Source: an optimization exercise on an open RTL-to-GDS flow (aim: small area, a short achievable clock period and few clock cycles per item). Production flows keep margins and buffers that such runs may drop.
Where RTL was checked, it was by simulation tests only, not by an equivalence proof against the original.
Some runs may be left out. An edit can pass the tests and still lose a function that they never use.
The RTL of runs 4 to 6 was laid out without a check of its function.

## flow/config.mk

```make
export PLATFORM = sky130hd
export DESIGN_NAME = rgb2hsv_clk
export DESIGN_NICKNAME = rgb2hsv_clk
export VERILOG_FILES = /design/flow/design.v
export SDC_FILE = /design/flow/constraint.sdc
export NUM_CORES = 4
export LEC_CHECK = 0
export CAP_MARGIN = 20
export CORE_MARGIN = 2
export CORE_UTILIZATION = 40
export SLEW_MARGIN = 20
```

## flow/constraint.sdc

```tcl
create_clock -name core_clock -period 8.0 [get_ports {pclk}]
set_input_delay 1.6000 -clock core_clock [delete_from_list [all_inputs] [get_ports {pclk}]]
set_output_delay 1.6000 -clock core_clock [all_outputs]
set_load 0.01 [all_outputs]
```

## flow/design.v

```verilog
module hsv_front (
    input  [23:0] rgb,
    output [7:0]  max,
    output [7:0]  d,
    output [7:0]  x,
    output [1:0]  sel,    
    output        neg     
);
    wire [7:0] r = rgb[23:16];
    wire [7:0] g = rgb[15:8];
    wire [7:0] b = rgb[7:0];
    wire r_ge_g = r >= g;
    wire r_ge_b = r >= b;
    wire g_ge_b = g >= b;
    wire rmax = r_ge_g & r_ge_b;
    wire gmax = ~rmax & g_ge_b;
    assign max = rmax ? r : (gmax ? g : b);
    wire [7:0] min = (r <= g && r <= b) ? r : (g <= b ? g : b);
    assign d = max - min;
    assign x = rmax ? (g_ge_b ? g - b : b - g) :
               gmax ? (r_ge_b ? r - b : b - r) :
                      (r_ge_g ? r - g : g - r);
    assign sel = rmax ? 2'd0 : (gmax ? 2'd1 : 2'd2);
    assign neg = rmax ? ~g_ge_b : gmax ? r_ge_b & (r != b) : ~r_ge_g;
endmodule
module hsv_back (
    input  [7:0]  max,
    input  [7:0]  d,
    input  [7:0]  x,
    input  [1:0]  sel,
    input         neg,
    output [24:0] hsv
);
    reg [13:0] hr;
    reg [5:0]  hq;
    integer k;
    always @(*) begin
        hr = 14'd60 * x;
        for (k = 5; k >= 0; k = k - 1) begin
            hq[k] = 1'b0;
            if ((hr >> k) >= d) begin
                hr = hr - ({6'd0, d} << k);
                hq[k] = 1'b1;
            end
        end
    end
    reg [15:0] sr;
    reg [7:0]  sq;
    always @(*) begin
        sr = 16'd255 * d;
        for (k = 7; k >= 0; k = k - 1) begin
            sq[k] = 1'b0;
            if ((sr >> k) >= max) begin
                sr = sr - ({8'd0, max} << k);
                sq[k] = 1'b1;
            end
        end
    end
    wire nz = d != 8'd0;
    wire [8:0] base = sel == 2'd0 ? (neg ? 9'd360 : 9'd0) :
                      sel == 2'd1 ? 9'd120 : 9'd240;
    wire [8:0] h = neg ? base - {3'd0, hq} : base + {3'd0, hq};
    assign hsv = {nz ? h : 9'd0, nz ? sq : 8'd0, max};
endmodule
module rgb2hsv_clk (
    input pclk,
    input rst,  
    input enable,  
    input[23:0] RGB24,
    output[24:0] HSV25,
    output reg hsv_done
);
wire [7:0] f_max, f_d, f_x;
wire [1:0] f_sel;
wire       f_neg;
hsv_front u_front (
    .rgb(RGB24), .max(f_max), .d(f_d), .x(f_x), .sel(f_sel), .neg(f_neg)
);
reg [7:0] max_q, d_q, x_q;
reg [1:0] sel_q;
reg       neg_q;
always @(posedge pclk) begin
    max_q <= f_max;
    d_q   <= f_d;
    x_q   <= f_x;
    sel_q <= f_sel;
    neg_q <= f_neg;
    hsv_done <= enable & ~rst;
end
hsv_back u_back (
    .max(max_q), .d(d_q), .x(x_q), .sel(sel_q), .neg(neg_q), .hsv(HSV25)
);
endmodule
```

## flow/run.sh

```bash
#!/bin/bash
# synth_recipe.tcl (not shown) runs the flow's synth.tcl, then flattens the netlist and writes it again
# the make line also repeats each setting of config.mk as NAME=value (left out here)
make -C /OpenROAD-flow-scripts/flow DESIGN_CONFIG=/design/flow/config.mk WORK_HOME=/design/flow/orfs CLKGATE_MAP_FILE= SYNTH_SCRIPT=/design/flow/synth_recipe.tcl finish
```

Fig. 1: run 1, power grid
Bar = 50 µm. Pins as bars on the die edge. Tap cells in gray.
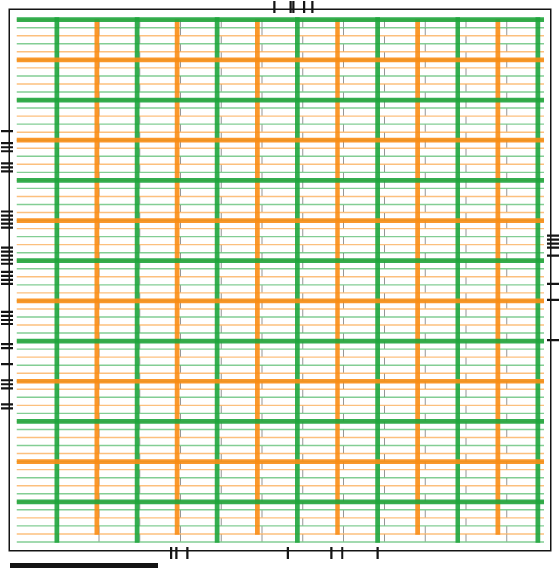
color	net
orange	VDD
green	VSS
rows	65
met5 straps	13
met1 rails	66
signal pins	53
tap cells	402
height of the die: 182.8 µm
die outline width: 182.8 µm

Fig. 2: run 1, routed clock nets over the placement
Bar = 50 µm.
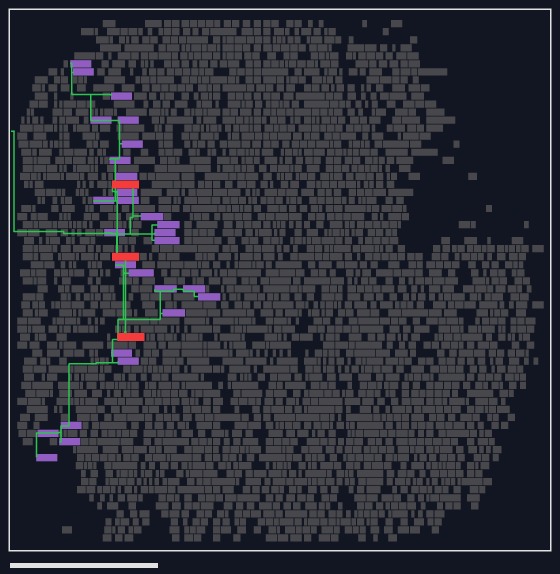
[green] clock wires | length: 427 µm
[purple] flip-flops | count: 28
[red] clock drivers | count: 3
routed clock nets	4

Fig. 3: run 1, a small window of the routed layout
Bar = 10 µm. Window x 31 to 61, y 122 to 152 µm. Cells in gray, sequential cells in the stronger gray; small squares are vias.
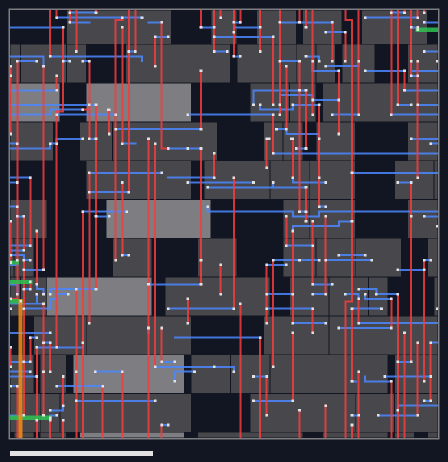
color	layer
red	metal 2
orange	metal 4
blue	metal 1
green	metal 3
netlist names of flops here include	x_q (2)
most frequent	buf_4 (13), fa_1 (7)
cells with their middle in the window	65
sequential cells in the window	4

Fig. 4: run 1, the metal 4 layer
Bar = 50 µm.
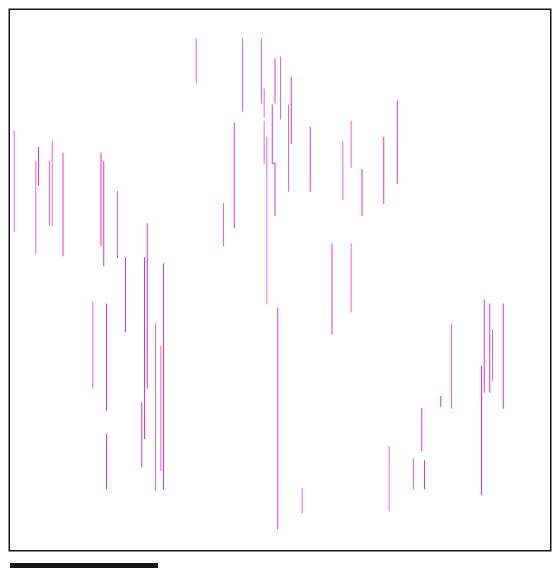
longest straight run	76.2 µm
wire length on this layer	1500 µm

==> Flow_metrics.wiki, run 1 <==
{| class="wikitable"
! Metric !! Value
|-
| Run status || complete, but fails checks
|-
| Violated checks || negative setup slack
|-
| Worst hold path type || in -> reg
|-
| Top cell category || multi-input combinational cells
|-
| Overall fraction of global-route tracks in use || 25.89%
|-
| Starting utilization of the core area || 40.52%
|-
| Global-route wire length before repair || 72220 µm
|-
| Commonest non-fill, non-tap cells in the layout || 714 x buf_4, 195 x ha_1, 148 x inv_1
|-
| Portion of synthesized cell area occupied by the leading cell type || 21.72%
|-
| CTS root buffer || clkbuf_16
|-
| Worst hold-check slack || between 1.5 and 2 ns
|-
| Regs by FF count || d_q x8, max_q x8, x_q x8
|-
| Via count || 15150
|-
| EDFF count, synth || 0
|-
| CP Launch Point || d_q[6]
|-
| Met1 global-route usage || 31.08%
|-
| Number of post-CTS setup repair buffers || 176
|-
| Num sequential || 28
|-
| Worst hold path cell count || 2
|-
| Worst Setup End Kind || output pin
|-
| Adder-cell area share of the yosys netlist || 30.49%
|-
| Final worst slack || -12.29 ns
|-
| Synth Cell Area || 0.01279 mm²
|-
| Highest metal layer with signal wires || met4
|-
| Final setup violation count || 16
|-
| Detailed router's first-iteration violation count || 599
|-
| YS warnings || 2
|-
| Worst setup timing slack at the placement stage || -12.55 ns
|-
| Time the worst path needs with I/O delays and setup || between 20 and 25 ns
|-
| Number of inverters outside the clock class in the layout || between 150 and 200
|-
| Category of cells accounting for the largest share of critical-path delay || compound AO/OA/AOI/OAI gates
|-
| Cell area after placement || 0.01829 mm²
|-
| Met3 global-route usage || 1.469%
|-
| Share of the synthesized netlist area taken by xor and xnor gates || 8.562%
|-
| Most frequent cell on the critical path || buf_4
|-
| FILL cells || 2503
|-
| Pin count of the biggest net entering global routing || 37
|-
| Area growth, synth to finish || 64.12%
|-
| Placeable core region || 0.03156 mm²
|-
| GR Overflow Total || 0
|}
Testbench counts for the RTL of run 1, summed over its fixed seeds: cycles 4,792, items 2,400.
Fig. 5: run 1, placed standard cells
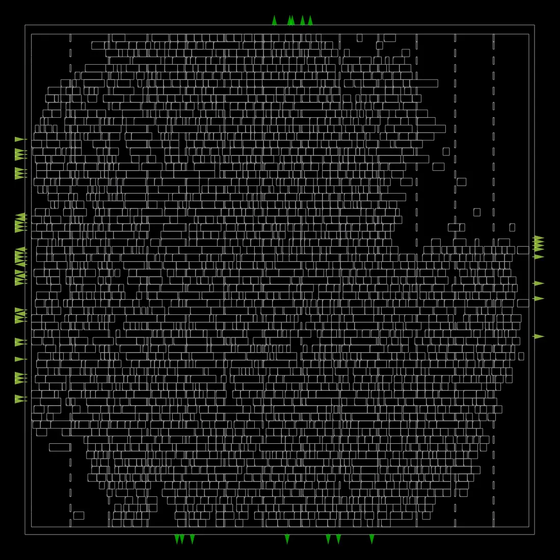

==> run 2: changes to the inputs <==
==> flow/design.v (replaced) <==
module div_step #(
    parameter R = 8,
    parameter L = 8,
    parameter M1 = 0
) (
    input  [R+L-1:0] rq,       
    input  [R-1:0]   dv,       
    output [R+L-1:0] rq_next
);
    wire [R:0]   t    = rq[R+L-1:L-1];        
    wire [R+1:0] diff = {1'b0, t} + {2'b11, ~dv} + (M1 ? 1'b0 : 1'b1);    
    wire         ge   = ~diff[R+1];
    wire [R-1:0] rem  = ge ? diff[R-1:0] : t[R-1:0];
    assign rq_next = {rem, rq[L-2:0], ge};
endmodule
module rgb2hsv_clk (
    input pclk,
    input rst,  
    input enable,  
    input[23:0] RGB24,
    output[24:0] HSV25,
    output reg hsv_done
);
localparam LAST = 4'd9;
reg [23:0] rgb_q;
reg [3:0]  cnt;
reg [7:0]  vmax;      
reg [7:0]  dm1;       
reg [15:0] srq;       
reg [13:0] hrq;       
reg [1:0]  sel;       
reg        neg;       
always @(posedge pclk) begin
    rgb_q <= RGB24;
    if (rst) begin
        cnt <= 4'd0;
        hsv_done <= 1'b0;
    end else begin
        if (enable)
            cnt <= 4'd1;
        else if (cnt == LAST)
            cnt <= 4'd0;
        else if (cnt != 4'd0)
            cnt <= cnt + 4'd1;
        hsv_done <= cnt == LAST;
    end
end
wire [7:0] r = rgb_q[23:16];
wire [7:0] g = rgb_q[15:8];
wire [7:0] b = rgb_q[7:0];
wire r_ge_g = r >= g;
wire r_ge_b = r >= b;
wire g_ge_b = g >= b;
wire rmax = r_ge_g & r_ge_b;
wire gmax = ~rmax & g_ge_b;
wire [7:0] mx  = rmax ? r : (gmax ? g : b);
wire [7:0] mid = rmax ? (g_ge_b ? g : b) : gmax ? (r_ge_b ? r : b) : (r_ge_g ? r : g);
wire [7:0] mn  = rmax ? (g_ge_b ? b : g) : gmax ? (r_ge_b ? b : r) : (r_ge_g ? g : r);
wire [7:0] f_dm1 = mx + ~mn;
wire [7:0] f_x   = mid - mn;
wire [1:0] f_sel = rmax ? 2'd0 : (gmax ? 2'd1 : 2'd2);
wire f_neg = rmax ? ~g_ge_b : gmax ? r_ge_b & (r != b) : ~r_ge_g;
wire [15:0] s_next;
div_step #(.R(8), .L(8)) u_s (.rq(srq), .dv(vmax), .rq_next(s_next));
wire [13:0] h_next;
div_step #(.R(8), .L(6), .M1(1)) u_h (.rq(hrq), .dv(dm1), .rq_next(h_next));
wire [13:0] h60 = {hrq[7:0], 6'd0} - {4'd0, hrq[7:0], 2'd0};
wire [5:0]  hq = hrq[5:0];
wire [8:0]  base = sel == 2'd0 ? (neg ? 9'd360 : 9'd0) :
                   sel == 2'd1 ? 9'd120 : 9'd240;
wire [8:0]  hue = neg ? base - {3'd0, hq} : base + {3'd0, hq};
always @(posedge pclk) begin
    if (cnt == 4'd1) begin
        vmax <= mx;
        dm1  <= f_dm1;
        sel  <= f_sel;
        neg  <= f_neg;
        srq  <= {f_dm1, ~f_dm1};
        hrq  <= {6'd0, f_x};
    end else begin
        srq <= s_next;
        if (cnt == 4'd2)
            hrq <= h60;
        else if (cnt == LAST)
            hrq <= {5'd0, hue};
        else
            hrq <= h_next;
    end
end
wire nz = ~&dm1;
assign HSV25 = {hrq[8:0], srq[7:0] & {8{nz}}, vmax};
endmodule
--- a/flow/config.mk
+++ b/flow/config.mk
@@ -8,4 +8,5 @@
 export CAP_MARGIN = 20
 export CORE_MARGIN = 2
 export CORE_UTILIZATION = 40
+export SETUP_SLACK_MARGIN = 5.0
 export SLEW_MARGIN = 20
Fig. 6: run 2, placed standard cells
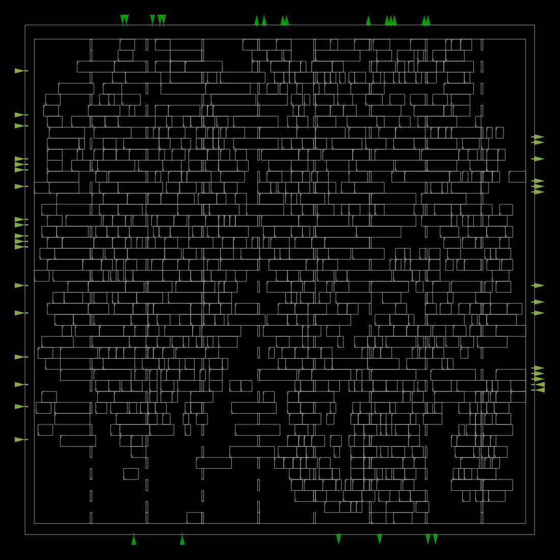
Tapcell Cnt: 184
fin util: 59.74%
placeable core region: 0.01453 mm²
FILL cells: 1208

Fig. 7: run 2, routed clock nets over the placement
Bar = 50 µm.
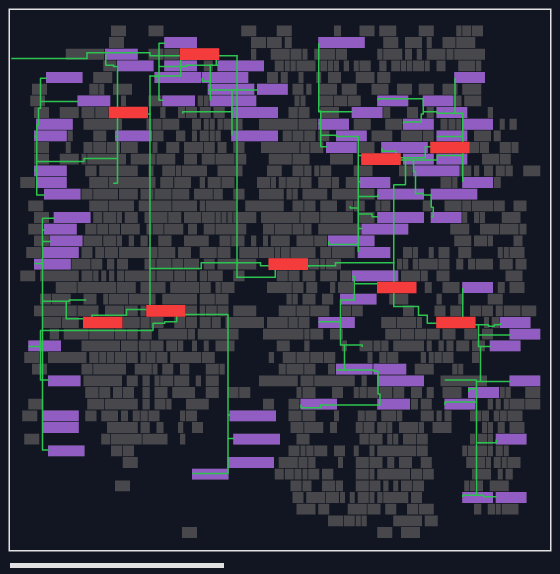
[green] clock wires | length: 1120 µm
[purple] flip-flops | count: 78
[red] clock drivers | count: 9
routed clock nets	10
flops lie	widely spread
worst skew pair latency: 0.35 ns
Worst Clk Skew: 0.006152 ns

==> run 2 against run 1 <==
Compared with the run above: now clean on timing, DRC and antenna; cell count down 65%; flip-flop and latch count up 50; count of clock-buffer cells in the layout up 6; critical path depth down 93; maximum frequency rose to 5.8 times the previous value; core utilization down 6.8 points; area after synthesis down 54%; routed wire length down 59%.
==> Flow_metrics.wiki, run 2 <==
{| class="wikitable"
! Metric !! Value
|-
| Share of synthesized area spent on multiplexers || 3.662%
|-
| Number of H-tree branching levels || 3
|-
| Met3 global-route usage || 4.248% (+2.8 points)
|-
| Top cell category || multi-input combinational cells
|-
| Regs by FF count || rgb_q x24, srq x16, hrq x14
|-
| Commonest non-fill, non-tap cells in the layout || 80 x buf_4, 53 x nor2_1, 47 x inv_1
|-
| Cell area after placement || 0.006761 mm² (-63%)
|-
| YS warnings || 1 (-1)
|-
| Worst hold path cell count || 1 (-1)
|-
| Highest metal layer with signal wires || met4
|-
| Worst hold path type || reg -> reg
|-
| Number of buffer cells added on primary ports || 52
|-
| EDFF count, synth || 20 (+20)
|-
| Starting utilization of the core area || 40.90% (+0.38 points)
|-
| Adder-cell area share of the yosys netlist || 14.57% (-16 points)
|-
| Pin count of the biggest net entering global routing || 37 (unchanged)
|-
| Multi-input gate area || 0.004696 mm²
|-
| Post-route cell area || around 0.0087 mm²
|-
| Portion of synthesized cell area occupied by the leading cell type || 19.53% (-2.2 points)
|-
| Worst setup timing slack at the placement stage || 3.432 ns (+15.99 ns)
|-
| Most common library cells after synthesis || 66 x ha_1, 62 x nor2_1, 59 x inv_1
|-
| Synth Cell Area || 0.005944 mm² (-54%)
|-
| Dpl cells || 895
|-
| R2R Setup Slk || 4.49 ns
|-
| Post-route clock period utilization || 43.91%
|-
| Area growth, synth to finish || 46.05%
|-
| Most heavily used metal layer in global routing || met2
|-
| Worst Setup End Kind || flip-flop
|-
| Logic depth of the worst path, buffers included || 15
|-
| Met1 global-route usage || 25.87% (-5.2 points)
|-
| CTS root buffer || clkbuf_16
|-
| GR Overflow Total || 0 (unchanged)
|-
| Via count || 5758 (-62%)
|-
| Share of the synthesized netlist area taken by xor and xnor gates || 7.072% (-1.5 points)
|-
| Final setup violation count || 0 (-16)
|-
| Worst-path fanout max || 8
|-
| Height of the die || 125.9 µm (-31%)
|-
| Global-route wire length before repair || 27810 µm (-61%)
|-
| Num sequential || 78 (+180%)
|-
| Number of post-CTS setup repair buffers || 50 (-72%)
|-
| Overall fraction of global-route tracks in use || 21.67% (-4.2 points)
|-
| Detailed router's first-iteration violation count || 386 (-36%)
|-
| Flops & latches, synth || between 70 and 80
|-
| Number of inverters outside the clock class in the layout || 59 (-64%)
|-
| Time the worst path needs with I/O delays and setup || 3.513 ns (-16.78 ns)
|-
| Worst hold-check slack || 0.4488 ns (-1.404 ns)
|-
| Run status || no timing/DRC/antenna violations
|-
| Routed length per placed instance || 18.19 µm
|-
| Relative slew slack || 50.82%
|-
| Compound-cell area share of the yosys netlist || 23.60%
|-
| Share of the final layout cell area in sequential cells || a little over a fifth
|-
| Category of cells accounting for the largest share of critical-path delay || compound AO/OA/AOI/OAI gates
|-
| Flip-flop cell with the highest count after synthesis || dfxtp_1
|-
| CP Launch Point || rgb_q[9]
|-
| Final worst slack || 4.487 ns (+16.78 ns)
|-
| Most frequent cell on the critical path || ha_1
|-
| Die outline width || 125.9 µm (-31%)
|}
Testbench counts for the RTL of run 2, summed over its fixed seeds: cycles 26,392, items 2,400.
Fig. 8: run 2, the metal 4 layer
Bar = 50 µm.
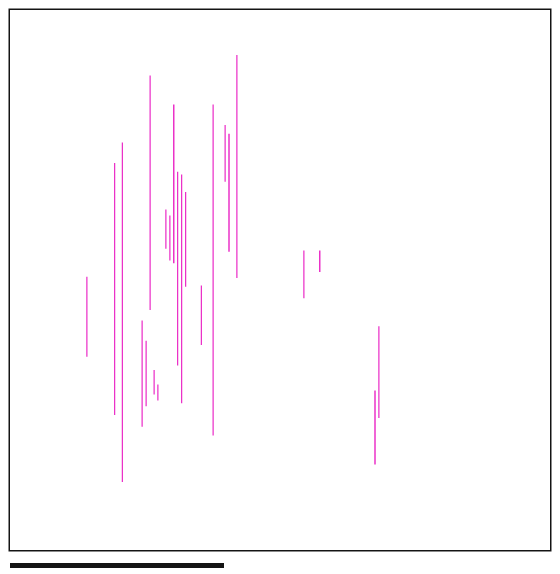

==> run 3: changes to the inputs <==
--- a/flow/config.mk
+++ b/flow/config.mk
@@ -8,5 +8,4 @@
 export CAP_MARGIN = 20
 export CORE_MARGIN = 2
 export CORE_UTILIZATION = 40
-export SETUP_SLACK_MARGIN = 5.0
 export SLEW_MARGIN = 20
Fig. 9: run 3, the metal 4 layer
Bar = 50 µm.
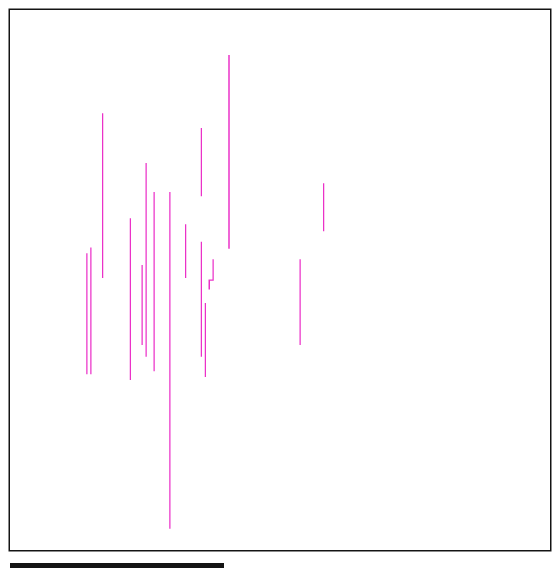
nets with wire on the layer	14
share of all routed wire	3.1%
main direction	vertical
wire length on this layer	470 µm

Fig. 10: run 3, routed clock nets over the placement
Bar = 50 µm.
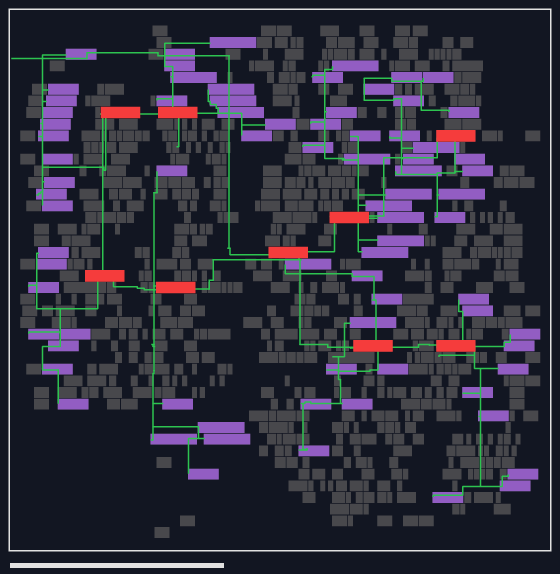
[purple] flip-flops | count: 78
[red] clock drivers | count: 9
[green] clock wires | length: 1070 µm
routed clock nets	10
flops lie	widely spread

==> run 3 against run 2 <==
Compared with the run above: still clean; count of clock-buffer cells in the layout rose by 1; cell area fell by 21%; sequential share of layout area is 4.6 points higher; core utilization fell by 13 points; maximum frequency fell by 23%; first-iteration DRC count is 9.6% lower; highest routed layer unchanged.
==> Flow_metrics.wiki, run 3 <==
{| class="wikitable"
! Metric !! Value
|-
| Run status || no timing/DRC/antenna violations
|-
| Final net count || 817
|-
| Number of post-CTS setup repair buffers || 0 (-100%)
|-
| Share of the final layout cell area in sequential cells || 25.83% (+4.6 points)
|-
| Adder-cell area share of the yosys netlist || 14.57% (unchanged)
|-
| Number of H-tree branching levels || 3 (unchanged)
|-
| Post-route cell area || 0.006820 mm² (-21%)
|-
| Worst hold path cell count || 1 (unchanged)
|-
| Final setup violation count || 0 (unchanged)
|-
| Beginning of the worst hold path || srq[1]
|-
| Post-route clock period utilization || 57.28% (+13 points)
|-
| Library cell with the highest instance count after synthesis || ha_1
|-
| Area growth, synth to finish || 14.73%
|-
| Combinational family with the most area after synthesis || compound AO/OA/AOI/OAI gates
|-
| Via count || 5188 (-9.9%)
|-
| Multi-input gate area || 0.003781 mm² (-19%)
|-
| GR Overflow Total || 0 (unchanged)
|-
| Initial antenna violation count || 0
|-
| Placeable core region || 0.01453 mm² (unchanged)
|-
| FILL cells || 1436 (+19%)
|-
| Measured slew at the worst slew-check pin || 0.9867 ns
|-
| R2R Setup Slk || 3.42 ns (-1.07 ns)
|-
| Worst hold-check slack || 0.4511 ns (+0.002351 ns)
|-
| Number of buffer cells added on primary ports || 52 (unchanged)
|-
| Highest Clock Rate || 218.2 MHz
|-
| Synth Cell Area || 0.005944 mm² (unchanged)
|-
| Global-route wire length before repair || 25140 µm (-9.6%)
|-
| Met3 global-route usage || 4.333% (+0.085 points)
|-
| Total DRC errors in the routed layout || 0
|-
| Finished Layout Cells || 911
|-
| Highest metal layer with signal wires || met4
|-
| Distinct cell type count of the synthesized netlist || 74
|-
| Sequential cell area fraction in the yosys report || 29.64%
|-
| Die outline area || 0.01585 mm²
|-
| YS warnings || 1 (unchanged)
|-
| Overall fraction of global-route tracks in use || 19.81% (-1.9 points)
|-
| Die outline width || 125.9 µm (unchanged)
|-
| Compound-cell area share of the yosys netlist || 23.60% (unchanged)
|-
| Non-clock buffers || between 50 and 60
|-
| Dpl cells || 895 (unchanged)
|-
| Share of synthesized area spent on multiplexers || 3.662% (unchanged)
|-
| Category of cells accounting for the largest share of critical-path delay || compound AO/OA/AOI/OAI gates
|-
| Height of the die || 125.9 µm (unchanged)
|-
| Met1 global-route usage || 24.23% (-1.6 points)
|-
| Num sequential || 78 (unchanged)
|-
| Most common library cells after synthesis || 66 x ha_1, 62 x nor2_1, 59 x inv_1
|-
| Flops & latches, synth || 78 (unchanged)
|-
| Clock tree from TritonCTS || built
|-
| Met1 wire length || 6722 µm
|-
| Top cell category || multi-input combinational cells
|-
| Commonest non-fill, non-tap cells in the layout || 66 x ha_1, 62 x nor2_1, 59 x inv_1
|-
| Number of routed nets with antenna violations || 0
|-
| # clk buffers || 10
|-
| Routed length per placed instance || 16.94 µm (-6.8%)
|-
| Sink of the worst hold path || srq[2]
|-
| Worst-path fanout max || 21 (+13)
|-
| Tapcell Cnt || 184 (unchanged)
|-
| Number of inverters outside the clock class in the layout || 59 (unchanged)
|-
| CP endpoint || srq[6]
|-
| Worst Reg2Reg Path Length in Cells || 14
|-
| Worst setup timing slack at the placement stage || 3.521 ns (+0.08964 ns)
|-
| Worst Clk Skew || 0.005534 ns (-0.0006174 ns)
|-
| Most heavily used metal layer in global routing || met2
|-
| Ratio of cells with drive above 1 in the final layout || 6.878%
|-
| Regs by FF count || rgb_q x24, srq x16, hrq x14
|-
| Post-CTS Resized || 0
|-
| Fin util || 46.93% (-13 points)
|-
| CTS root buffer || clkbuf_16
|-
| Max reg flops || 24
|-
| Worst Setup End Kind || flip-flop
|-
| Post-detailed-route via-to-cell ratio || 5.695
|-
| Relative slew slack || 34.22% (-17 points)
|-
| MaxCap Viol Count || 0
|-
| R2r startpoint || rgb_q[1]
|-
| Pin count of the biggest net entering global routing || 37 (unchanged)
|-
| EDFF count, synth || 20 (unchanged)
|-
| Logic depth of the worst path, buffers included || 14 (-1)
|-
| Syn nets || 789
|-
| Starting utilization of the core area || 40.90% (unchanged)
|-
| Reg area || 0.001762 mm²
|-
| Cell area after placement || 0.006530 mm² (-3.4%)
|-
| Final worst slack || 3.418 ns (-1.069 ns)
|-
| Time the worst path needs with I/O delays and setup || 4.582 ns (+1.069 ns)
|-
| Flip-flop cell with the highest count after synthesis || dfxtp_1
|-
| Multi-input logic cell count || 520
|-
| Met3 Wirelength || 799 µm
|-
| Final HPWL DP || 12150 µm
|-
| Buffering overhead || 7.852%
|-
| Antenna diode count || 0
|-
| Detailed router's first-iteration violation count || 349 (-9.6%)
|-
| Worst skew pair latency || 0.34 ns (about the same)
|-
| Worst path cell trace || inv_1 > ha_1 > nor2b_1 > o211ai_2 > a31oi_2 > o21ai_2 > o21ai_0 > a222oi_1 > inv_1 > ha_1 > o21ai_0 > a31oi_2 > mux2_2 > a211o_1
|-
| Detailed-routing iteration count for the pre-antenna-repair pass || 5
|-
| CP Launch Point || rgb_q[1]
|-
| Share of the synthesized netlist area taken by xor and xnor gates || 7.072% (unchanged)
|-
| Portion of synthesized cell area occupied by the leading cell type || 19.53% (unchanged)
|-
| Worst hold path type || reg -> reg
|}
Fig. 11: run 3, placed standard cells
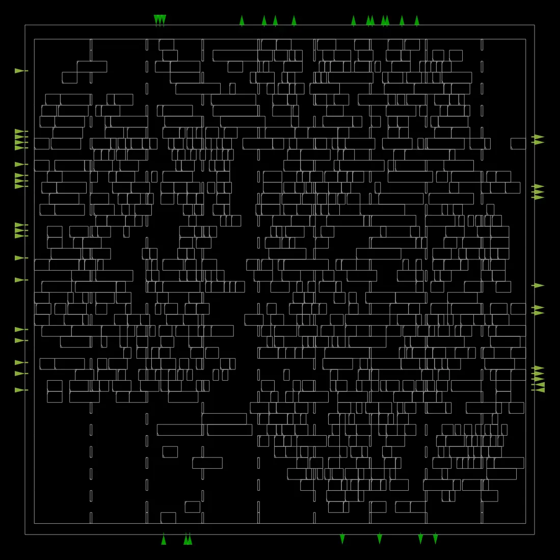

==> run 4: changes to the inputs <==
--- a/flow/design.v
+++ b/flow/design.v
@@ -21,7 +21,7 @@
     output[24:0] HSV25,
     output reg hsv_done
 );
-localparam LAST = 4'd9;
+localparam LAST = 4'd10;
 reg [23:0] rgb_q;
 reg [3:0]  cnt;
 reg [7:0]  vmax;      
@@ -56,10 +56,10 @@
 wire [7:0] mx  = rmax ? r : (gmax ? g : b);
 wire [7:0] mid = rmax ? (g_ge_b ? g : b) : gmax ? (r_ge_b ? r : b) : (r_ge_g ? r : g);
 wire [7:0] mn  = rmax ? (g_ge_b ? b : g) : gmax ? (r_ge_b ? b : r) : (r_ge_g ? g : r);
-wire [7:0] f_dm1 = mx + ~mn;
-wire [7:0] f_x   = mid - mn;
 wire [1:0] f_sel = rmax ? 2'd0 : (gmax ? 2'd1 : 2'd2);
 wire f_neg = rmax ? ~g_ge_b : gmax ? r_ge_b & (r != b) : ~r_ge_g;
+wire [7:0] f_dm1 = vmax + ~srq[15:8];
+wire [7:0] f_x   = srq[7:0] - srq[15:8];
 wire [15:0] s_next;
 div_step #(.R(8), .L(8)) u_s (.rq(srq), .dv(vmax), .rq_next(s_next));
 wire [13:0] h_next;
@@ -72,20 +72,23 @@
 always @(posedge pclk) begin
     if (cnt == 4'd1) begin
         vmax <= mx;
-        dm1  <= f_dm1;
         sel  <= f_sel;
         neg  <= f_neg;
+        srq  <= {mn, mid};
+    end else if (cnt == 4'd2) begin
+        dm1  <= f_dm1;
         srq  <= {f_dm1, ~f_dm1};
-        hrq  <= {6'd0, f_x};
     end else begin
         srq <= s_next;
-        if (cnt == 4'd2)
-            hrq <= h60;
-        else if (cnt == LAST)
-            hrq <= {5'd0, hue};
-        else
-            hrq <= h_next;
     end
+    if (cnt == 4'd2)
+        hrq <= {6'd0, f_x};
+    else if (cnt == 4'd3)
+        hrq <= h60;
+    else if (cnt == LAST)
+        hrq <= {5'd0, hue};
+    else
+        hrq <= h_next;
 end
 wire nz = ~&dm1;
 assign HSV25 = {hrq[8:0], srq[7:0] & {8{nz}}, vmax};
--- a/flow/config.mk
+++ b/flow/config.mk
@@ -8,4 +8,5 @@
 export CAP_MARGIN = 20
 export CORE_MARGIN = 2
 export CORE_UTILIZATION = 40
+export SETUP_SLACK_MARGIN = 4.5
 export SLEW_MARGIN = 20
Fig. 12: run 4, placed standard cells
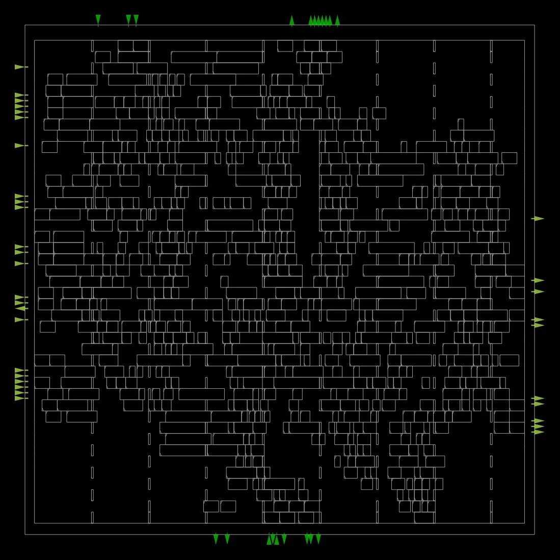
FILL cells: 1330
Tapcell Cnt: 180
share of the final layout cell area in sequential cells: 26.71%
FP Rows: 43

==> run 4 against run 3 <==
Compared with the run above: still clean; non-clock buffer count fell by 1; sequential share of layout area rose by 0.88 points; critical path depth fell by 10; core utilization rose by 0.59 points; routed wire length fell by 8.5%; worst hold slack improved by 0.053 ns.
==> Flow_metrics.wiki, run 4 <==
{| class="wikitable"
! Metric !! Value
|-
| Global-route wire length before repair || 22980 µm (-8.6%)
|-
| R2r startpoint || hrq[0]
|-
| Met3 global-route usage || 3.644% (-0.69 points)
|-
| Height of the die || 123.4 µm (-2.0%)
|-
| Logic depth of the worst path, buffers included || 4 (-10)
|-
| Routed length per placed instance || 15.93 µm (-6.0%)
|-
| Most heavily used metal layer in global routing || met2
|-
| Met3 Wirelength || 673 µm (-16%)
|-
| Relative slew slack || 31.62% (-2.6 points)
|-
| Num sequential || 78 (unchanged)
|-
| Reg area || 0.001762 mm² (unchanged)
|-
| Number of inverters outside the clock class in the layout || 63 (+6.8%)
|-
| Ratio of cells with drive above 1 in the final layout || 4.249% (-2.6 points)
|-
| Final worst slack || 4.700 ns (+1.283 ns)
|-
| Area growth, synth to finish || 15.69%
|-
| Time the worst path needs with I/O delays and setup || 3.300 ns (-1.283 ns)
|-
| Beginning of the worst hold path || rgb_q[12]
|-
| Regs by FF count || rgb_q x24, srq x16, hrq x14
|-
| Final net count || 800 (-2.1%)
|-
| Run status || no timing/DRC/antenna violations
|-
| Pin count of the biggest net entering global routing || 32 (-14%)
|-
| Share of the synthesized netlist area taken by xor and xnor gates || 6.452% (-0.62 points)
|-
| Flip-flop cell with the highest count after synthesis || dfxtp_1
|-
| Synth Cell Area || 0.005702 mm² (-4.1%)
|-
| Worst setup timing slack at the placement stage || 4.680 ns (+1.159 ns)
|-
| GR Overflow Total || 0 (unchanged)
|-
| Starting utilization of the core area || 41.08% (+0.18 points)
|-
| Number of H-tree branching levels || 3 (unchanged)
|-
| Number of post-CTS setup repair buffers || 0 (unchanged)
|-
| Max reg flops || 24 (unchanged)
|-
| Post-CTS Resized || 1 (+1)
|-
| Multi-input gate area || 0.003570 mm² (-5.6%)
|-
| Dpl cells || 870 (-2.8%)
|-
| Via count || 4899 (-5.6%)
|-
| Non-clock buffers || 53 (-1.9%)
|-
| CP endpoint || HSV25[11]
|-
| Worst hold path cell count || 2 (+1)
|-
| Finished Layout Cells || 886 (-2.7%)
|-
| Syn nets || 762 (-3.4%)
|}
Fig. 13: run 4, power grid
Bar = 20 µm. Pins as bars on the die edge. Tap cells in gray.
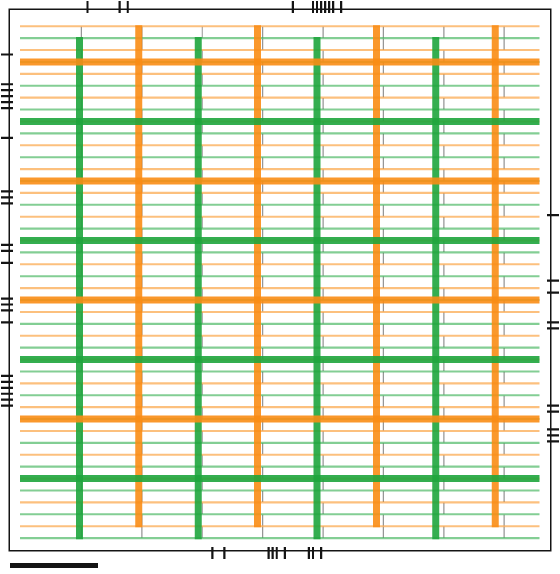
color	net
orange	VDD
green	VSS
tap cells	180
met5 straps	8
met1 rails	44
rows	43
signal pins	53

Fig. 14: run 4, routed clock nets over the placement
Bar = 20 µm.
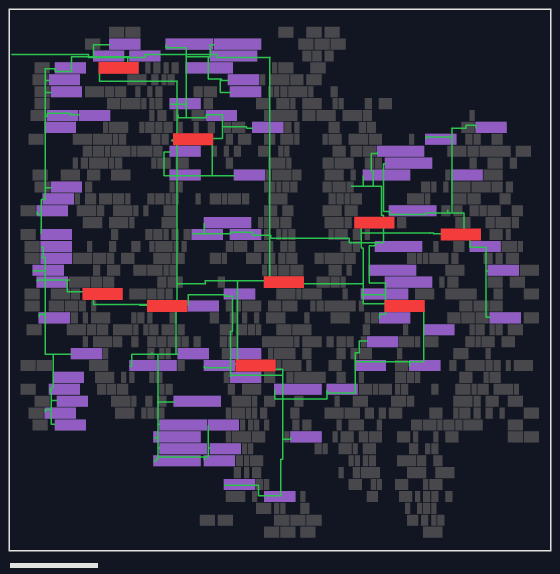

==> run 5: changes to the inputs <==
--- a/flow/design.v
+++ b/flow/design.v
@@ -5,13 +5,14 @@
 ) (
     input  [R+L-1:0] rq,       
     input  [R-1:0]   dv,       
+    input            qinv,
     output [R+L-1:0] rq_next
 );
     wire [R:0]   t    = rq[R+L-1:L-1];        
     wire [R+1:0] diff = {1'b0, t} + {2'b11, ~dv} + (M1 ? 1'b0 : 1'b1);    
     wire         ge   = ~diff[R+1];
     wire [R-1:0] rem  = ge ? diff[R-1:0] : t[R-1:0];
-    assign rq_next = {rem, rq[L-2:0], ge};
+    assign rq_next = {rem, rq[L-2:0], ge ^ qinv};
 endmodule
 module rgb2hsv_clk (
     input pclk,
@@ -30,6 +31,7 @@
 reg [13:0] hrq;       
 reg [1:0]  sel;       
 reg        neg;       
+reg        nz;        
 always @(posedge pclk) begin
     rgb_q <= RGB24;
     if (rst) begin
@@ -61,14 +63,15 @@
 wire [7:0] f_dm1 = vmax + ~srq[15:8];
 wire [7:0] f_x   = srq[7:0] - srq[15:8];
 wire [15:0] s_next;
-div_step #(.R(8), .L(8)) u_s (.rq(srq), .dv(vmax), .rq_next(s_next));
+div_step #(.R(8), .L(8)) u_s (.rq(srq), .dv(vmax), .qinv(1'b0), .rq_next(s_next));
 wire [13:0] h_next;
-div_step #(.R(8), .L(6), .M1(1)) u_h (.rq(hrq), .dv(dm1), .rq_next(h_next));
+div_step #(.R(8), .L(6), .M1(1)) u_h (.rq(hrq), .dv(dm1), .qinv(neg), .rq_next(h_next));
 wire [13:0] h60 = {hrq[7:0], 6'd0} - {4'd0, hrq[7:0], 2'd0};
 wire [5:0]  hq = hrq[5:0];
-wire [8:0]  base = sel == 2'd0 ? (neg ? 9'd360 : 9'd0) :
-                   sel == 2'd1 ? 9'd120 : 9'd240;
-wire [8:0]  hue = neg ? base - {3'd0, hq} : base + {3'd0, hq};
+wire [8:0]  base = sel == 2'd0 ? (neg ? 9'd297 : 9'd0) :
+                   sel == 2'd1 ? (neg ? 9'd57 : 9'd120) :
+                                 (neg ? 9'd177 : 9'd240);
+wire [8:0]  hue = base + {3'd0, hq};
 always @(posedge pclk) begin
     if (cnt == 4'd1) begin
         vmax <= mx;
@@ -77,6 +80,7 @@
         srq  <= {mn, mid};
     end else if (cnt == 4'd2) begin
         dm1  <= f_dm1;
+        nz   <= ~&f_dm1;
         srq  <= {f_dm1, ~f_dm1};
     end else begin
         srq <= s_next;
@@ -90,6 +94,5 @@
     else
         hrq <= h_next;
 end
-wire nz = ~&dm1;
 assign HSV25 = {hrq[8:0], srq[7:0] & {8{nz}}, vmax};
 endmodule
Fig. 15: run 5, routed clock nets over the placement
Bar = 20 µm.
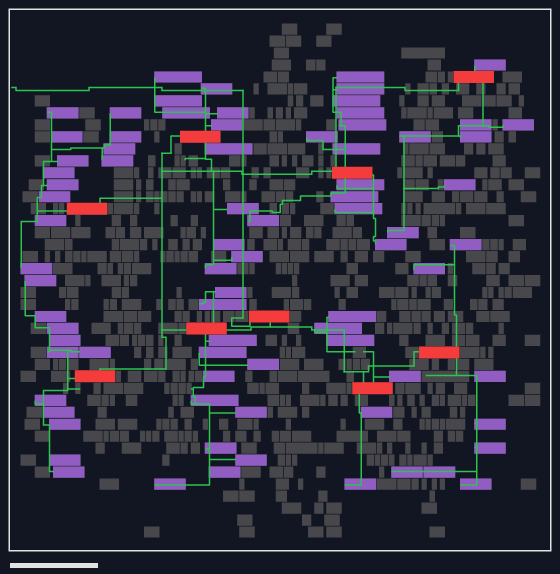
[green] clock wires | length: 1100 µm
[purple] flip-flops | count: 79
[red] clock drivers | count: 9
routed clock nets	10

Fig. 16: run 5, power grid
Bar = 20 µm. Pins as bars on the die edge. Tap cells in gray.
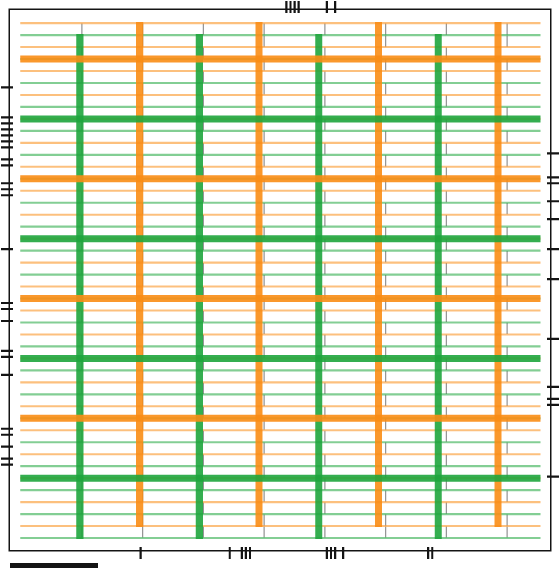
color	net
green	VSS
orange	VDD
met1 rails	44
met4 straps	8

==> run 5 against run 4 <==
Compared with the run above: still clean on timing, DRC and antenna; die area fell by 1.2%; cell area fell by 0.97%; register-to-register slack improved by 0.27 ns; area after synthesis fell by 1.2%; flip-flop and latch count rose by 1; count of clock-buffer cells in the layout rose by 2; first-iteration DRC count rose by 3.2%; global-route usage rose by 0.88 points; critical path depth fell by 2; highest routed layer unchanged.
==> Flow_metrics.wiki, run 5 <==
{| class="wikitable"
! Metric !! Value
|-
| Synth Cell Area || 0.005632 mm² (-1.2%)
|-
| Initial antenna violation count || 0
|-
| Worst setup timing slack at the placement stage || 5.123 ns (+0.4425 ns)
|-
| Worst hold path type || reg -> reg
|-
| Via count || 4825 (-1.5%)
|-
| Total negative setup slack || 0 ns
|-
| Kind of critical path || reg -> out
|-
| CP endpoint || HSV25[14]
|-
| Overall fraction of global-route tracks in use || 20.25%
|-
| Area growth, synth to finish || 16.00%
|-
| Met2 demand-to-capacity share in global routing || 36.15%
|-
| Flip-flop cell with the highest count after synthesis || dfxtp_1
|-
| Via count of the first global-routing pass || 4889
|-
| Total detailed-routing wirelength || 14140 µm
|-
| Max reg flops || 24 (unchanged)
|-
| Commonest non-fill, non-tap cells in the layout || 68 x ha_1, 67 x a21oi_1, 61 x inv_1, 61 x nor2_1, 59 x dfxtp_1
|-
| Fraction of area in multi-input gates || 53.30%
|-
| Placeable core region || between 0.01 and 0.015 mm²
|-
| Post-detailed-route via-to-cell ratio || approximately 5.5
|-
| Most heavily used metal layer in global routing || met2
|-
| Multi-input logic cell count || a little under 500
|-
| Fin util || 47.24%
|-
| Logic depth of the worst path, buffers included || 2 (-2)
|-
| Adder-cell area share of the yosys netlist || 16.53%
|-
| Worst hold path cell count || 2 (unchanged)
|-
| Worst hold-check slack || 0.5327 ns
|-
| Beginning of the worst hold path || cnt[1]
|-
| Most common library cells after synthesis || 68 x ha_1, 67 x a21oi_1, 61 x inv_1, 61 x nor2_1, 59 x dfxtp_1
|-
| GR Overflow Total || 0 (unchanged)
|-
| Worst skew pair latency || 0.36 ns
|-
| Starting utilization of the core area || 40.73% (-0.35 points)
|-
| Number of routed nets with antenna violations || 0
|-
| Max Transition Viols Final || 0
|-
| Post-CTS Resized || 0 (-1)
|-
| Most common cell after layout, fill and taps aside || ha_1
|-
| Number of H-tree branching levels || 3 (unchanged)
|-
| FP Rows || 43 (unchanged)
|-
| Number of buffer cells added on primary ports || 52
|-
| Library cell with the highest instance count after synthesis || ha_1
|-
| R2r startpoint || cnt[3]
|-
| Worst Reg2Reg Path Length in Cells || 6
|-
| Height of the die || 122.7 µm (-0.60%)
|-
| Top-Level Pins || 53
|-
| Final net count || 791 (-1.1%)
|-
| Final worst slack || 4.786 ns (+0.08546 ns)
|-
| Share of the synthesized netlist area taken by xor and xnor gates || 6.065% (-0.39 points)
|-
| RD Place Congestion || about 0.9
|-
| Run status || no timing/DRC/antenna violations
|-
| Sink of the worst hold path || cnt[1]
|-
| Routed length per placed instance || 16.12 µm (+1.2%)
|-
| Share of the final layout cell area in sequential cells || 27.27% (+0.57 points)
|-
| Relative slew slack || 31.85% (+0.23 points)
|-
| Tapcell Cnt || 180 (unchanged)
|-
| Portion of synthesized cell area occupied by the leading cell type || around a fifth
|-
| Flops & latches, synth || 79
|-
| Setup repair after global routing missed its margin || no
|-
| Combinational family with the most area after synthesis || compound AO/OA/AOI/OAI gates
|-
| R2R Setup Slk || 5.08 ns
|-
| Pin count of the biggest net entering global routing || 25 (-22%)
|-
| Category of cells accounting for the largest share of critical-path delay || buffers and inverters
|-
| Cell taking the most area after synthesis || dfxtp_1
|-
| Number of post-CTS setup repair buffers || 0 (unchanged)
|-
| Share of synthesized area spent on multiplexers || 1.866%
|-
| Post-synthesis simple-gate area fraction || 12.82%
|-
| Worst Clk Skew || 0.009755 ns
|-
| Library cell contributing the largest single delay on the critical path || clkdlybuf4s50_1
|-
| Clock tree from TritonCTS || built
|-
| Non-clock buffers || 53 (unchanged)
|-
| Met3 Wirelength || 710 µm (+5.5%)
|-
| Die outline area || 0.01504 mm²
|-
| Reg area || 0.001782 mm² (+1.1%)
|-
| FILL cells || 1345 (+1.1%)
|-
| Regs by FF count || rgb_q x24, srq x16, hrq x14
|-
| Time the worst path needs with I/O delays and setup || 3.214 ns (-0.08546 ns)
|-
| Syn nets || 750 (-1.6%)
|-
| Num sequential || 79 (+1.3%)
|-
| Arrival time reported for the critical path endpoint || 1.61 ns
|-
| Global-route wire length before repair || 23680 µm (+3.0%)
|-
| Final setup violation count || 0
|-
| Ratio of cells with drive above 1 in the final layout || 4.448% (+0.20 points)
|-
| Met3 global-route usage || 4.043% (+0.40 points)
|-
| Finished Layout Cells || 877 (-1.0%)
|-
| Dpl cells || 861 (-1.0%)
|-
| Number of inverters outside the clock class in the layout || 61 (-3.2%)
|-
| Most area-consuming cells after synthesis || dfxtp_1 21%, ha_1 15%, edfxtp_1 11%
|-
| Multi-input gate area || 0.003482 mm² (-2.5%)
|-
| Critical path buffer and inverter count || 1
|-
| Category of the worst setup path launch point || flip-flop
|}
Fig. 17: run 5, placed standard cells
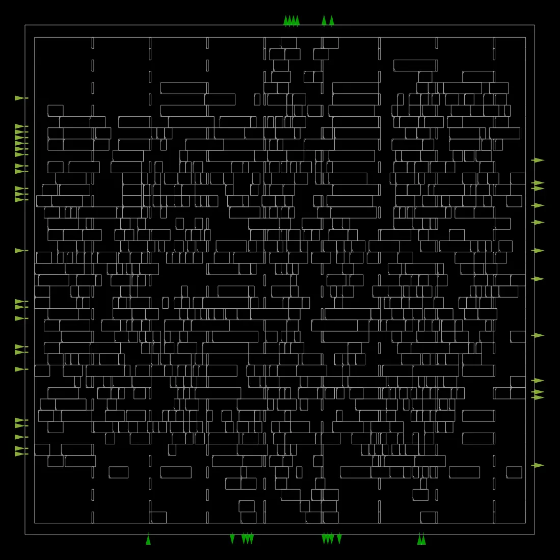

==> run 6: changes to the inputs <==
--- a/flow/config.mk
+++ b/flow/config.mk
@@ -8,5 +8,5 @@
 export CAP_MARGIN = 20
 export CORE_MARGIN = 2
 export CORE_UTILIZATION = 40
-export SETUP_SLACK_MARGIN = 4.5
+export SETUP_SLACK_MARGIN = 5.0
 export SLEW_MARGIN = 20
Fig. 18: run 6, placed standard cells
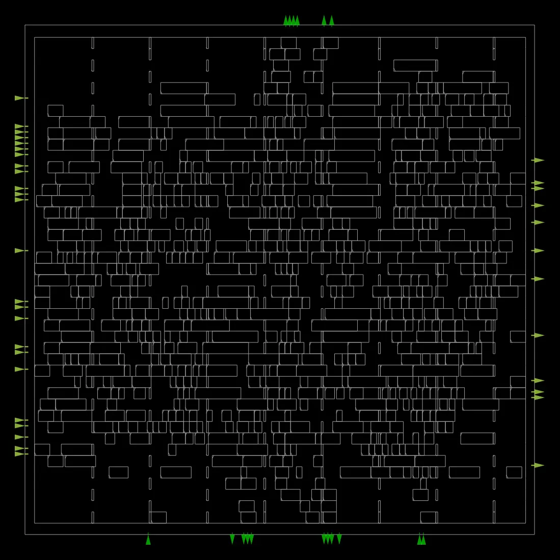
Finished Layout Cells: 882
fin util: 47.71%

==> run 6 against run 5 <==
Compared with the run above: count of clock-buffer cells in the layout unchanged; area after synthesis unchanged; cell count increased by 0.57%; still clean on timing, DRC and antenna; first-iteration DRC count decreased by 17%; critical path depth increased by 1; worst hold slack got worse by 0.0017 ns; maximum frequency increased by 8.3%.
==> Flow_metrics.wiki, run 6 <==
{| class="wikitable"
! Metric !! Value
|-
| Placeable core region || 0.01383 mm² (unchanged)
|-
| Combinational family with the most area after synthesis || compound AO/OA/AOI/OAI gates
|-
| Kind of critical path || reg -> out
|-
| Most common cell after layout, fill and taps aside || ha_1
|-
| Max reg flops || 24 (unchanged)
|-
| YS warnings || 1
|-
| Critical path buffer and inverter count || 2 (+1)
|-
| Cell taking the most area after synthesis || dfxtp_1
|-
| Worst skew pair latency || 0.35 ns (about the same)
|-
| Worst hold path cell count || 2 (unchanged)
|-
| Library cell contributing the largest single delay on the critical path || edfxtp_1
|-
| Worst-path fanout max || 2
|-
| Non-clock buffers || 58 (+9.4%)
|-
| Most area-consuming cells after synthesis || dfxtp_1 21%, ha_1 15%, edfxtp_1 11%
|-
| Arrival time reported for the critical path endpoint || 1.37 ns (-0.24 ns)
|-
| Most heavily used metal layer in global routing || met2
|-
| Run status || no timing/DRC/antenna violations
|-
| Tapcell Cnt || 180 (unchanged)
|-
| Flip-flop cell with the highest count after synthesis || dfxtp_1
|-
| Final net count || 796 (+0.63%)
|-
| Category of the worst setup path launch point || flip-flop
|-
| Share of the final layout cell area in sequential cells || 27.22% (-0.055 points)
|-
| Reg area || 0.001795 mm² (+0.77%)
|-
| Via count || 4861 (+0.75%)
|-
| RD Place Congestion || 0.8958 (unchanged)
|-
| R2r startpoint || cnt[3]
|-
| Initial antenna violation count || 0 (unchanged)
|-
| Multi-input logic cell count || 488 (unchanged)
|-
| Ratio of cells with drive above 1 in the final layout || 6.410% (+2.0 points)
|-
| Final worst slack || 5.033 ns (+0.2474 ns)
|-
| Post-route clock period utilization || 37.08%
|-
| Most common library cells after synthesis || 68 x ha_1, 67 x a21oi_1, 61 x inv_1, 61 x nor2_1, 59 x dfxtp_1
|-
| Commonest non-fill, non-tap cells in the layout || 68 x ha_1, 67 x a21oi_1, 61 x inv_1
|-
| Worst hold path type || reg -> reg
|-
| Worst setup timing slack at the placement stage || 5.123 ns (unchanged)
|-
| Post-synthesis simple-gate area fraction || 12.82% (unchanged)
|-
| Number of inverters outside the clock class in the layout || 61 (unchanged)
|-
| Die outline area || 0.01504 mm² (unchanged)
|-
| Pin count of the biggest net entering global routing || 25 (unchanged)
|-
| Top-Level Pins || 53 (unchanged)
|-
| Beginning of the worst hold path || cnt[1]
|-
| Synth Cell Area || 0.005632 mm² (unchanged)
|-
| Starting utilization of the core area || 40.73% (unchanged)
|-
| Global-route wire length before repair || 23740 µm (+0.26%)
|-
| Dpl cells || 861 (unchanged)
|-
| Post-detailed-route via-to-cell ratio || 5.511 (+0.17%)
|-
| Logic depth of the worst path, buffers included || 3 (+1)
|-
| Max Transition Viols Final || 0 (unchanged)
|-
| Syn nets || 750 (unchanged)
|-
| Number of routed nets with antenna violations || 0 (unchanged)
|-
| Final setup violation count || 0 (unchanged)
|-
| Met2 demand-to-capacity share in global routing || 36.56% (+0.42 points)
|-
| Sink of the worst hold path || cnt[1]
|-
| Total negative setup slack || 0 ns (unchanged)
|-
| Num sequential || 79 (unchanged)
|-
| CP endpoint || HSV25[13]
|-
| Regs by FF count || rgb_q x24, srq x16, hrq x14
|-
| Antenna diode count || 0
|-
| Area growth, synth to finish || 17.13%
|-
| Relative slew slack || 38.94% (+7.1 points)
|-
| Via count of the first global-routing pass || 4889 (unchanged)
|-
| Number of buffer cells added on primary ports || 52 (unchanged)
|-
| Portion of synthesized cell area occupied by the leading cell type || 20.97% (unchanged)
|-
| Height of the die || 122.7 µm (unchanged)
|-
| Flops & latches, synth || 79 (unchanged)
|-
| Fraction of area in multi-input gates || 52.86% (-0.44 points)
|-
| Clock tree from TritonCTS || built
|-
| Share of synthesized area spent on multiplexers || 1.866% (unchanged)
|-
| MaxCap Viol Count || 0
|-
| Library cell with the highest instance count after synthesis || ha_1
|-
| GR Overflow Total || 0 (unchanged)
|-
| Number of post-CTS setup repair buffers || 3 (+3)
|-
| Setup repair after global routing missed its margin || yes
|-
| Met3 Wirelength || 630 µm (-11%)
|-
| Time the worst path needs with I/O delays and setup || 2.967 ns (-0.2474 ns)
|-
| Worst hold-check slack || 0.5311 ns (-0.001664 ns)
|-
| FP Rows || 43 (unchanged)
|-
| Category of cells accounting for the largest share of critical-path delay || buffers and inverters
|-
| Share of the synthesized netlist area taken by xor and xnor gates || 6.065% (unchanged)
|-
| R2R Setup Slk || 5.21 ns (+0.13 ns)
|-
| Multi-input gate area || 0.003487 mm² (+0.14%)
|-
| Worst path required time || 6.40 ns
|-
| Worst Reg2Reg Path Length in Cells || 6 (unchanged)
|-
| Met3 global-route usage || 4.043% (unchanged)
|-
| Total detailed-routing wirelength || 14210 µm (+0.52%)
|-
| Routed length per placed instance || 16.12 µm (about the same)
|-
| FILL cells || 1340 (-0.37%)
|-
| Number of H-tree branching levels || 3 (unchanged)
|}
Fig. 19: run 6, routed clock nets over the placement
Bar = 20 µm.
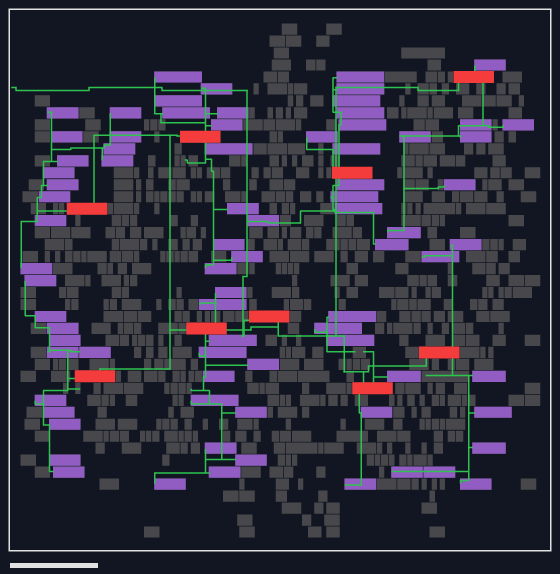
[red] clock drivers | count: 9
[purple] flip-flops | count: 79
[green] clock wires | length: 1090 µm
routed clock nets	10
flops lie	widely spread
Worst Clk Skew: 0.007000 ns

Fig. 20: run 6, a small window of the routed layout
Bar = 10 µm. Window x 16 to 46, y 77 to 107 µm. Cells in gray, sequential cells in the stronger gray; small squares are vias.
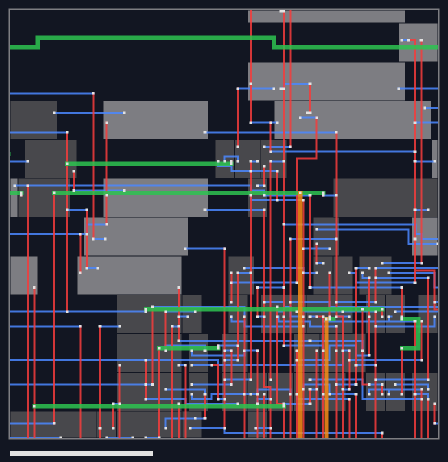

==> run 7: changes to the inputs <==
--- a/flow/design.v
+++ b/flow/design.v
@@ -5,6 +5,7 @@
 ) (
     input  [R+L-1:0] rq,       
     input  [R-1:0]   dv,       
+    input            qen,
     input            qinv,
     output [R+L-1:0] rq_next
 );
@@ -12,7 +13,7 @@
     wire [R+1:0] diff = {1'b0, t} + {2'b11, ~dv} + (M1 ? 1'b0 : 1'b1);    
     wire         ge   = ~diff[R+1];
     wire [R-1:0] rem  = ge ? diff[R-1:0] : t[R-1:0];
-    assign rq_next = {rem, rq[L-2:0], ge ^ qinv};
+    assign rq_next = {rem, rq[L-2:0], (ge & qen) ^ qinv};
 endmodule
 module rgb2hsv_clk (
     input pclk,
@@ -24,7 +25,8 @@
 );
 localparam LAST = 4'd10;
 reg [23:0] rgb_q;
-reg [3:0]  cnt;
+reg [3:0]  cnt;       
+reg        c1, c2, c3, c10;    
 reg [7:0]  vmax;      
 reg [7:0]  dm1;       
 reg [15:0] srq;       
@@ -34,6 +36,10 @@
 reg        nz;        
 always @(posedge pclk) begin
     rgb_q <= RGB24;
+    c1  <= enable;
+    c2  <= c1;
+    c3  <= c2;
+    c10 <= cnt == LAST - 4'd1;
     if (rst) begin
         cnt <= 4'd0;
         hsv_done <= 1'b0;
@@ -63,9 +69,9 @@
 wire [7:0] f_dm1 = vmax + ~srq[15:8];
 wire [7:0] f_x   = srq[7:0] - srq[15:8];
 wire [15:0] s_next;
-div_step #(.R(8), .L(8)) u_s (.rq(srq), .dv(vmax), .qinv(1'b0), .rq_next(s_next));
+div_step #(.R(8), .L(8)) u_s (.rq(srq), .dv(vmax), .qen(nz), .qinv(1'b0), .rq_next(s_next));
 wire [13:0] h_next;
-div_step #(.R(8), .L(6), .M1(1)) u_h (.rq(hrq), .dv(dm1), .qinv(neg), .rq_next(h_next));
+div_step #(.R(8), .L(6), .M1(1)) u_h (.rq(hrq), .dv(dm1), .qen(1'b1), .qinv(neg), .rq_next(h_next));
 wire [13:0] h60 = {hrq[7:0], 6'd0} - {4'd0, hrq[7:0], 2'd0};
 wire [5:0]  hq = hrq[5:0];
 wire [8:0]  base = sel == 2'd0 ? (neg ? 9'd297 : 9'd0) :
@@ -73,26 +79,26 @@
                                  (neg ? 9'd177 : 9'd240);
 wire [8:0]  hue = base + {3'd0, hq};
 always @(posedge pclk) begin
-    if (cnt == 4'd1) begin
+    if (c1) begin
         vmax <= mx;
         sel  <= f_sel;
         neg  <= f_neg;
         srq  <= {mn, mid};
-    end else if (cnt == 4'd2) begin
+    end else if (c2) begin
         dm1  <= f_dm1;
         nz   <= ~&f_dm1;
         srq  <= {f_dm1, ~f_dm1};
     end else begin
         srq <= s_next;
     end
-    if (cnt == 4'd2)
+    if (c2)
         hrq <= {6'd0, f_x};
-    else if (cnt == 4'd3)
+    else if (c3)
         hrq <= h60;
-    else if (cnt == LAST)
+    else if (c10)
         hrq <= {5'd0, hue};
     else
         hrq <= h_next;
 end
-assign HSV25 = {hrq[8:0], srq[7:0] & {8{nz}}, vmax};
+assign HSV25 = {hrq[8:0], srq[7:0], vmax};
 endmodule
Fig. 21: run 7, a small window of the routed layout
Bar = 10 µm. Window x 16 to 46, y 79 to 109 µm. Cells in gray, sequential cells in the stronger gray; small squares are vias.
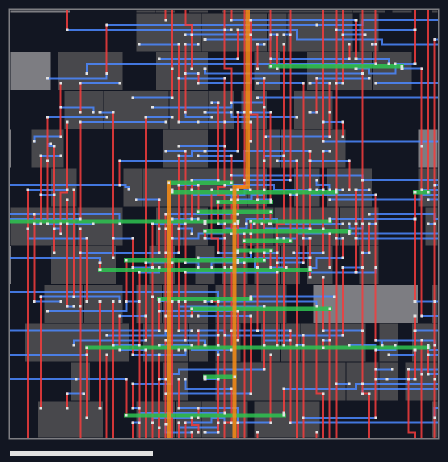
color	layer
orange	metal 4
blue	metal 1
green	metal 3
red	metal 2
cells with their middle in the window	70
sequential cells in the window	1
most frequent	ha_1 (12), nor2_1 (8)
netlist names of flops here include	rgb_q (1)

Fig. 22: run 7, power grid
Bar = 20 µm. Pins as bars on the die edge. Tap cells in gray.
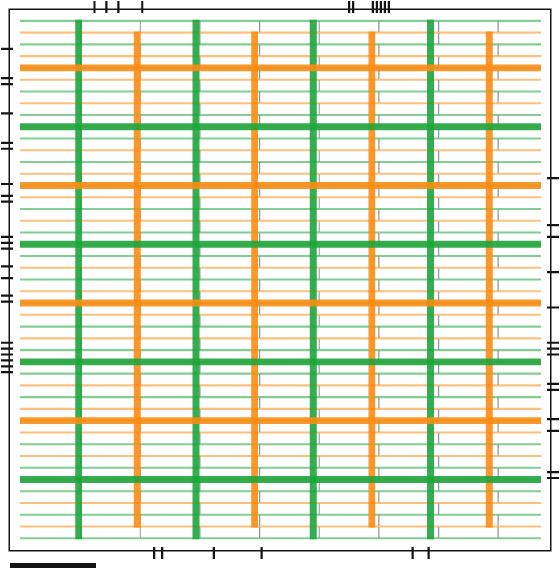
color	net
green	VSS
orange	VDD
signal pins	53
met4 straps	8
tap cells	184
met1 rails	45
rows	44

==> run 7 against run 6 <==
Compared with the run above: sequential share of layout area increased by 0.35 points; worst setup slack worse by 0.010 ns; register-to-register slack lost 0.02 ns; maximum frequency fell by 0.34%; clock skew about the same; flip-flop and latch count rose by 4; critical path depth is 2 lower; cell area up 2.9%; critical path type unchanged; critical endpoint is now HSV25[3].
==> Flow_metrics.wiki, run 7 <==
{| class="wikitable"
! Metric !! Value
|-
| Worst hold path cell count || 1 (-1)
|-
| Max reg flops || 24 (unchanged)
|-
| Post-synthesis simple-gate area fraction || 13.26% (+0.45 points)
|-
| Most common library cells after synthesis || 69 x inv_1, 68 x ha_1, 65 x nor2_1
|-
| Finished Layout Cells || 885 (+0.34%)
|-
| Max Transition Viols Final || 0 (unchanged)
|-
| Synth Cell Area || 0.005848 mm² (+3.8%)
|-
| Category of the worst setup path launch point || flip-flop
|-
| Number of H-tree branching levels || 3 (unchanged)
|-
| Post-route clock period utilization || 37.21% (+0.13 points)
|-
| Reg area || 0.001872 mm² (+4.3%)
|-
| Share of the final layout cell area in sequential cells || 27.57% (+0.35 points)
|-
| MaxCap Viol Count || 0 (unchanged)
|-
| Most area-consuming cells after synthesis || dfxtp_1 22%, ha_1 15%, edfxtp_1 10%
|-
| Category of cells accounting for the largest share of critical-path delay || buffers and inverters
|-
| Total detailed-routing wirelength || 15080 µm (+6.1%)
|-
| Kind of critical path || reg -> out
|-
| Final setup violation count || 0 (unchanged)
|-
| Number of routed nets with antenna violations || 0 (unchanged)
|-
| Multi-input gate area || 0.003536 mm² (+1.4%)
|-
| Worst Clk Skew || 0.006642 ns (-0.0003586 ns)
|-
| Beginning of the worst hold path || cnt[2]
|-
| Multi-input logic cell count || 478 (-2.0%)
|-
| Antenna diode count || 0 (unchanged)
|-
| Syn nets || 762 (+1.6%)
|-
| Most heavily used metal layer in global routing || met2
|-
| Dpl cells || 868 (+0.81%)
|-
| Placeable core region || 0.01442 mm² (+4.3%)
|-
| RD Place Congestion || 0.9091 (+1.5%)
|-
| R2R Setup Slk || 5.19 ns (-0.02 ns)
|-
| Area growth, synth to finish || 16.11%
|-
| Arrival time reported for the critical path endpoint || 1.38 ns (about the same)
|-
| Worst hold path type || reg -> reg
|-
| Setup repair after global routing missed its margin || no
|-
| YS warnings || 1 (unchanged)
|-
| Num sequential || 83 (+5.1%)
|-
| Worst Reg2Reg Path Length in Cells || 8 (+2)
|-
| Total negative setup slack || 0 ns (unchanged)
|-
| Worst hold-check slack || 0.5118 ns (-0.01929 ns)
|-
| Height of the die || 124.9 µm (+1.8%)
|-
| Share of the synthesized netlist area taken by xor and xnor gates || 4.643% (-1.4 points)
|-
| Flops & latches, synth || 83 (+5.1%)
|-
| Worst setup timing slack at the placement stage || 5.245 ns (+0.1219 ns)
|-
| Sink of the worst hold path || hsv_done
|-
| Met3 Wirelength || 835 µm (+33%)
|-
| Most common cell after layout, fill and taps aside || inv_1
|-
| Tapcell Cnt || 184 (+2.2%)
|-
| Fin util || 47.08% (-0.63 points)
|-
| Ratio of cells with drive above 1 in the final layout || 6.562% (+0.15 points)
|-
| Via count || 4993 (+2.7%)
|-
| Number of post-CTS setup repair buffers || 1 (-2)
|-
| Run status || no timing/DRC/antenna violations
|-
| Pin count of the biggest net entering global routing || 37 (+48%)
|-
| CP endpoint || HSV25[3]
|-
| Non-clock buffers || 55 (-5.2%)
|-
| Cell taking the most area after synthesis || dfxtp_1
|-
| Final net count || 795 (-0.13%)
|-
| Flip-flop cell with the highest count after synthesis || dfxtp_1
|-
| Commonest non-fill, non-tap cells in the layout || 69 x inv_1, 68 x ha_1, 65 x nor2_1
|-
| FILL cells || 1419 (+5.9%)
|-
| Regs by FF count || rgb_q x24, srq x16, hrq x14
|-
| FP Rows || 44 (+2.3%)
|-
| Portion of synthesized cell area occupied by the leading cell type || 21.57% (+0.59 points)
|-
| Post-detailed-route via-to-cell ratio || 5.642 (+2.4%)
|}
Testbench counts for the RTL of run 7, summed over its fixed seeds: cycles 28,792, items 2,400.
Fig. 23: run 7, placed standard cells
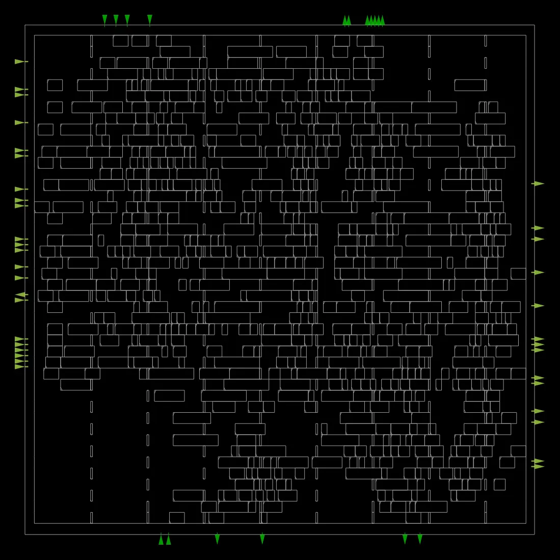

==> run 8: changes to the inputs <==
==> flow/flow/run.sh (new file) <==
#!/bin/bash
# Layout flow: the standard ORFS flow, with the ORFS variables listed in
# flow/make_args.txt (one VAR=value per line) added to its make command line,
# e.g. a tighter SETUP_SLACK_MARGIN for the timing repair.  If flow/abc.script
# exists, synthesis uses it as ABC's mapping script; everything else, and
# every later step, is the standard flow.  Each step's full output goes to a
# log file in this folder; ORFS's own logs stay under orfs/logs.
set -euo pipefail
ARGS=()
while IFS= read -r line; do
  [[ -z "$line" || "$line" == \#* ]] && continue
  ARGS+=("$line")
done < flow/make_args.txt
if [[ -f flow/abc.script ]]; then
  mkdir -p scripts_abc
  for f in "$FLOW_HOME"/scripts/*; do ln -sf "$f" scripts_abc/; done
  rm -f scripts_abc/abc_speed.script
  cp flow/abc.script scripts_abc/abc_speed.script
  bash standard.sh SCRIPTS_DIR="$PWD/scripts_abc" "${ARGS[@]}" synth > synth.log 2>&1
fi
bash standard.sh "${ARGS[@]}" finish > finish.log 2>&1
==> flow/flow/abc.script (new file) <==
&get -n
&st
&syn2
&dch -f
&nf -R 1000
&put
==> flow/flow/make_args.txt (new file) <==
SETUP_SLACK_MARGIN=5.0
ADDER_MAP_FILE=
BUFFER_PORTS_ARGS=-buffer_cell sky130_fd_sc_hd__buf_1
==> flow/standard.sh (new file) <==
#!/bin/bash
# synth_recipe.tcl (not shown) runs the flow's synth.tcl, then flattens the netlist and writes it again
# the make line also repeats each setting of config.mk as NAME=value (left out here)
make -C /OpenROAD-flow-scripts/flow DESIGN_CONFIG=/design/flow/config.mk WORK_HOME=/design/flow/orfs CLKGATE_MAP_FILE= SYNTH_SCRIPT=/design/flow/synth_recipe.tcl "${@:-finish}"
--- a/flow/config.mk
+++ b/flow/config.mk
@@ -8,5 +8,4 @@
 export CAP_MARGIN = 20
 export CORE_MARGIN = 2
 export CORE_UTILIZATION = 40
-export SETUP_SLACK_MARGIN = 5.0
 export SLEW_MARGIN = 20
removed: flow/run.sh
Fig. 24: run 8, placed standard cells
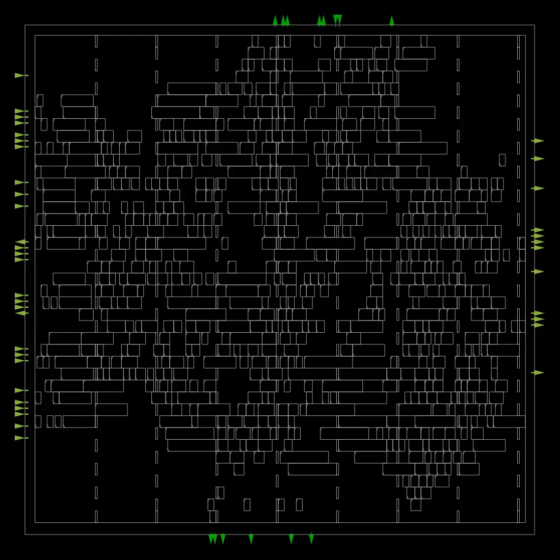
placeable core region: 0.01252 mm²
share of the final layout cell area in sequential cells: 32.26%
Finished Layout Cells: 868

Fig. 25: run 8, power grid
Bar = 20 µm. Pins as bars on the die edge. Tap cells in gray.
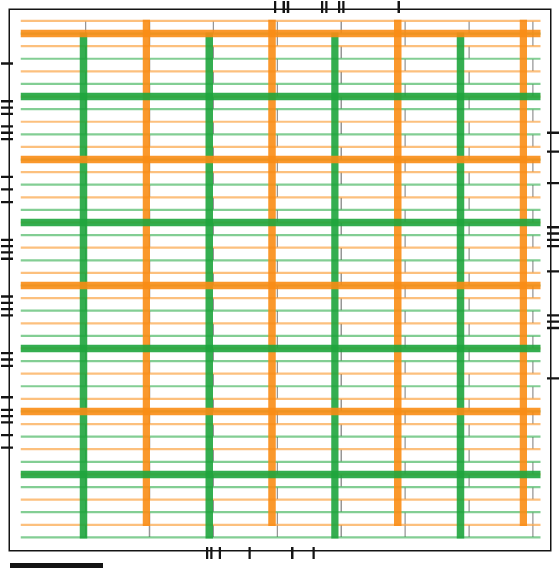
color	net
orange	VDD
green	VSS
tap cells	172
met1 rails	42

==> run 8 against run 7 <==
Compared with the run above: critical path type is now reg -> reg; flip-flop and latch count did not move; critical path depth is 13 higher; die area fell by 13%; core utilization down 0.95 points; worst hold slack lost 0.0093 ns; non-clock buffer count rose by 6; still clean on timing, DRC and antenna; highest routed layer is now met5; cell count fell by 1.9%; area after synthesis shrank 13%.
==> Flow_metrics.wiki, run 8 <==
{| class="wikitable"
! Metric !! Value
|-
| Number of post-CTS setup repair buffers || 0 (-1)
|-
| Max reg flops || 24 (unchanged)
|-
| Worst path cell trace || nor2b_1 > a21o_1 > nand2_1 > nand3_1 > nand2_1 > maj3_1 > a21oi_1 > a21oi_1 > nor3_4 > buf_12 > nor2_1 > xor2_1 > a21boi_0 > o22ai_1
|-
| Met3 Wirelength || 644 µm (-23%)
|-
| Post-detailed-route via-to-cell ratio || 5.532 (-1.9%)
|-
| Reg area || 0.001863 mm² (-0.47%)
|-
| Worst hold path cell count || 1 (unchanged)
|-
| Area growth, synth to finish || 13.84%
|-
| RD Place Congestion || 0.8926 (-1.8%)
|-
| Most area-consuming cells after synthesis || dfxtp_1 25%, edfxtp_1 12%, xnor2_1 8.6%
|-
| Beginning of the worst hold path || cnt[1]
|-
| Reg-to-reg critical path endpoint || srq[14]
|-
| Total negative setup slack || 0 ns (unchanged)
|-
| Portion of synthesized cell area occupied by the leading cell type || 24.86% (+3.3 points)
|-
| FP Rows || 41 (-6.8%)
|-
| Number of routed nets with antenna violations || 0 (unchanged)
|-
| Kind of critical path || reg -> reg
|-
| Commonest non-fill, non-tap cells in the layout || 83 x nor2_1, 62 x dfxtp_1, 53 x o21ai_0
|-
| Highest Clock Rate || approximately 350 MHz
|-
| Synth Cell Area || 0.005072 mm² (-13%)
|-
| Category of cells accounting for the largest share of critical-path delay || compound AO/OA/AOI/OAI gates
|-
| Clk buf depth || 2
|-
| Multi-input gate area || 0.002982 mm² (-16%)
|-
| Post-CTS Resized || 8
|-
| Number of inverters outside the clock class in the layout || 42
|-
| Share of the synthesized netlist area taken by xor and xnor gates || 12.78% (+8.1 points)
|-
| FILL cells || 1268 (-11%)
|-
| Dpl cells || 848 (-2.3%)
|-
| Fin util || 46.13% (-0.95 points)
|-
| Total detailed-routing wirelength || 13280 µm (-12%)
|-
| Initial antenna violation count || 1
|-
| Run status || no timing/DRC/antenna violations
|-
| Final net count || 719 (-9.6%)
|-
| Flip-flop cell with the highest count after synthesis || dfxtp_1
|-
| Pin count of the biggest net entering global routing || 41 (+11%)
|-
| Clock tree from TritonCTS || built
|-
| Num sequential || 83 (unchanged)
|-
| Max Transition Viols Final || 0 (unchanged)
|-
| Post-route cell area || 0.005774 mm²
|-
| MaxCap Viol Count || 0 (unchanged)
|-
| R2R Setup Slk || 5.13 ns (-0.06 ns)
|-
| Register name with the most flops || rgb_q
|-
| Height of the die || 116.6 µm (-6.6%)
|-
| YS warnings || 1 (unchanged)
|-
| Global-route wire length before repair || 21310 µm
|-
| Post-synthesis simple-gate area fraction || 19.51% (+6.2 points)
|-
| Post-route clock period utilization || 35.93% (-1.3 points)
|-
| Layout clock area frac || 4.810%
|-
| Sink of the worst hold path || c10
|-
| Number of H-tree branching levels || 3 (unchanged)
|-
| Cell taking the most area after synthesis || dfxtp_1
|-
| Setup repair after global routing missed its margin || yes
|-
| Syn nets || 664 (-13%)
|-
| Via count || 4802 (-3.8%)
|-
| Most common cell after layout, fill and taps aside || nor2_1
|-
| Worst setup timing slack at the placement stage || 4.495 ns (-0.7500 ns)
|-
| Final setup violation count || 0 (unchanged)
|-
| Most common library cells after synthesis || 83 x nor2_1, 63 x dfxtp_1, 56 x nand2_1
|-
| Most heavily used metal layer in global routing || met2
|-
| Antenna diode count || 0 (unchanged)
|-
| Via count of the first global-routing pass || about 4400
|-
| Slowest stage delay, CP || about 0.44 ns
|-
| CP endpoint || srq[14]
|-
| Regs by FF count || rgb_q x24, srq x16, hrq x14
|-
| Category of the worst setup path launch point || flip-flop
|-
| Arrival time reported for the critical path endpoint || 3.08 ns (+1.70 ns)
|-
| Non-clock buffers || 61 (+11%)
|-
| Multi-input logic cell count || 495 (+3.6%)
|-
| Flops & latches, synth || 83 (unchanged)
|-
| Worst Clk Skew || 0.006829 ns (+0.0001869 ns)
|-
| Tapcell Cnt || 172 (-6.5%)
|-
| Worst Reg2Reg Path Length in Cells || 14 (+6)
|-
| Worst hold-check slack || 0.5025 ns (-0.009267 ns)
|-
| Worst hold path type || reg -> reg
|}
Fig. 26: run 8, a small window of the routed layout
Bar = 10 µm. Window x 14 to 44, y 72 to 102 µm. Cells in gray, sequential cells in the stronger gray; small squares are vias.
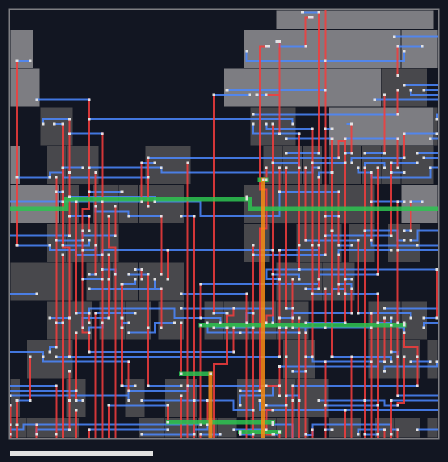

==> run 9: changes to the inputs <==
==> flow/flow/make_args.txt (replaced) <==
SETUP_SLACK_MARGIN=5.0
ADDER_MAP_FILE=
BUFFER_PORTS_ARGS=-buffer_cell sky130_fd_sc_hd__buf_1
CTS_BUF_LIST=sky130_fd_sc_hd__clkbuf_4 sky130_fd_sc_hd__clkbuf_8
Fig. 27: run 9, a small window of the routed layout
Bar = 10 µm. Window x 14 to 44, y 72 to 102 µm. Cells in gray, sequential cells in the stronger gray; small squares are vias.
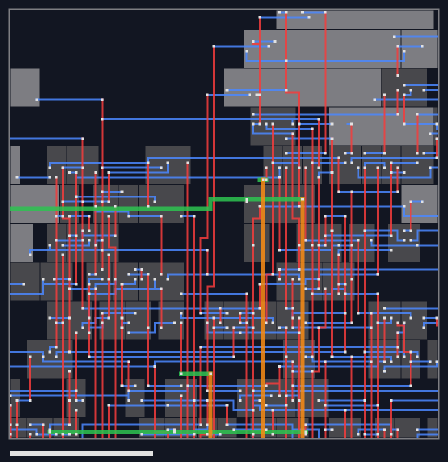
color	layer
blue	metal 1
orange	metal 4
green	metal 3
red	metal 2
most frequent	o22ai_1 (13), nor2_1 (8), clkinv_1 (7)
sequential cells in the window	3
netlist names of flops here include	vmax (2), srq (1)
cells with their middle in the window	65

Fig. 28: run 9, placed standard cells
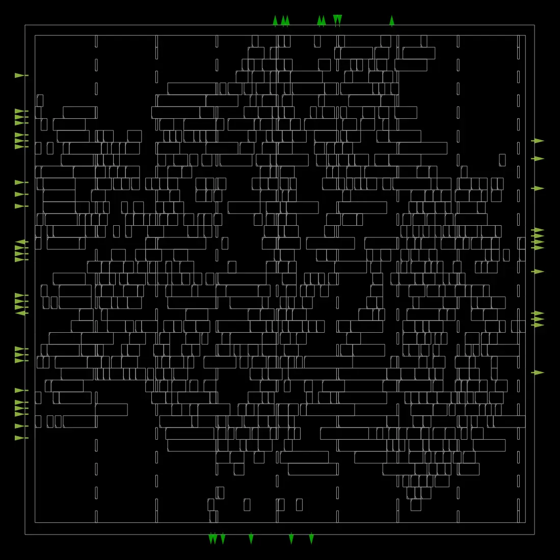
Tapcell Cnt: 172
Finished Layout Cells: 869
share of the final layout cell area in sequential cells: 32.88%
FP Rows: 41
num sequential: 83

==> run 9 against run 8 <==
Compared with the run above: still clean on timing, DRC and antenna; cell area fell by 1.8%; maximum frequency rose by 0.14%; cell count rose by 0.12%; die area did not move; flip-flop and latch count did not move; worst hold slack improved by 0.0042 ns; first-iteration DRC count fell by 27%; critical path depth did not move; highest routed layer is now met4; area after synthesis did not move; register-to-register slack barely moved.
==> Flow_metrics.wiki, run 9 <==
{| class="wikitable"
! Metric !! Value
|-
| Area growth, synth to finish || 11.84%
|-
| Global-route wire length before repair || 21170 µm (-0.65%)
|-
| Worst Clk Skew || 0.009711 ns (+0.002883 ns)
|-
| Beginning of the worst hold path || cnt[1]
|-
| Most common library cells after synthesis || 83 x nor2_1, 63 x dfxtp_1, 56 x nand2_1
|-
| Clock tree from TritonCTS || built
|-
| Final setup violation count || 0 (unchanged)
|-
| Number of routed nets with antenna violations || 0 (unchanged)
|-
| Flops & latches, synth || 83 (unchanged)
|-
| Multi-input logic cell count || 495 (unchanged)
|-
| # clk buffers || 12
|-
| Pin count of the biggest net entering global routing || 41 (unchanged)
|-
| Syn nets || 664 (unchanged)
|-
| Post-route cell area || 0.005673 mm² (-1.8%)
|-
| Most common cell after layout, fill and taps aside || nor2_1
|-
| Worst Reg2Reg Path Length in Cells || 14 (unchanged)
|-
| Initial antenna violation count || 0 (-1)
|-
| Height of the die || 116.6 µm (unchanged)
|-
| Worst hold-check slack || 0.5067 ns (+0.004168 ns)
|-
| Worst hold path type || reg -> reg
|-
| Total detailed-routing wirelength || 13210 µm (-0.54%)
|-
| Fin util || 45.32% (-0.81 points)
|-
| Placeable core region || 0.01252 mm² (unchanged)
|-
| Via count || 4729 (-1.5%)
|-
| Dpl cells || 848 (unchanged)
|-
| Total negative setup slack || 0 ns (unchanged)
|-
| Worst hold path cell count || 1 (unchanged)
|-
| Run status || no timing/DRC/antenna violations
|-
| Regs by FF count || rgb_q x24, srq x16, hrq x14
|-
| Met3 Wirelength || 583 µm (-9.5%)
|-
| Multi-input gate area || 0.002977 mm² (-0.17%)
|-
| CP endpoint || srq[14]
|-
| Category of cells accounting for the largest share of critical-path delay || compound AO/OA/AOI/OAI gates
|-
| Max reg flops || 24 (unchanged)
|-
| Slowest stage delay, CP || 0.44 ns (about the same)
|-
| Sink of the worst hold path || c10
|-
| Register name with the most flops || rgb_q
|-
| Most area-consuming cells after synthesis || dfxtp_1 25%, edfxtp_1 12%, xnor2_1 8.6%
|-
| Number of inverters outside the clock class in the layout || 42 (unchanged)
|-
| Kind of critical path || reg -> reg
|-
| Most heavily used metal layer in global routing || met2
|-
| RD Place Congestion || 0.8926 (unchanged)
|-
| Non-clock buffers || 62 (+1.6%)
|-
| Worst path cell trace || nor2b_1 > a21o_1 > nand2_1 > nand3_1 > nand2_1 > maj3_1 > a21oi_1 > a21oi_1 > nor3_4 > buf_4 > nor2_1 > xor2_1 > a21boi_0 > o22ai_1
|-
| Highest Clock Rate || 348.3 MHz (+0.14%)
|-
| Worst setup timing slack at the placement stage || 4.495 ns (unchanged)
|-
| Arrival time reported for the critical path endpoint || 3.10 ns (+0.02 ns)
|-
| Max Transition Viols Final || 0 (unchanged)
|-
| Post-detailed-route via-to-cell ratio || 5.442 (-1.6%)
|-
| Post-synthesis simple-gate area fraction || 19.51% (unchanged)
|-
| Layout clock area frac || 3.308% (-1.5 points)
|-
| Number of post-CTS setup repair buffers || 0 (unchanged)
|-
| Post-CTS Resized || 8 (unchanged)
|-
| R2R Setup Slk || 5.13 ns (about the same)
|-
| Setup repair after global routing missed its margin || yes
|-
| FILL cells || 1277 (+0.71%)
|-
| Final net count || 720 (+0.14%)
|-
| Portion of synthesized cell area occupied by the leading cell type || 24.86% (unchanged)
|-
| Antenna diode count || 0 (unchanged)
|-
| Flip-flop cell with the highest count after synthesis || dfxtp_1
|-
| Category of the worst setup path launch point || flip-flop
|-
| Post-route clock period utilization || 35.89% (-0.049 points)
|-
| Clk buf depth || 2 (unchanged)
|}
Fig. 29: run 9, routed clock nets over the placement
Bar = 20 µm.
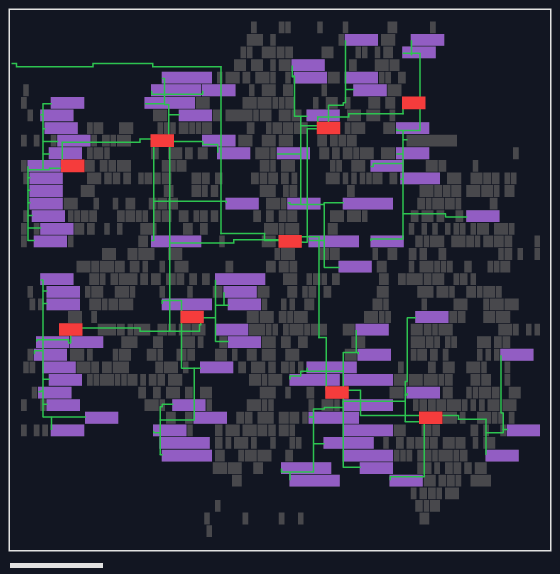

==> run 10: changes to the inputs <==
==> flow/flow/abc.script (replaced) <==
&get -n
&st
&syn2
&dch -f
&nf -R 1000
&put
buffer -c
upsize -c
dnsize -c
Fig. 30: run 10, routed clock nets over the placement
Bar = 20 µm.
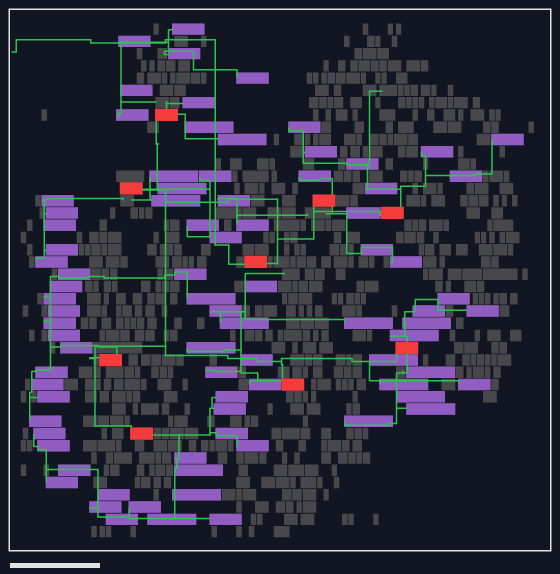
[red] clock drivers | count: 9
[green] clock wires | length: 1120 µm
[purple] flip-flops | count: 83
routed clock nets	10
flops lie	widely spread
worst skew pair latency: 0.39 ns
Worst Clk Skew: 0.01236 ns

Fig. 31: run 10, power grid
Bar = 20 µm. Pins as bars on the die edge. Tap cells in gray.
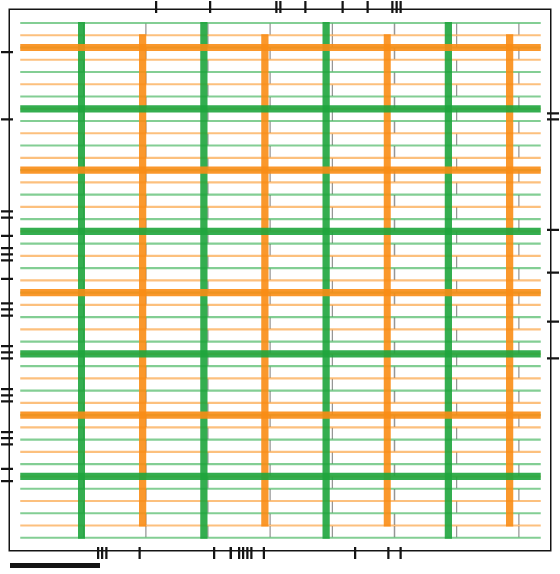
color	net
orange	VDD
green	VSS
tap cells	176
met4 straps	8
placeable core region: 0.01319 mm²
die outline width: 119.8 µm

==> run 10 against run 9 <==
Compared with the run above: clock skew increased by 0.0026 ns; count of clock-buffer cells in the layout is 3 lower; cell count decreased by 0.23%; global-route usage fell by 0.57 points; core utilization decreased by 1.9 points; via count decreased by 0.76%; synthesized cell count rose by 6.0%; register-to-register slack improved by 0.11 ns; critical path type is now reg -> out.
==> Flow_metrics.wiki, run 10 <==
{| class="wikitable"
! Metric !! Value
|-
| Run status || no timing/DRC/antenna violations
|-
| Initial antenna violation count || 0 (unchanged)
|-
| Worst Reg2Reg Path Length in Cells || 12 (-2)
|-
| Most area-consuming cells after synthesis || dfxtp_1 23%, edfxtp_1 11%, xnor2_1 8.2%
|-
| Post-CTS Resized || 0 (-8)
|-
| CP endpoint || HSV25[18]
|-
| Async SR Flop Fraction || 0%
|-
| GR Overflow Total || 0
|-
| Synth Instances || 675
|-
| Final setup violation count || 0 (unchanged)
|-
| Number of H-tree branching levels || 3
|-
| Met1 global-route usage || around a quarter
|-
| Highest Clock Rate || 356.6 MHz (+2.4%)
|-
| Final HPWL DP || 10070 µm
|-
| Routed wire length on met2 || 6510 µm
|-
| Register name with the most flops || rgb_q
|-
| Category of the worst setup path launch point || flip-flop
|-
| RD Place Congestion || 0.9734 (+9.1%)
|-
| Finished Layout Cells || 867 (-0.23%)
|-
| Time the worst path needs with I/O delays and setup || 2.804 ns
|-
| Max reg flops || 24 (unchanged)
|-
| Worst setup timing slack at the placement stage || 5.105 ns (+0.6097 ns)
|-
| Dpl cells || 851 (+0.35%)
|-
| Critical path buffer and inverter count || 1
|-
| Highest metal layer with signal wires || met4
|-
| Tapcell Cnt || 176 (+2.3%)
|-
| Met3 Wirelength || 534 µm (-8.4%)
|-
| Antenna diode count || 0 (unchanged)
|-
| Top-Level Pins || 53
|-
| Starting utilization of the core area || just over 40%
|-
| Syn nets || 702 (+5.7%)
|-
| Share of synthesized area spent on multiplexers || 0%
|-
| Top cell category || multi-input combinational cells
|-
| Worst hold path cell count || 1 (unchanged)
|-
| Regs by FF count || rgb_q x24, srq x16, hrq x14
|-
| CP Launch Point || hrq[2]
|-
| Worst path cell trace || buf_1
|-
| FILL cells || 1334 (+4.5%)
|-
| FP Rows || 42 (+2.4%)
|-
| Portion of synthesized cell area occupied by the leading cell type || 23.50% (-1.4 points)
|-
| Worst hold-check slack || 0.5100 ns (+0.003369 ns)
|-
| Detailed router's first-iteration violation count || 273
|-
| Commonest non-fill, non-tap cells in the layout || 82 x nor2_1, 62 x dfxtp_1, 52 x buf_1
|-
| Area growth, synth to finish || 6.807%
|-
| Via count || 4693 (-0.76%)
|-
| Global-route wire length before repair || 22340 µm (+5.5%)
|-
| Clock tree from TritonCTS || built
|-
| Max Transition Viols Final || 0 (unchanged)
|-
| Most common cell after layout, fill and taps aside || nor2_1
|-
| Combinational family with the most area after synthesis || compound AO/OA/AOI/OAI gates
|-
| Number of post-CTS setup repair buffers || 0 (unchanged)
|-
| Multi-input gate area || 0.003058 mm² (+2.7%)
|-
| Via count of the first global-routing pass || 4582
|-
| Multi-input logic cell count || 495 (unchanged)
|-
| Arrival time reported for the critical path endpoint || 1.20 ns (-1.90 ns)
|-
| Flip-flop cell with the highest count after synthesis || dfxtp_1
|-
| Syn_area_per_cell || between 7 and 8 µm²
|-
| Number of routed nets with antenna violations || 0 (unchanged)
|-
| Slowest stage delay, CP || 0.61 ns (+0.17 ns)
|-
| YS warnings || 1
|-
| Sequential cell area fraction in the yosys report || 34.69%
|-
| Relative slew slack || 42.14%
|-
| Worst hold path type || reg -> reg
|-
| Post-detailed-route via-to-cell ratio || 5.413 (-0.53%)
|-
| Die outline area || 0.01436 mm²
|-
| Pin count of the biggest net entering global routing || 41 (unchanged)
|-
| Setup repair after global routing missed its margin || no
|-
| # clk buffers || 9 (-3)
|-
| Category of cells accounting for the largest share of critical-path delay || flip-flops
|-
| Number of hold-repair buffers added at the cts stage || 0
|-
| Post-route cell area || 0.005733 mm² (+1.1%)
|-
| Post-route clock period utilization || 35.05% (-0.84 points)
|-
| Sink of the worst hold path || c10
|-
| Total detailed-routing wirelength || 13290 µm (+0.61%)
|-
| Kind of critical path || reg -> out
|-
| Layout clock area frac || 3.776% (+0.47 points)
|-
| Fin util || 43.46% (-1.9 points)
|-
| Beginning of the worst hold path || cnt[1]
|-
| Logic depth of the worst path, buffers included || 1
|-
| Distinct cell type count of the synthesized netlist || 72
|-
| Num sequential || 83 (unchanged)
|-
| Flops & latches, synth || 83 (unchanged)
|-
| Non-clock buffers || 55 (-11%)
|-
| Final net count || 713 (-0.97%)
|-
| MaxCap Viol Count || 0
|-
| CTS root buffer || clkbuf_8
|-
| Clk buf depth || 2 (unchanged)
|-
| Post-synthesis simple-gate area fraction || 19.88% (+0.37 points)
|-
| Worst Setup End Kind || output pin
|-
| Share of the final layout cell area in sequential cells || 32.50% (-0.39 points)
|-
| R2R Setup Slk || 5.24 ns (+0.11 ns)
|-
| Total CTS buffers || 9
|-
| Total negative setup slack || 0 ns (unchanged)
|-
| Ratio of cells with drive above 1 in the final layout || ~8%
|-
| Number of inverters outside the clock class in the layout || 42 (unchanged)
|-
| Compound-cell area share of the yosys netlist || a little under a quarter
|-
| Most heavily used metal layer in global routing || met2
|-
| Most common library cells after synthesis || 82 x nor2_1, 63 x dfxtp_1, 51 x o21ai_0
|}
Fig. 32: run 10, placed standard cells
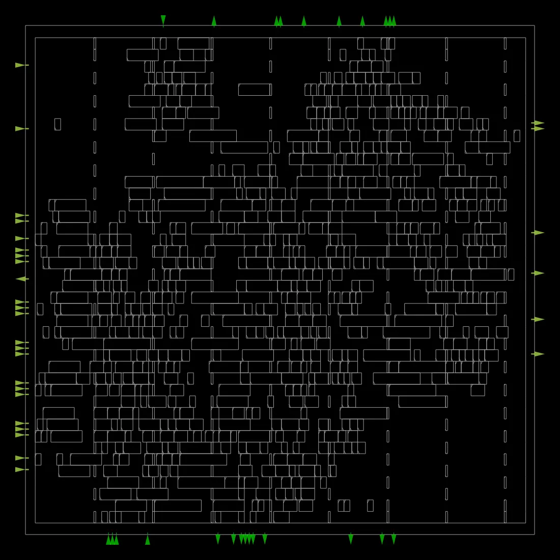

==> run 11: changes to the inputs <==
--- a/flow/design.v
+++ b/flow/design.v
@@ -26,20 +26,17 @@
 localparam LAST = 4'd10;
 reg [23:0] rgb_q;
 reg [3:0]  cnt;       
-reg        c1, c2, c3, c10;    
+reg        c1, c2;    
 reg [7:0]  vmax;      
 reg [7:0]  dm1;       
 reg [15:0] srq;       
 reg [13:0] hrq;       
 reg [1:0]  sel;       
 reg        neg;       
-reg        nz;        
 always @(posedge pclk) begin
     rgb_q <= RGB24;
     c1  <= enable;
     c2  <= c1;
-    c3  <= c2;
-    c10 <= cnt == LAST - 4'd1;
     if (rst) begin
         cnt <= 4'd0;
         hsv_done <= 1'b0;
@@ -68,6 +65,7 @@
 wire f_neg = rmax ? ~g_ge_b : gmax ? r_ge_b & (r != b) : ~r_ge_g;
 wire [7:0] f_dm1 = vmax + ~srq[15:8];
 wire [7:0] f_x   = srq[7:0] - srq[15:8];
+wire nz = ~&dm1;
 wire [15:0] s_next;
 div_step #(.R(8), .L(8)) u_s (.rq(srq), .dv(vmax), .qen(nz), .qinv(1'b0), .rq_next(s_next));
 wire [13:0] h_next;
@@ -86,16 +84,15 @@
         srq  <= {mn, mid};
     end else if (c2) begin
         dm1  <= f_dm1;
-        nz   <= ~&f_dm1;
         srq  <= {f_dm1, ~f_dm1};
     end else begin
         srq <= s_next;
     end
     if (c2)
         hrq <= {6'd0, f_x};
-    else if (c3)
+    else if (cnt == 4'd3)
         hrq <= h60;
-    else if (c10)
+    else if (cnt == LAST)
         hrq <= {5'd0, hue};
     else
         hrq <= h_next;
Fig. 33: run 11, placed standard cells
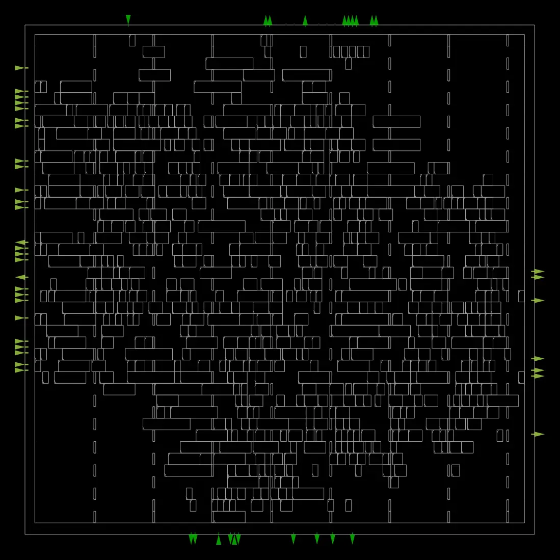
fin util: 43.41%
placeable core region: 0.01309 mm²
Finished Layout Cells: 859
FILL cells: 1360

Fig. 34: run 11, power grid
Bar = 20 µm. Pins as bars on the die edge. Tap cells in gray.
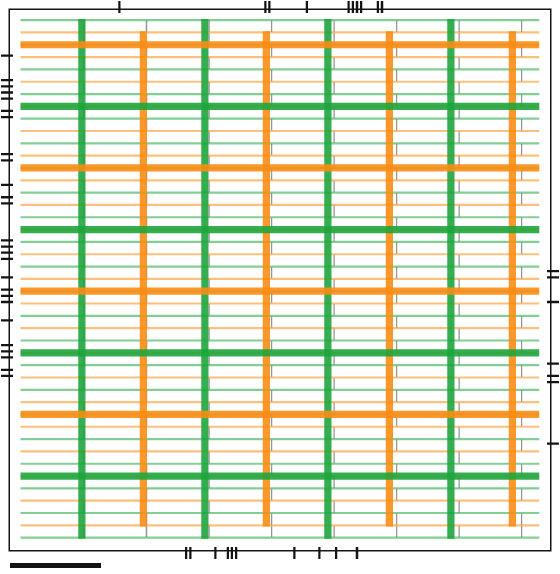
color	net
orange	VDD
green	VSS
signal pins	53
met1 rails	43
tap cells	176
met5 straps	8
height of the die: 119.2 µm
die outline width: 119.2 µm

==> run 11 against run 10 <==
Compared with the run above: still clean; maximum frequency decreased by 1.5%; die area decreased by 1.1%; synthesized cell count down 1.5%; worst setup slack got worse by 0.043 ns; critical endpoint is now HSV25[21].
==> Flow_metrics.wiki, run 11 <==
{| class="wikitable"
! Metric !! Value
|-
| Number of post-CTS setup repair buffers || 0 (unchanged)
|-
| Run status || no timing/DRC/antenna violations
|-
| Die outline area || 0.01421 mm² (-1.1%)
|-
| Compound-cell area share of the yosys netlist || 22.07% (-1.3 points)
|-
| Clock tree from TritonCTS || built
|-
| Worst skew pair latency || 0.39 ns (about the same)
|-
| Top-Level Pins || 53 (unchanged)
|-
| Detailed router's first-iteration violation count || 273 (unchanged)
|-
| CTS root buffer || clkbuf_8
|-
| Post-route cell area || 0.005680 mm² (-0.92%)
|-
| Highest metal layer with signal wires || met4
|-
| Antenna diode count || 0 (unchanged)
|-
| Critical path buffer and inverter count || 1 (unchanged)
|-
| Via count of the first global-routing pass || 4509 (-1.6%)
|-
| # clk buffers || 10 (+1)
|-
| Clk buf depth || 2 (unchanged)
|-
| Worst hold-check slack || 0.5332 ns (+0.02319 ns)
|-
| Starting utilization of the core area || 40.56% (-0.13 points)
|-
| RD Place Congestion || 0.9094 (-6.6%)
|-
| Final setup violation count || 0 (unchanged)
|-
| Total CTS buffers || 9 (unchanged)
|-
| R2R Setup Slk || 5.25 ns (about the same)
|-
| Slowest stage delay, CP || 0.66 ns (+0.05 ns)
|-
| Tapcell Cnt || 176 (unchanged)
|-
| Flops & latches, synth || 80 (-3.6%)
|-
| Final net count || 705 (-1.1%)
|-
| Time the worst path needs with I/O delays and setup || 2.847 ns (+0.04346 ns)
|-
| Category of cells accounting for the largest share of critical-path delay || flip-flops
|-
| Max Transition Viols Final || 0 (unchanged)
|-
| Highest Clock Rate || 351.2 MHz (-1.5%)
|-
| Logic depth of the worst path, buffers included || 1 (unchanged)
|-
| Post-route clock period utilization || 35.59% (+0.54 points)
|-
| Dpl cells || 843 (-0.94%)
|-
| MaxCap Viol Count || 0 (unchanged)
|-
| Commonest non-fill, non-tap cells in the layout || 82 x nor2_1, 61 x dfxtp_1, 52 x buf_1
|-
| Worst Clk Skew || 0.01790 ns (+0.005546 ns)
|-
| Number of hold-repair buffers added at the cts stage || 0 (unchanged)
|-
| Worst setup timing slack at the placement stage || 5.258 ns (+0.1530 ns)
|-
| Total detailed-routing wirelength || 13140 µm (-1.2%)
|-
| YS warnings || 1 (unchanged)
|-
| Number of H-tree branching levels || 3 (unchanged)
|-
| Area growth, synth to finish || 7.025%
|-
| Portion of synthesized cell area occupied by the leading cell type || 23.01% (-0.49 points)
|-
| Non-clock buffers || 55 (unchanged)
|-
| Worst Setup End Kind || output pin
|-
| Number of inverters outside the clock class in the layout || 33 (-21%)
|-
| Share of synthesized area spent on multiplexers || 0% (unchanged)
|-
| GR Overflow Total || 0 (unchanged)
|}
Testbench counts for the RTL of run 11, summed over its fixed seeds: cycles 28,792, items 2,400.
Fig. 35: run 11, routed clock nets over the placement
Bar = 20 µm.
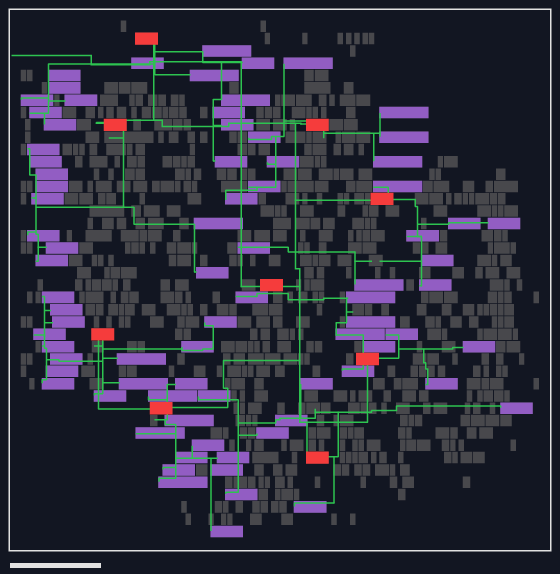

==> run 12: changes to the inputs <==
==> flow/flow/make_args.txt (replaced) <==
SETUP_SLACK_MARGIN=5.0
ADDER_MAP_FILE=
CORE_UTILIZATION=55
BUFFER_PORTS_ARGS=-buffer_cell sky130_fd_sc_hd__buf_1
CTS_BUF_LIST=sky130_fd_sc_hd__clkbuf_4 sky130_fd_sc_hd__clkbuf_8
Fig. 36: run 12, routed clock nets over the placement
Bar = 20 µm.
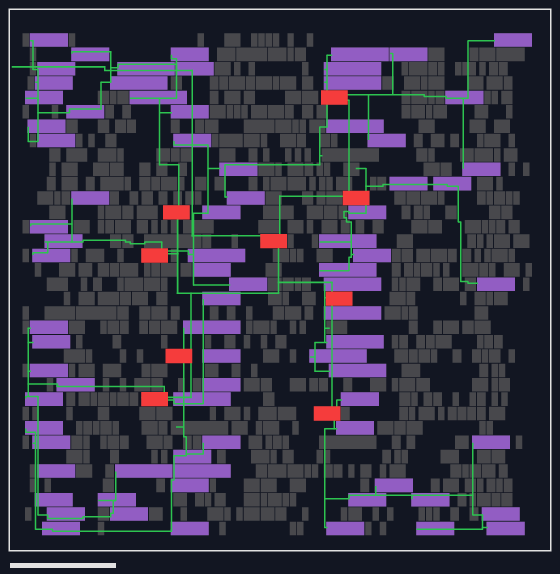
[red] clock drivers | count: 9
[green] clock wires | length: 1020 µm
[purple] flip-flops | count: 80
flops lie	widely spread
worst skew pair latency: 0.36 ns

Fig. 37: run 12, power grid
Bar = 20 µm. Pins as bars on the die edge. Tap cells in gray.
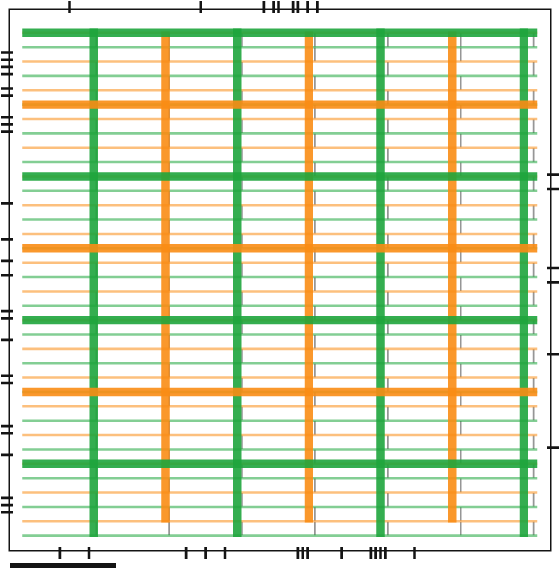
color	net
green	VSS
orange	VDD
tap cells	129
rows	35
met4 straps	7
met5 straps	7
height of the die: 102.2 µm
placeable core region: 0.009284 mm²

==> run 12 against run 11 <==
Compared with the run above: global-route usage increased by 6.5 points; cell count decreased by 5.4%; worst hold slack improved by 0.017 ns; die area decreased by 26%; sequential share of layout area decreased by 0.090 points; count of clock-buffer cells in the layout unchanged; core utilization increased by 18 points; maximum frequency increased by 1.3%; critical endpoint unchanged.
==> Flow_metrics.wiki, run 12 <==
{| class="wikitable"
! Metric !! Value
|-
| Time the worst path needs with I/O delays and setup || 2.810 ns (-0.03706 ns)
|-
| Library cell contributing the largest single delay on the critical path || dfxtp_1
|-
| Total CTS buffers || 9 (unchanged)
|-
| RD Place Congestion || 0.8776 (-3.5%)
|-
| Async SR Flop Fraction || 0%
|-
| Die outline width || 102.2 µm (-14%)
|-
| Most common library cells after synthesis || 82 x nor2_1, 61 x dfxtp_1, 49 x a21oi_1, 49 x nand2_1, 48 x xnor2_1
|-
| Logic depth of the worst path, buffers included || 1 (unchanged)
|-
| R2R Setup Slk || 5.26 ns (about the same)
|-
| Met2 demand-to-capacity share in global routing || 45.95%
|-
| Number of hold-repair buffers added at the cts stage || 0 (unchanged)
|-
| Max Transition Viols Final || 0 (unchanged)
|-
| Num sequential || 80
|-
| Total detailed-routing wirelength || 12630 µm (-3.8%)
|-
| Portion of synthesized cell area occupied by the leading cell type || 23.01% (unchanged)
|-
| Clock tree sinks || 80
|-
| Commonest non-fill, non-tap cells in the layout || 82 x nor2_1, 61 x dfxtp_1, 52 x buf_1
|-
| Post-CTS Resized || 0
|-
| Via count of the first global-routing pass || 4459 (-1.1%)
|-
| Worst hold path cell count || 2
|-
| CP endpoint || HSV25[21]
|-
| Setup repair after global routing missed its margin || no
|-
| Critical path buffer and inverter count || 1 (unchanged)
|-
| Dpl cells || 797 (-5.5%)
|-
| Cell area after placement || 0.005423 mm²
|-
| Starting utilization of the core area || 57.17% (+17 points)
|-
| Final HPWL DP || about 9500 µm
|-
| Number of H-tree branching levels || 3 (unchanged)
|-
| Worst hold-check slack || 0.5500 ns (+0.01680 ns)
|-
| R2r startpoint || srq[7]
|-
| Clock tree from TritonCTS || built
|-
| Flops & latches, synth || 80 (unchanged)
|-
| FP Rows || 35
|-
| Multi-input gate area || ~0.0031 mm²
|-
| Via count || approximately 4600
|-
| Share of the synthesized netlist area taken by xor and xnor gates || 14.19%
|-
| Most common cell after layout, fill and taps aside || nor2_1
|-
| YS warnings || 1 (unchanged)
|-
| Number of post-CTS setup repair buffers || 0 (unchanged)
|-
| Finished Layout Cells || 813 (-5.4%)
|-
| Routed length per placed instance || 15.54 µm
|-
| Worst path cell trace || buf_1
|-
| Highest metal layer with signal wires || met4
|-
| Worst hold path type || reg -> reg
|-
| Relative slew slack || 47.31%
|-
| Post-detailed-route via-to-cell ratio || around 5.6
|-
| Non-clock buffers || 56 (+1.8%)
|-
| Top-Level Pins || 53 (unchanged)
|-
| Reg-to-reg critical path endpoint || srq[14]
|-
| Number of inverters outside the clock class in the layout || 33 (unchanged)
|-
| Pin count of the biggest net entering global routing || 40
|-
| Final setup violation count || 0 (unchanged)
|-
| Syn nets || 692
|-
| Share of the final layout cell area in sequential cells || 31.45%
|-
| Post-route clock period utilization || 35.13% (-0.46 points)
|-
| Arrival time reported for the critical path endpoint || between 1 and 1.5 ns
|-
| Slowest stage delay, CP || 0.66 ns (about the same)
|-
| Post-route cell area || 0.005697 mm² (+0.29%)
|-
| Initial antenna violation count || 0
|-
| Worst Setup End Kind || output pin
|-
| Combinational family with the most area after synthesis || compound AO/OA/AOI/OAI gates
|-
| CTS root buffer || clkbuf_8
|-
| Compound-cell area share of the yosys netlist || 22.07% (unchanged)
|-
| Final net count || 706 (+0.14%)
|-
| Number of routed nets with antenna violations || 0
|-
| Fraction of area in multi-input gates || 54.80%
|-
| # clk buffers || 10 (unchanged)
|-
| Category of cells accounting for the largest share of critical-path delay || flip-flops
|-
| Highest Clock Rate || 355.8 MHz (+1.3%)
|-
| FILL cells || 864 (-36%)
|-
| Antenna diode count || 0 (unchanged)
|-
| Syn_area_per_cell || roughly 8 µm²
|-
| Detailed router's first-iteration violation count || 246 (-9.9%)
|-
| Measured slew at the worst slew-check pin || 0.7904 ns
|-
| Share of synthesized area spent on multiplexers || 0% (unchanged)
|-
| Clk buf depth || 2 (unchanged)
|-
| Reg area || 0.001792 mm²
|-
| Area growth, synth to finish || 7.331%
|-
| Worst-path fanout max || 14
|-
| Routed wire length on met2 || 6569 µm
|-
| Kind of critical path || reg -> out
|-
| Fin util || 61.36% (+18 points)
|-
| Worst Clk Skew || 0.01899 ns (+0.001086 ns)
|-
| Die outline area || 0.01045 mm² (-26%)
|-
| Most heavily used metal layer in global routing || met2
|-
| GR Overflow Total || 0 (unchanged)
|-
| MaxCap Viol Count || 0 (unchanged)
|-
| CP Launch Point || hrq[5]
|-
| Worst setup timing slack at the placement stage || 5.275 ns (+0.01781 ns)
|-
| Library cell with the highest instance count after synthesis || nor2_1
|-
| Met3 global-route usage || 3.967%
|-
| Run status || no timing/DRC/antenna violations
|-
| Detailed-routing iteration count for the pre-antenna-repair pass || 4
|-
| Tapcell Cnt || 129 (-27%)
|}
Fig. 38: run 12, a small window of the routed layout
Bar = 10 µm. Window x 11 to 41, y 62 to 92 µm. Cells in gray, sequential cells in the stronger gray; small squares are vias.
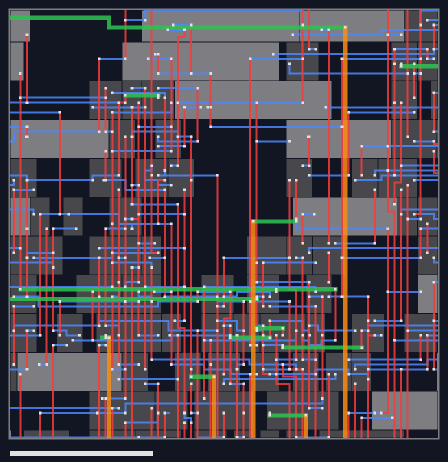

==> run 13: changes to the inputs <==
==> flow/flow/make_args.txt (replaced) <==
SETUP_SLACK_MARGIN=5.5
ADDER_MAP_FILE=
BUFFER_PORTS_ARGS=-buffer_cell sky130_fd_sc_hd__buf_1
CTS_BUF_LIST=sky130_fd_sc_hd__clkbuf_4 sky130_fd_sc_hd__clkbuf_8
Fig. 39: run 13, a small window of the routed layout
Bar = 10 µm. Window x 15 to 45, y 74 to 104 µm. Cells in gray, sequential cells in the stronger gray; small squares are vias.
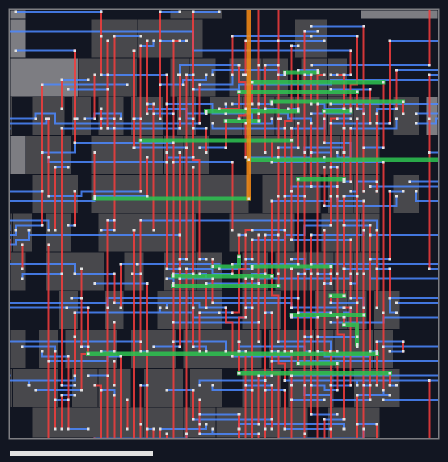
color	layer
green	metal 3
red	metal 2
blue	metal 1
orange	metal 4
most frequent	o22ai_1 (10)
cells with their middle in the window	81
netlist names of flops here include	rgb_q (1)
sequential cells in the window	1

==> run 13 against run 12 <==
Compared with the run above: clock skew shrank 0.0015 ns; maximum frequency grew 6.0%; critical path depth grew 1; cell area grew 15%; routed wire length grew 15%; register-to-register slack gained 0.13 ns; die area grew 36%; cell count grew 13%; first-iteration DRC count grew 37%; worst hold slack gained 0.036 ns; critical path type unchanged; highest routed layer unchanged.
==> Flow_metrics.wiki, run 13 <==
{| class="wikitable"
! Metric !! Value
|-
| Worst setup timing slack at the placement stage || 5.258 ns (-0.01781 ns)
|-
| Syn_area_per_cell || 7.981 µm² (unchanged)
|-
| Routed wire length on met2 || 7311 µm (+11%)
|-
| Setup repair after global routing missed its margin || yes
|-
| Combinational family with the most area after synthesis || compound AO/OA/AOI/OAI gates
|-
| Initial antenna violation count || 0 (unchanged)
|-
| Run status || no timing/DRC/antenna violations
|-
| Measured slew at the worst slew-check pin || 0.7576 ns (-0.03275 ns)
|-
| Compound-cell area share of the yosys netlist || 22.07% (unchanged)
|-
| Slowest stage delay, CP || 0.42 ns (-0.24 ns)
|-
| Dpl cells || 843 (+5.8%)
|-
| # clk buffers || 10 (unchanged)
|-
| Met2 demand-to-capacity share in global routing || 34.52% (-11 points)
|-
| Number of H-tree branching levels || 3 (unchanged)
|-
| Post-detailed-route via-to-cell ratio || 5.454 (-3.4%)
|-
| Worst skew pair latency || 0.39 ns (+0.03 ns)
|-
| Starting utilization of the core area || 40.56% (-17 points)
|-
| Clock tree sinks || 80 (unchanged)
|-
| CTS root buffer || clkbuf_8
|-
| Worst hold path cell count || 2 (unchanged)
|-
| Worst hold-check slack || 0.5858 ns (+0.03576 ns)
|-
| Library cell with the highest instance count after synthesis || nor2_1
|-
| Post-route cell area || 0.006541 mm² (+15%)
|-
| Detailed-routing iteration count for the pre-antenna-repair pass || 5 (+1)
|-
| Number of routed nets with antenna violations || 0 (unchanged)
|-
| Post-CTS Resized || 74 (+74)
|-
| Num sequential || 80 (unchanged)
|-
| RD Place Congestion || 0.9094 (+3.6%)
|-
| Met3 global-route usage || 3.975% (+0.0079 points)
|-
| R2R Setup Slk || 5.39 ns (+0.13 ns)
|-
| Number of post-CTS setup repair buffers || 33 (+33)
|-
| Relative slew slack || 49.33% (+2.0 points)
|-
| Number of hold-slack violations in the final timing report || 0
|-
| Final HPWL DP || 9952 µm (+4.2%)
|-
| Time the worst path needs with I/O delays and setup || 2.650 ns (-0.1600 ns)
|-
| Most area-consuming cells after synthesis || dfxtp_1 23%, edfxtp_1 11%, xnor2_1 7.9%
|-
| Async SR Flop Fraction || 0% (unchanged)
|-
| Share of the synthesized netlist area taken by xor and xnor gates || 14.19% (unchanged)
|-
| Via count of the first global-routing pass || 4720 (+5.9%)
|-
| Area growth, synth to finish || 23.24%
|-
| Max Transition Viols Final || 0 (unchanged)
|-
| Fraction of area in multi-input gates || 51.53% (-3.3 points)
|-
| GR Overflow Total || 0 (unchanged)
|-
| Die outline width || 119.2 µm (+17%)
|-
| Number of inverters outside the clock class in the layout || 33 (unchanged)
|-
| Top-Level Pins || 53 (unchanged)
|-
| R2r startpoint || srq[7]
|-
| Multi-input gate area || 0.003371 mm² (+8.0%)
|-
| Critical path buffer and inverter count || 2 (+1)
|-
| Worst hold path type || reg -> reg
|-
| Clock tree from TritonCTS || built
|-
| Worst path cell trace || buf_6 > buf_6
|-
| Routed length per placed instance || 15.81 µm (+1.7%)
|-
| Most heavily used metal layer in global routing || met2
|-
| Arrival time reported for the critical path endpoint || 1.05 ns (-0.16 ns)
|-
| Flops & latches, synth || 80 (unchanged)
|-
| Placeable core region || 0.01309 mm² (+41%)
|-
| Final worst slack || 5.350 ns
|-
| Non-clock buffers || 115 (+110%)
|-
| Antenna diode count || 0 (unchanged)
|-
| Worst Setup End Kind || output pin
|-
| Highest metal layer with signal wires || met4
|-
| Most common library cells after synthesis || 82 x nor2_1, 61 x dfxtp_1, 49 x a21oi_1, 49 x nand2_1, 48 x xnor2_1
|-
| Reg area || 0.001866 mm² (+4.1%)
|-
| Total CTS buffers || 9 (unchanged)
|-
| FP Rows || 42 (+20%)
|-
| Cell area after placement || 0.005474 mm² (+0.95%)
|-
| Share of the final layout cell area in sequential cells || 28.52% (-2.9 points)
|-
| Portion of synthesized cell area occupied by the leading cell type || 23.01% (unchanged)
|-
| Most common cell after layout, fill and taps aside || nor2_1
|-
| Detailed router's first-iteration violation count || 337 (+37%)
|-
| YS warnings || 1 (unchanged)
|-
| Pin count of the biggest net entering global routing || 40 (unchanged)
|-
| Die outline area || 0.01421 mm² (+36%)
|-
| Number of hold-repair buffers added at the cts stage || 0 (unchanged)
|-
| Tapcell Cnt || 176 (+36%)
|-
| Worst Clk Skew || 0.01744 ns (-0.001550 ns)
|-
| Commonest non-fill, non-tap cells in the layout || 78 x nor2_1, 57 x buf_4, 47 x nand2_1, 47 x a21oi_1, 45 x xnor2_1
|-
| Post-route clock period utilization || 33.13% (-2.0 points)
|-
| CP endpoint || HSV25[2]
|-
| Height of the die || 119.2 µm (+17%)
|-
| Finished Layout Cells || 921 (+13%)
|-
| Share of synthesized area spent on multiplexers || 0% (unchanged)
|-
| Syn nets || 692 (unchanged)
|-
| Met1 wire length || roughly 6200 µm
|-
| Highest Clock Rate || 377.3 MHz (+6.0%)
|-
| Final net count || 767 (+8.6%)
|-
| CP Launch Point || vmax[2]
|-
| FILL cells || 1249 (+45%)
|-
| Clk buf depth || 2 (unchanged)
|-
| Final setup violation count || 0 (unchanged)
|-
| Logic depth of the worst path, buffers included || 2 (+1)
|-
| Kind of critical path || reg -> out
|-
| Library cell contributing the largest single delay on the critical path || edfxtp_1
|}
Fig. 40: run 13, the metal 4 layer
Bar = 20 µm.
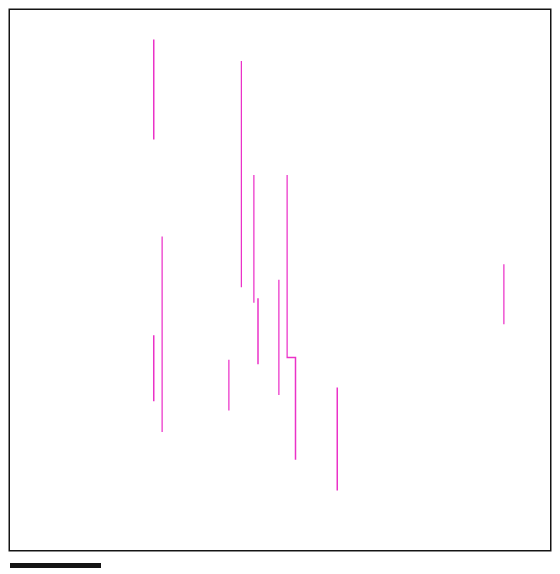
longest straight run	49.6 µm
nets with wire on the layer	9
main direction	vertical
via count: 5023
total detailed-routing wirelength: 14560 µm

Fig. 41: run 13, placed standard cells
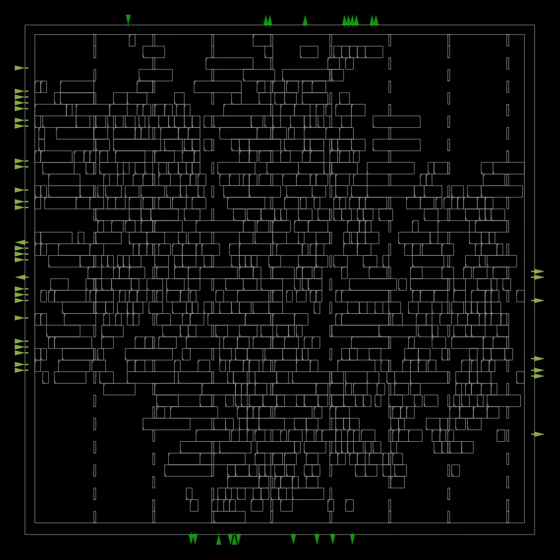

==> run 14: changes to the inputs <==
==> flow/flow/make_args.txt (replaced) <==
SETUP_SLACK_MARGIN=5.75
ADDER_MAP_FILE=
BUFFER_PORTS_ARGS=-buffer_cell sky130_fd_sc_hd__buf_1
CTS_BUF_LIST=sky130_fd_sc_hd__clkbuf_4 sky130_fd_sc_hd__clkbuf_8
Fig. 42: run 14, placed standard cells
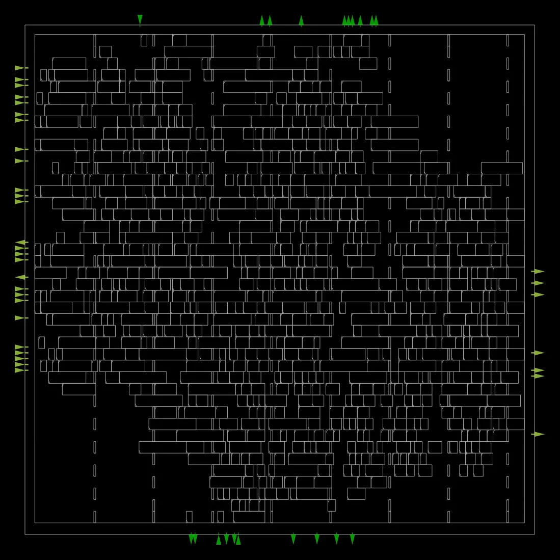
FP Rows: 42
num sequential: 80

Fig. 43: run 14, a small window of the routed layout
Bar = 10 µm. Window x 15 to 45, y 74 to 104 µm. Cells in gray, sequential cells in the stronger gray; small squares are vias.
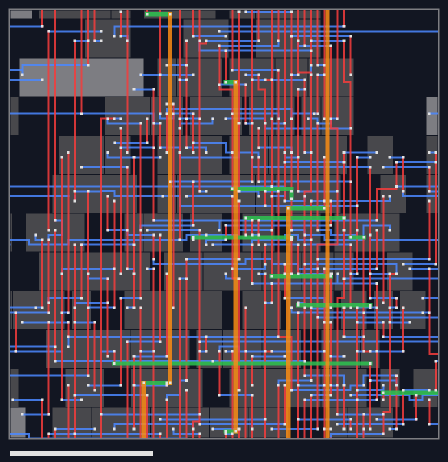
color	layer
blue	metal 1
red	metal 2
orange	metal 4
green	metal 3
cells with their middle in the window	70
most frequent	buf_4 (11), o22ai_1 (6), nor2_1 (6)
netlist names of flops here include	rgb_q (1)
sequential cells in the window	1

==> run 14 against run 13 <==
Compared with the run above: first-iteration DRC count down 19%; worst setup slack better by 0.068 ns; worst hold slack worse by 0.054 ns; critical path type unchanged; cell area up 11%; global-route usage up 1.4 points; cell count up 3.3%; clock skew down 0.0053 ns; routed wire length up 8.1%; non-clock buffer count up 32; critical path depth down 1; via count up 2.6%; highest routed layer unchanged.
==> Flow_metrics.wiki, run 14 <==
{| class="wikitable"
! Metric !! Value
|-
| Number of post-CTS setup repair buffers || 65 (+97%)
|-
| Worst Clk Skew || 0.01216 ns (-0.005282 ns)
|-
| Clock tree sinks || 80 (unchanged)
|-
| Commonest non-fill, non-tap cells in the layout || 83 x buf_4, 64 x nor2_1, 45 x nand2_1
|-
| GR Overflow Total || 0 (unchanged)
|-
| Most heavily used metal layer in global routing || met2
|-
| Library cell contributing the largest single delay on the critical path || edfxtp_1
|-
| Number of inverters outside the clock class in the layout || 33 (unchanged)
|-
| Antenna diode count || 0 (unchanged)
|-
| CTS root buffer || clkbuf_8
|-
| Met1 wire length || 6519 µm (+5.6%)
|-
| Share of the final layout cell area in sequential cells || 26.03% (-2.5 points)
|-
| Detailed-routing iteration count for the pre-antenna-repair pass || 5 (unchanged)
|-
| Sequential cell area fraction in the yosys report || approximately a third
|-
| Time the worst path needs with I/O delays and setup || 2.583 ns (-0.06786 ns)
|-
| Clk buf depth || 2 (unchanged)
|-
| Highest metal layer with signal wires || met4
|-
| Most area-consuming cells after synthesis || dfxtp_1 23%, edfxtp_1 11%, xnor2_1 7.9%
|-
| Post-CTS Resized || 136 (+84%)
|-
| Met2 demand-to-capacity share in global routing || 37.72% (+3.2 points)
|-
| Measured slew at the worst slew-check pin || 0.6743 ns (-0.08331 ns)
|-
| Worst Setup End Kind || output pin
|-
| Number of hold-repair buffers added at the cts stage || 0 (unchanged)
|-
| Via count || 5155 (+2.6%)
|-
| Worst hold path cell count || 2 (unchanged)
|-
| CP Launch Point || vmax[3]
|-
| Worst skew pair latency || 0.38 ns (about the same)
|-
| Finished Layout Cells || 951 (+3.3%)
|-
| Final worst slack || 5.417 ns (+0.06786 ns)
|-
| Post-route clock period utilization || 32.28% (-0.85 points)
|-
| Regs by FF count || rgb_q x24, srq x16, hrq x14
|-
| RD Place Congestion || 0.9039 (-0.60%)
|-
| Top-Level Pins || 53 (unchanged)
|-
| Portion of synthesized cell area occupied by the leading cell type || 23.01% (unchanged)
|-
| Async SR Flop Fraction || 0% (unchanged)
|-
| Total detailed-routing wirelength || 15730 µm (+8.1%)
|-
| Slowest stage delay, CP || 0.44 ns (+0.02 ns)
|-
| Highest Clock Rate || 387.2 MHz (+2.6%)
|-
| Max Transition Viols Final || 0 (unchanged)
|-
| Distinct cell type count of the synthesized netlist || 67
|-
| Initial antenna violation count || 0 (unchanged)
|-
| Clock tree from TritonCTS || built
|-
| Share of synthesized area spent on multiplexers || 0% (unchanged)
|-
| Worst setup timing slack at the placement stage || 5.265 ns (+0.007330 ns)
|-
| Final HPWL DP || 10040 µm (+0.88%)
|-
| Routed wire length on met2 || 8099 µm (+11%)
|-
| Placeable core region || 0.01309 mm² (unchanged)
|-
| Setup repair after global routing missed its margin || yes
|-
| # clk buffers || 11 (+1)
|-
| Met3 global-route usage || 3.161% (-0.81 points)
|-
| Pin count of the biggest net entering global routing || 40 (unchanged)
|-
| Dpl cells || 844 (+0.12%)
|-
| Share of the synthesized netlist area taken by xor and xnor gates || 14.19% (unchanged)
|-
| Final setup violation count || 0 (unchanged)
|-
| Combinational family with the most area after synthesis || compound AO/OA/AOI/OAI gates
|-
| Worst path cell trace || clkbuf_2
|-
| Non-clock buffers || 147 (+28%)
|-
| Layout clock area frac || 2.862%
|-
| Syn_area_per_cell || 7.981 µm² (unchanged)
|-
| Fraction of area in multi-input gates || 50.86% (-0.67 points)
|-
| Starting utilization of the core area || 40.56% (unchanged)
|-
| R2R Setup Slk || 5.52 ns (+0.13 ns)
|-
| Die outline width || 119.2 µm (unchanged)
|-
| Tapcell Cnt || 176 (unchanged)
|-
| Multi-input gate area || 0.003691 mm² (+9.5%)
|-
| Total CTS buffers || 9 (unchanged)
|-
| Most common library cells after synthesis || 82 x nor2_1, 61 x dfxtp_1, 49 x a21oi_1, 49 x nand2_1, 48 x xnor2_1
|-
| Flops & latches, synth || 80 (unchanged)
|-
| Kind of critical path || reg -> out
|-
| Worst hold-check slack || 0.5319 ns (-0.05390 ns)
|-
| Number of hold-slack violations in the final timing report || 0 (unchanged)
|-
| Logic depth of the worst path, buffers included || 1 (-1)
|-
| Run status || no timing/DRC/antenna violations
|-
| Number of routed nets with antenna violations || 0 (unchanged)
|-
| Syn nets || 692 (unchanged)
|-
| Reg area || 0.001889 mm² (+1.3%)
|-
| Height of the die || 119.2 µm (unchanged)
|-
| Compound-cell area share of the yosys netlist || 22.07% (unchanged)
|-
| Via count of the first global-routing pass || 4991 (+5.7%)
|-
| Post-route cell area || 0.007257 mm² (+11%)
|-
| Die outline area || 0.01421 mm² (unchanged)
|-
| Detailed router's first-iteration violation count || 273 (-19%)
|-
| Final net count || 797 (+3.9%)
|-
| Cell area after placement || 0.005492 mm² (+0.32%)
|-
| Post-detailed-route via-to-cell ratio || 5.421 (-0.61%)
|-
| Critical path buffer and inverter count || 1 (-1)
|-
| CP endpoint || HSV25[3]
|-
| Relative slew slack || 54.88% (+5.6 points)
|-
| Arrival time reported for the critical path endpoint || 0.98 ns (-0.07 ns)
|-
| Most common cell after layout, fill and taps aside || buf_4
|-
| FILL cells || 1169 (-6.4%)
|}

-- port drivers added, routing unchanged --
The flow's constraints put no driver on any port. The routed layouts listed below were extracted and timed again, unchanged, in two steps.
Step 1: set_driving_cell puts a clkbuf_16 on pclk and a buf_2 on each other input, an assumption about the parent block.
Step 2 adds t to the input delays and takes it off the output delays; t is the mean of the earliest and latest rising clock arrival at the registers after step 1. Input paths then give back, and output paths get back, about the clock's delay inside the block.
Slacks: ideal ports / drivers / drivers and shift; pairs: ideal ports / drivers.
| run | t, ns | slack for setup (ns) | worst setup path at the end |
|---|---|---|---|
| run 1 | 0.302 | -12.289 / -12.323 / -12.021 | register to output |
| run 2 | 0.384 | 4.487 / 4.487 / 4.487 | register to register |
| run 3 | 0.378 | 3.418 / 3.418 / 3.418 | register to register |
| run 4 | 0.377 | 4.700 / 4.657 / 4.806 | register to register |
| run 5 | 0.391 | 4.786 / 4.746 / 5.083 | register to register |
| run 6 | 0.387 | 5.033 / 4.994 / 5.206 | register to register |
| run 7 | 0.394 | 5.023 / 4.981 / 5.187 | register to register |
| run 8 | 0.379 | 5.125 / 5.125 / 5.125 | register to register |
| run 9 | 0.397 | 5.129 / 5.129 / 5.129 | register to register |
| run 10 | 0.415 | 5.196 / 5.162 / 5.237 | register to register |
| run 11 | 0.418 | 5.153 / 5.117 / 5.253 | register to register |
| run 12 | 0.377 | 5.190 / 5.159 / 5.256 | register to register |
| run 13 | 0.415 | 5.350 / 5.313 / 5.392 | register to register |
| run 14 | 0.415 | 5.417 / 5.376 / 5.517 | register to register |
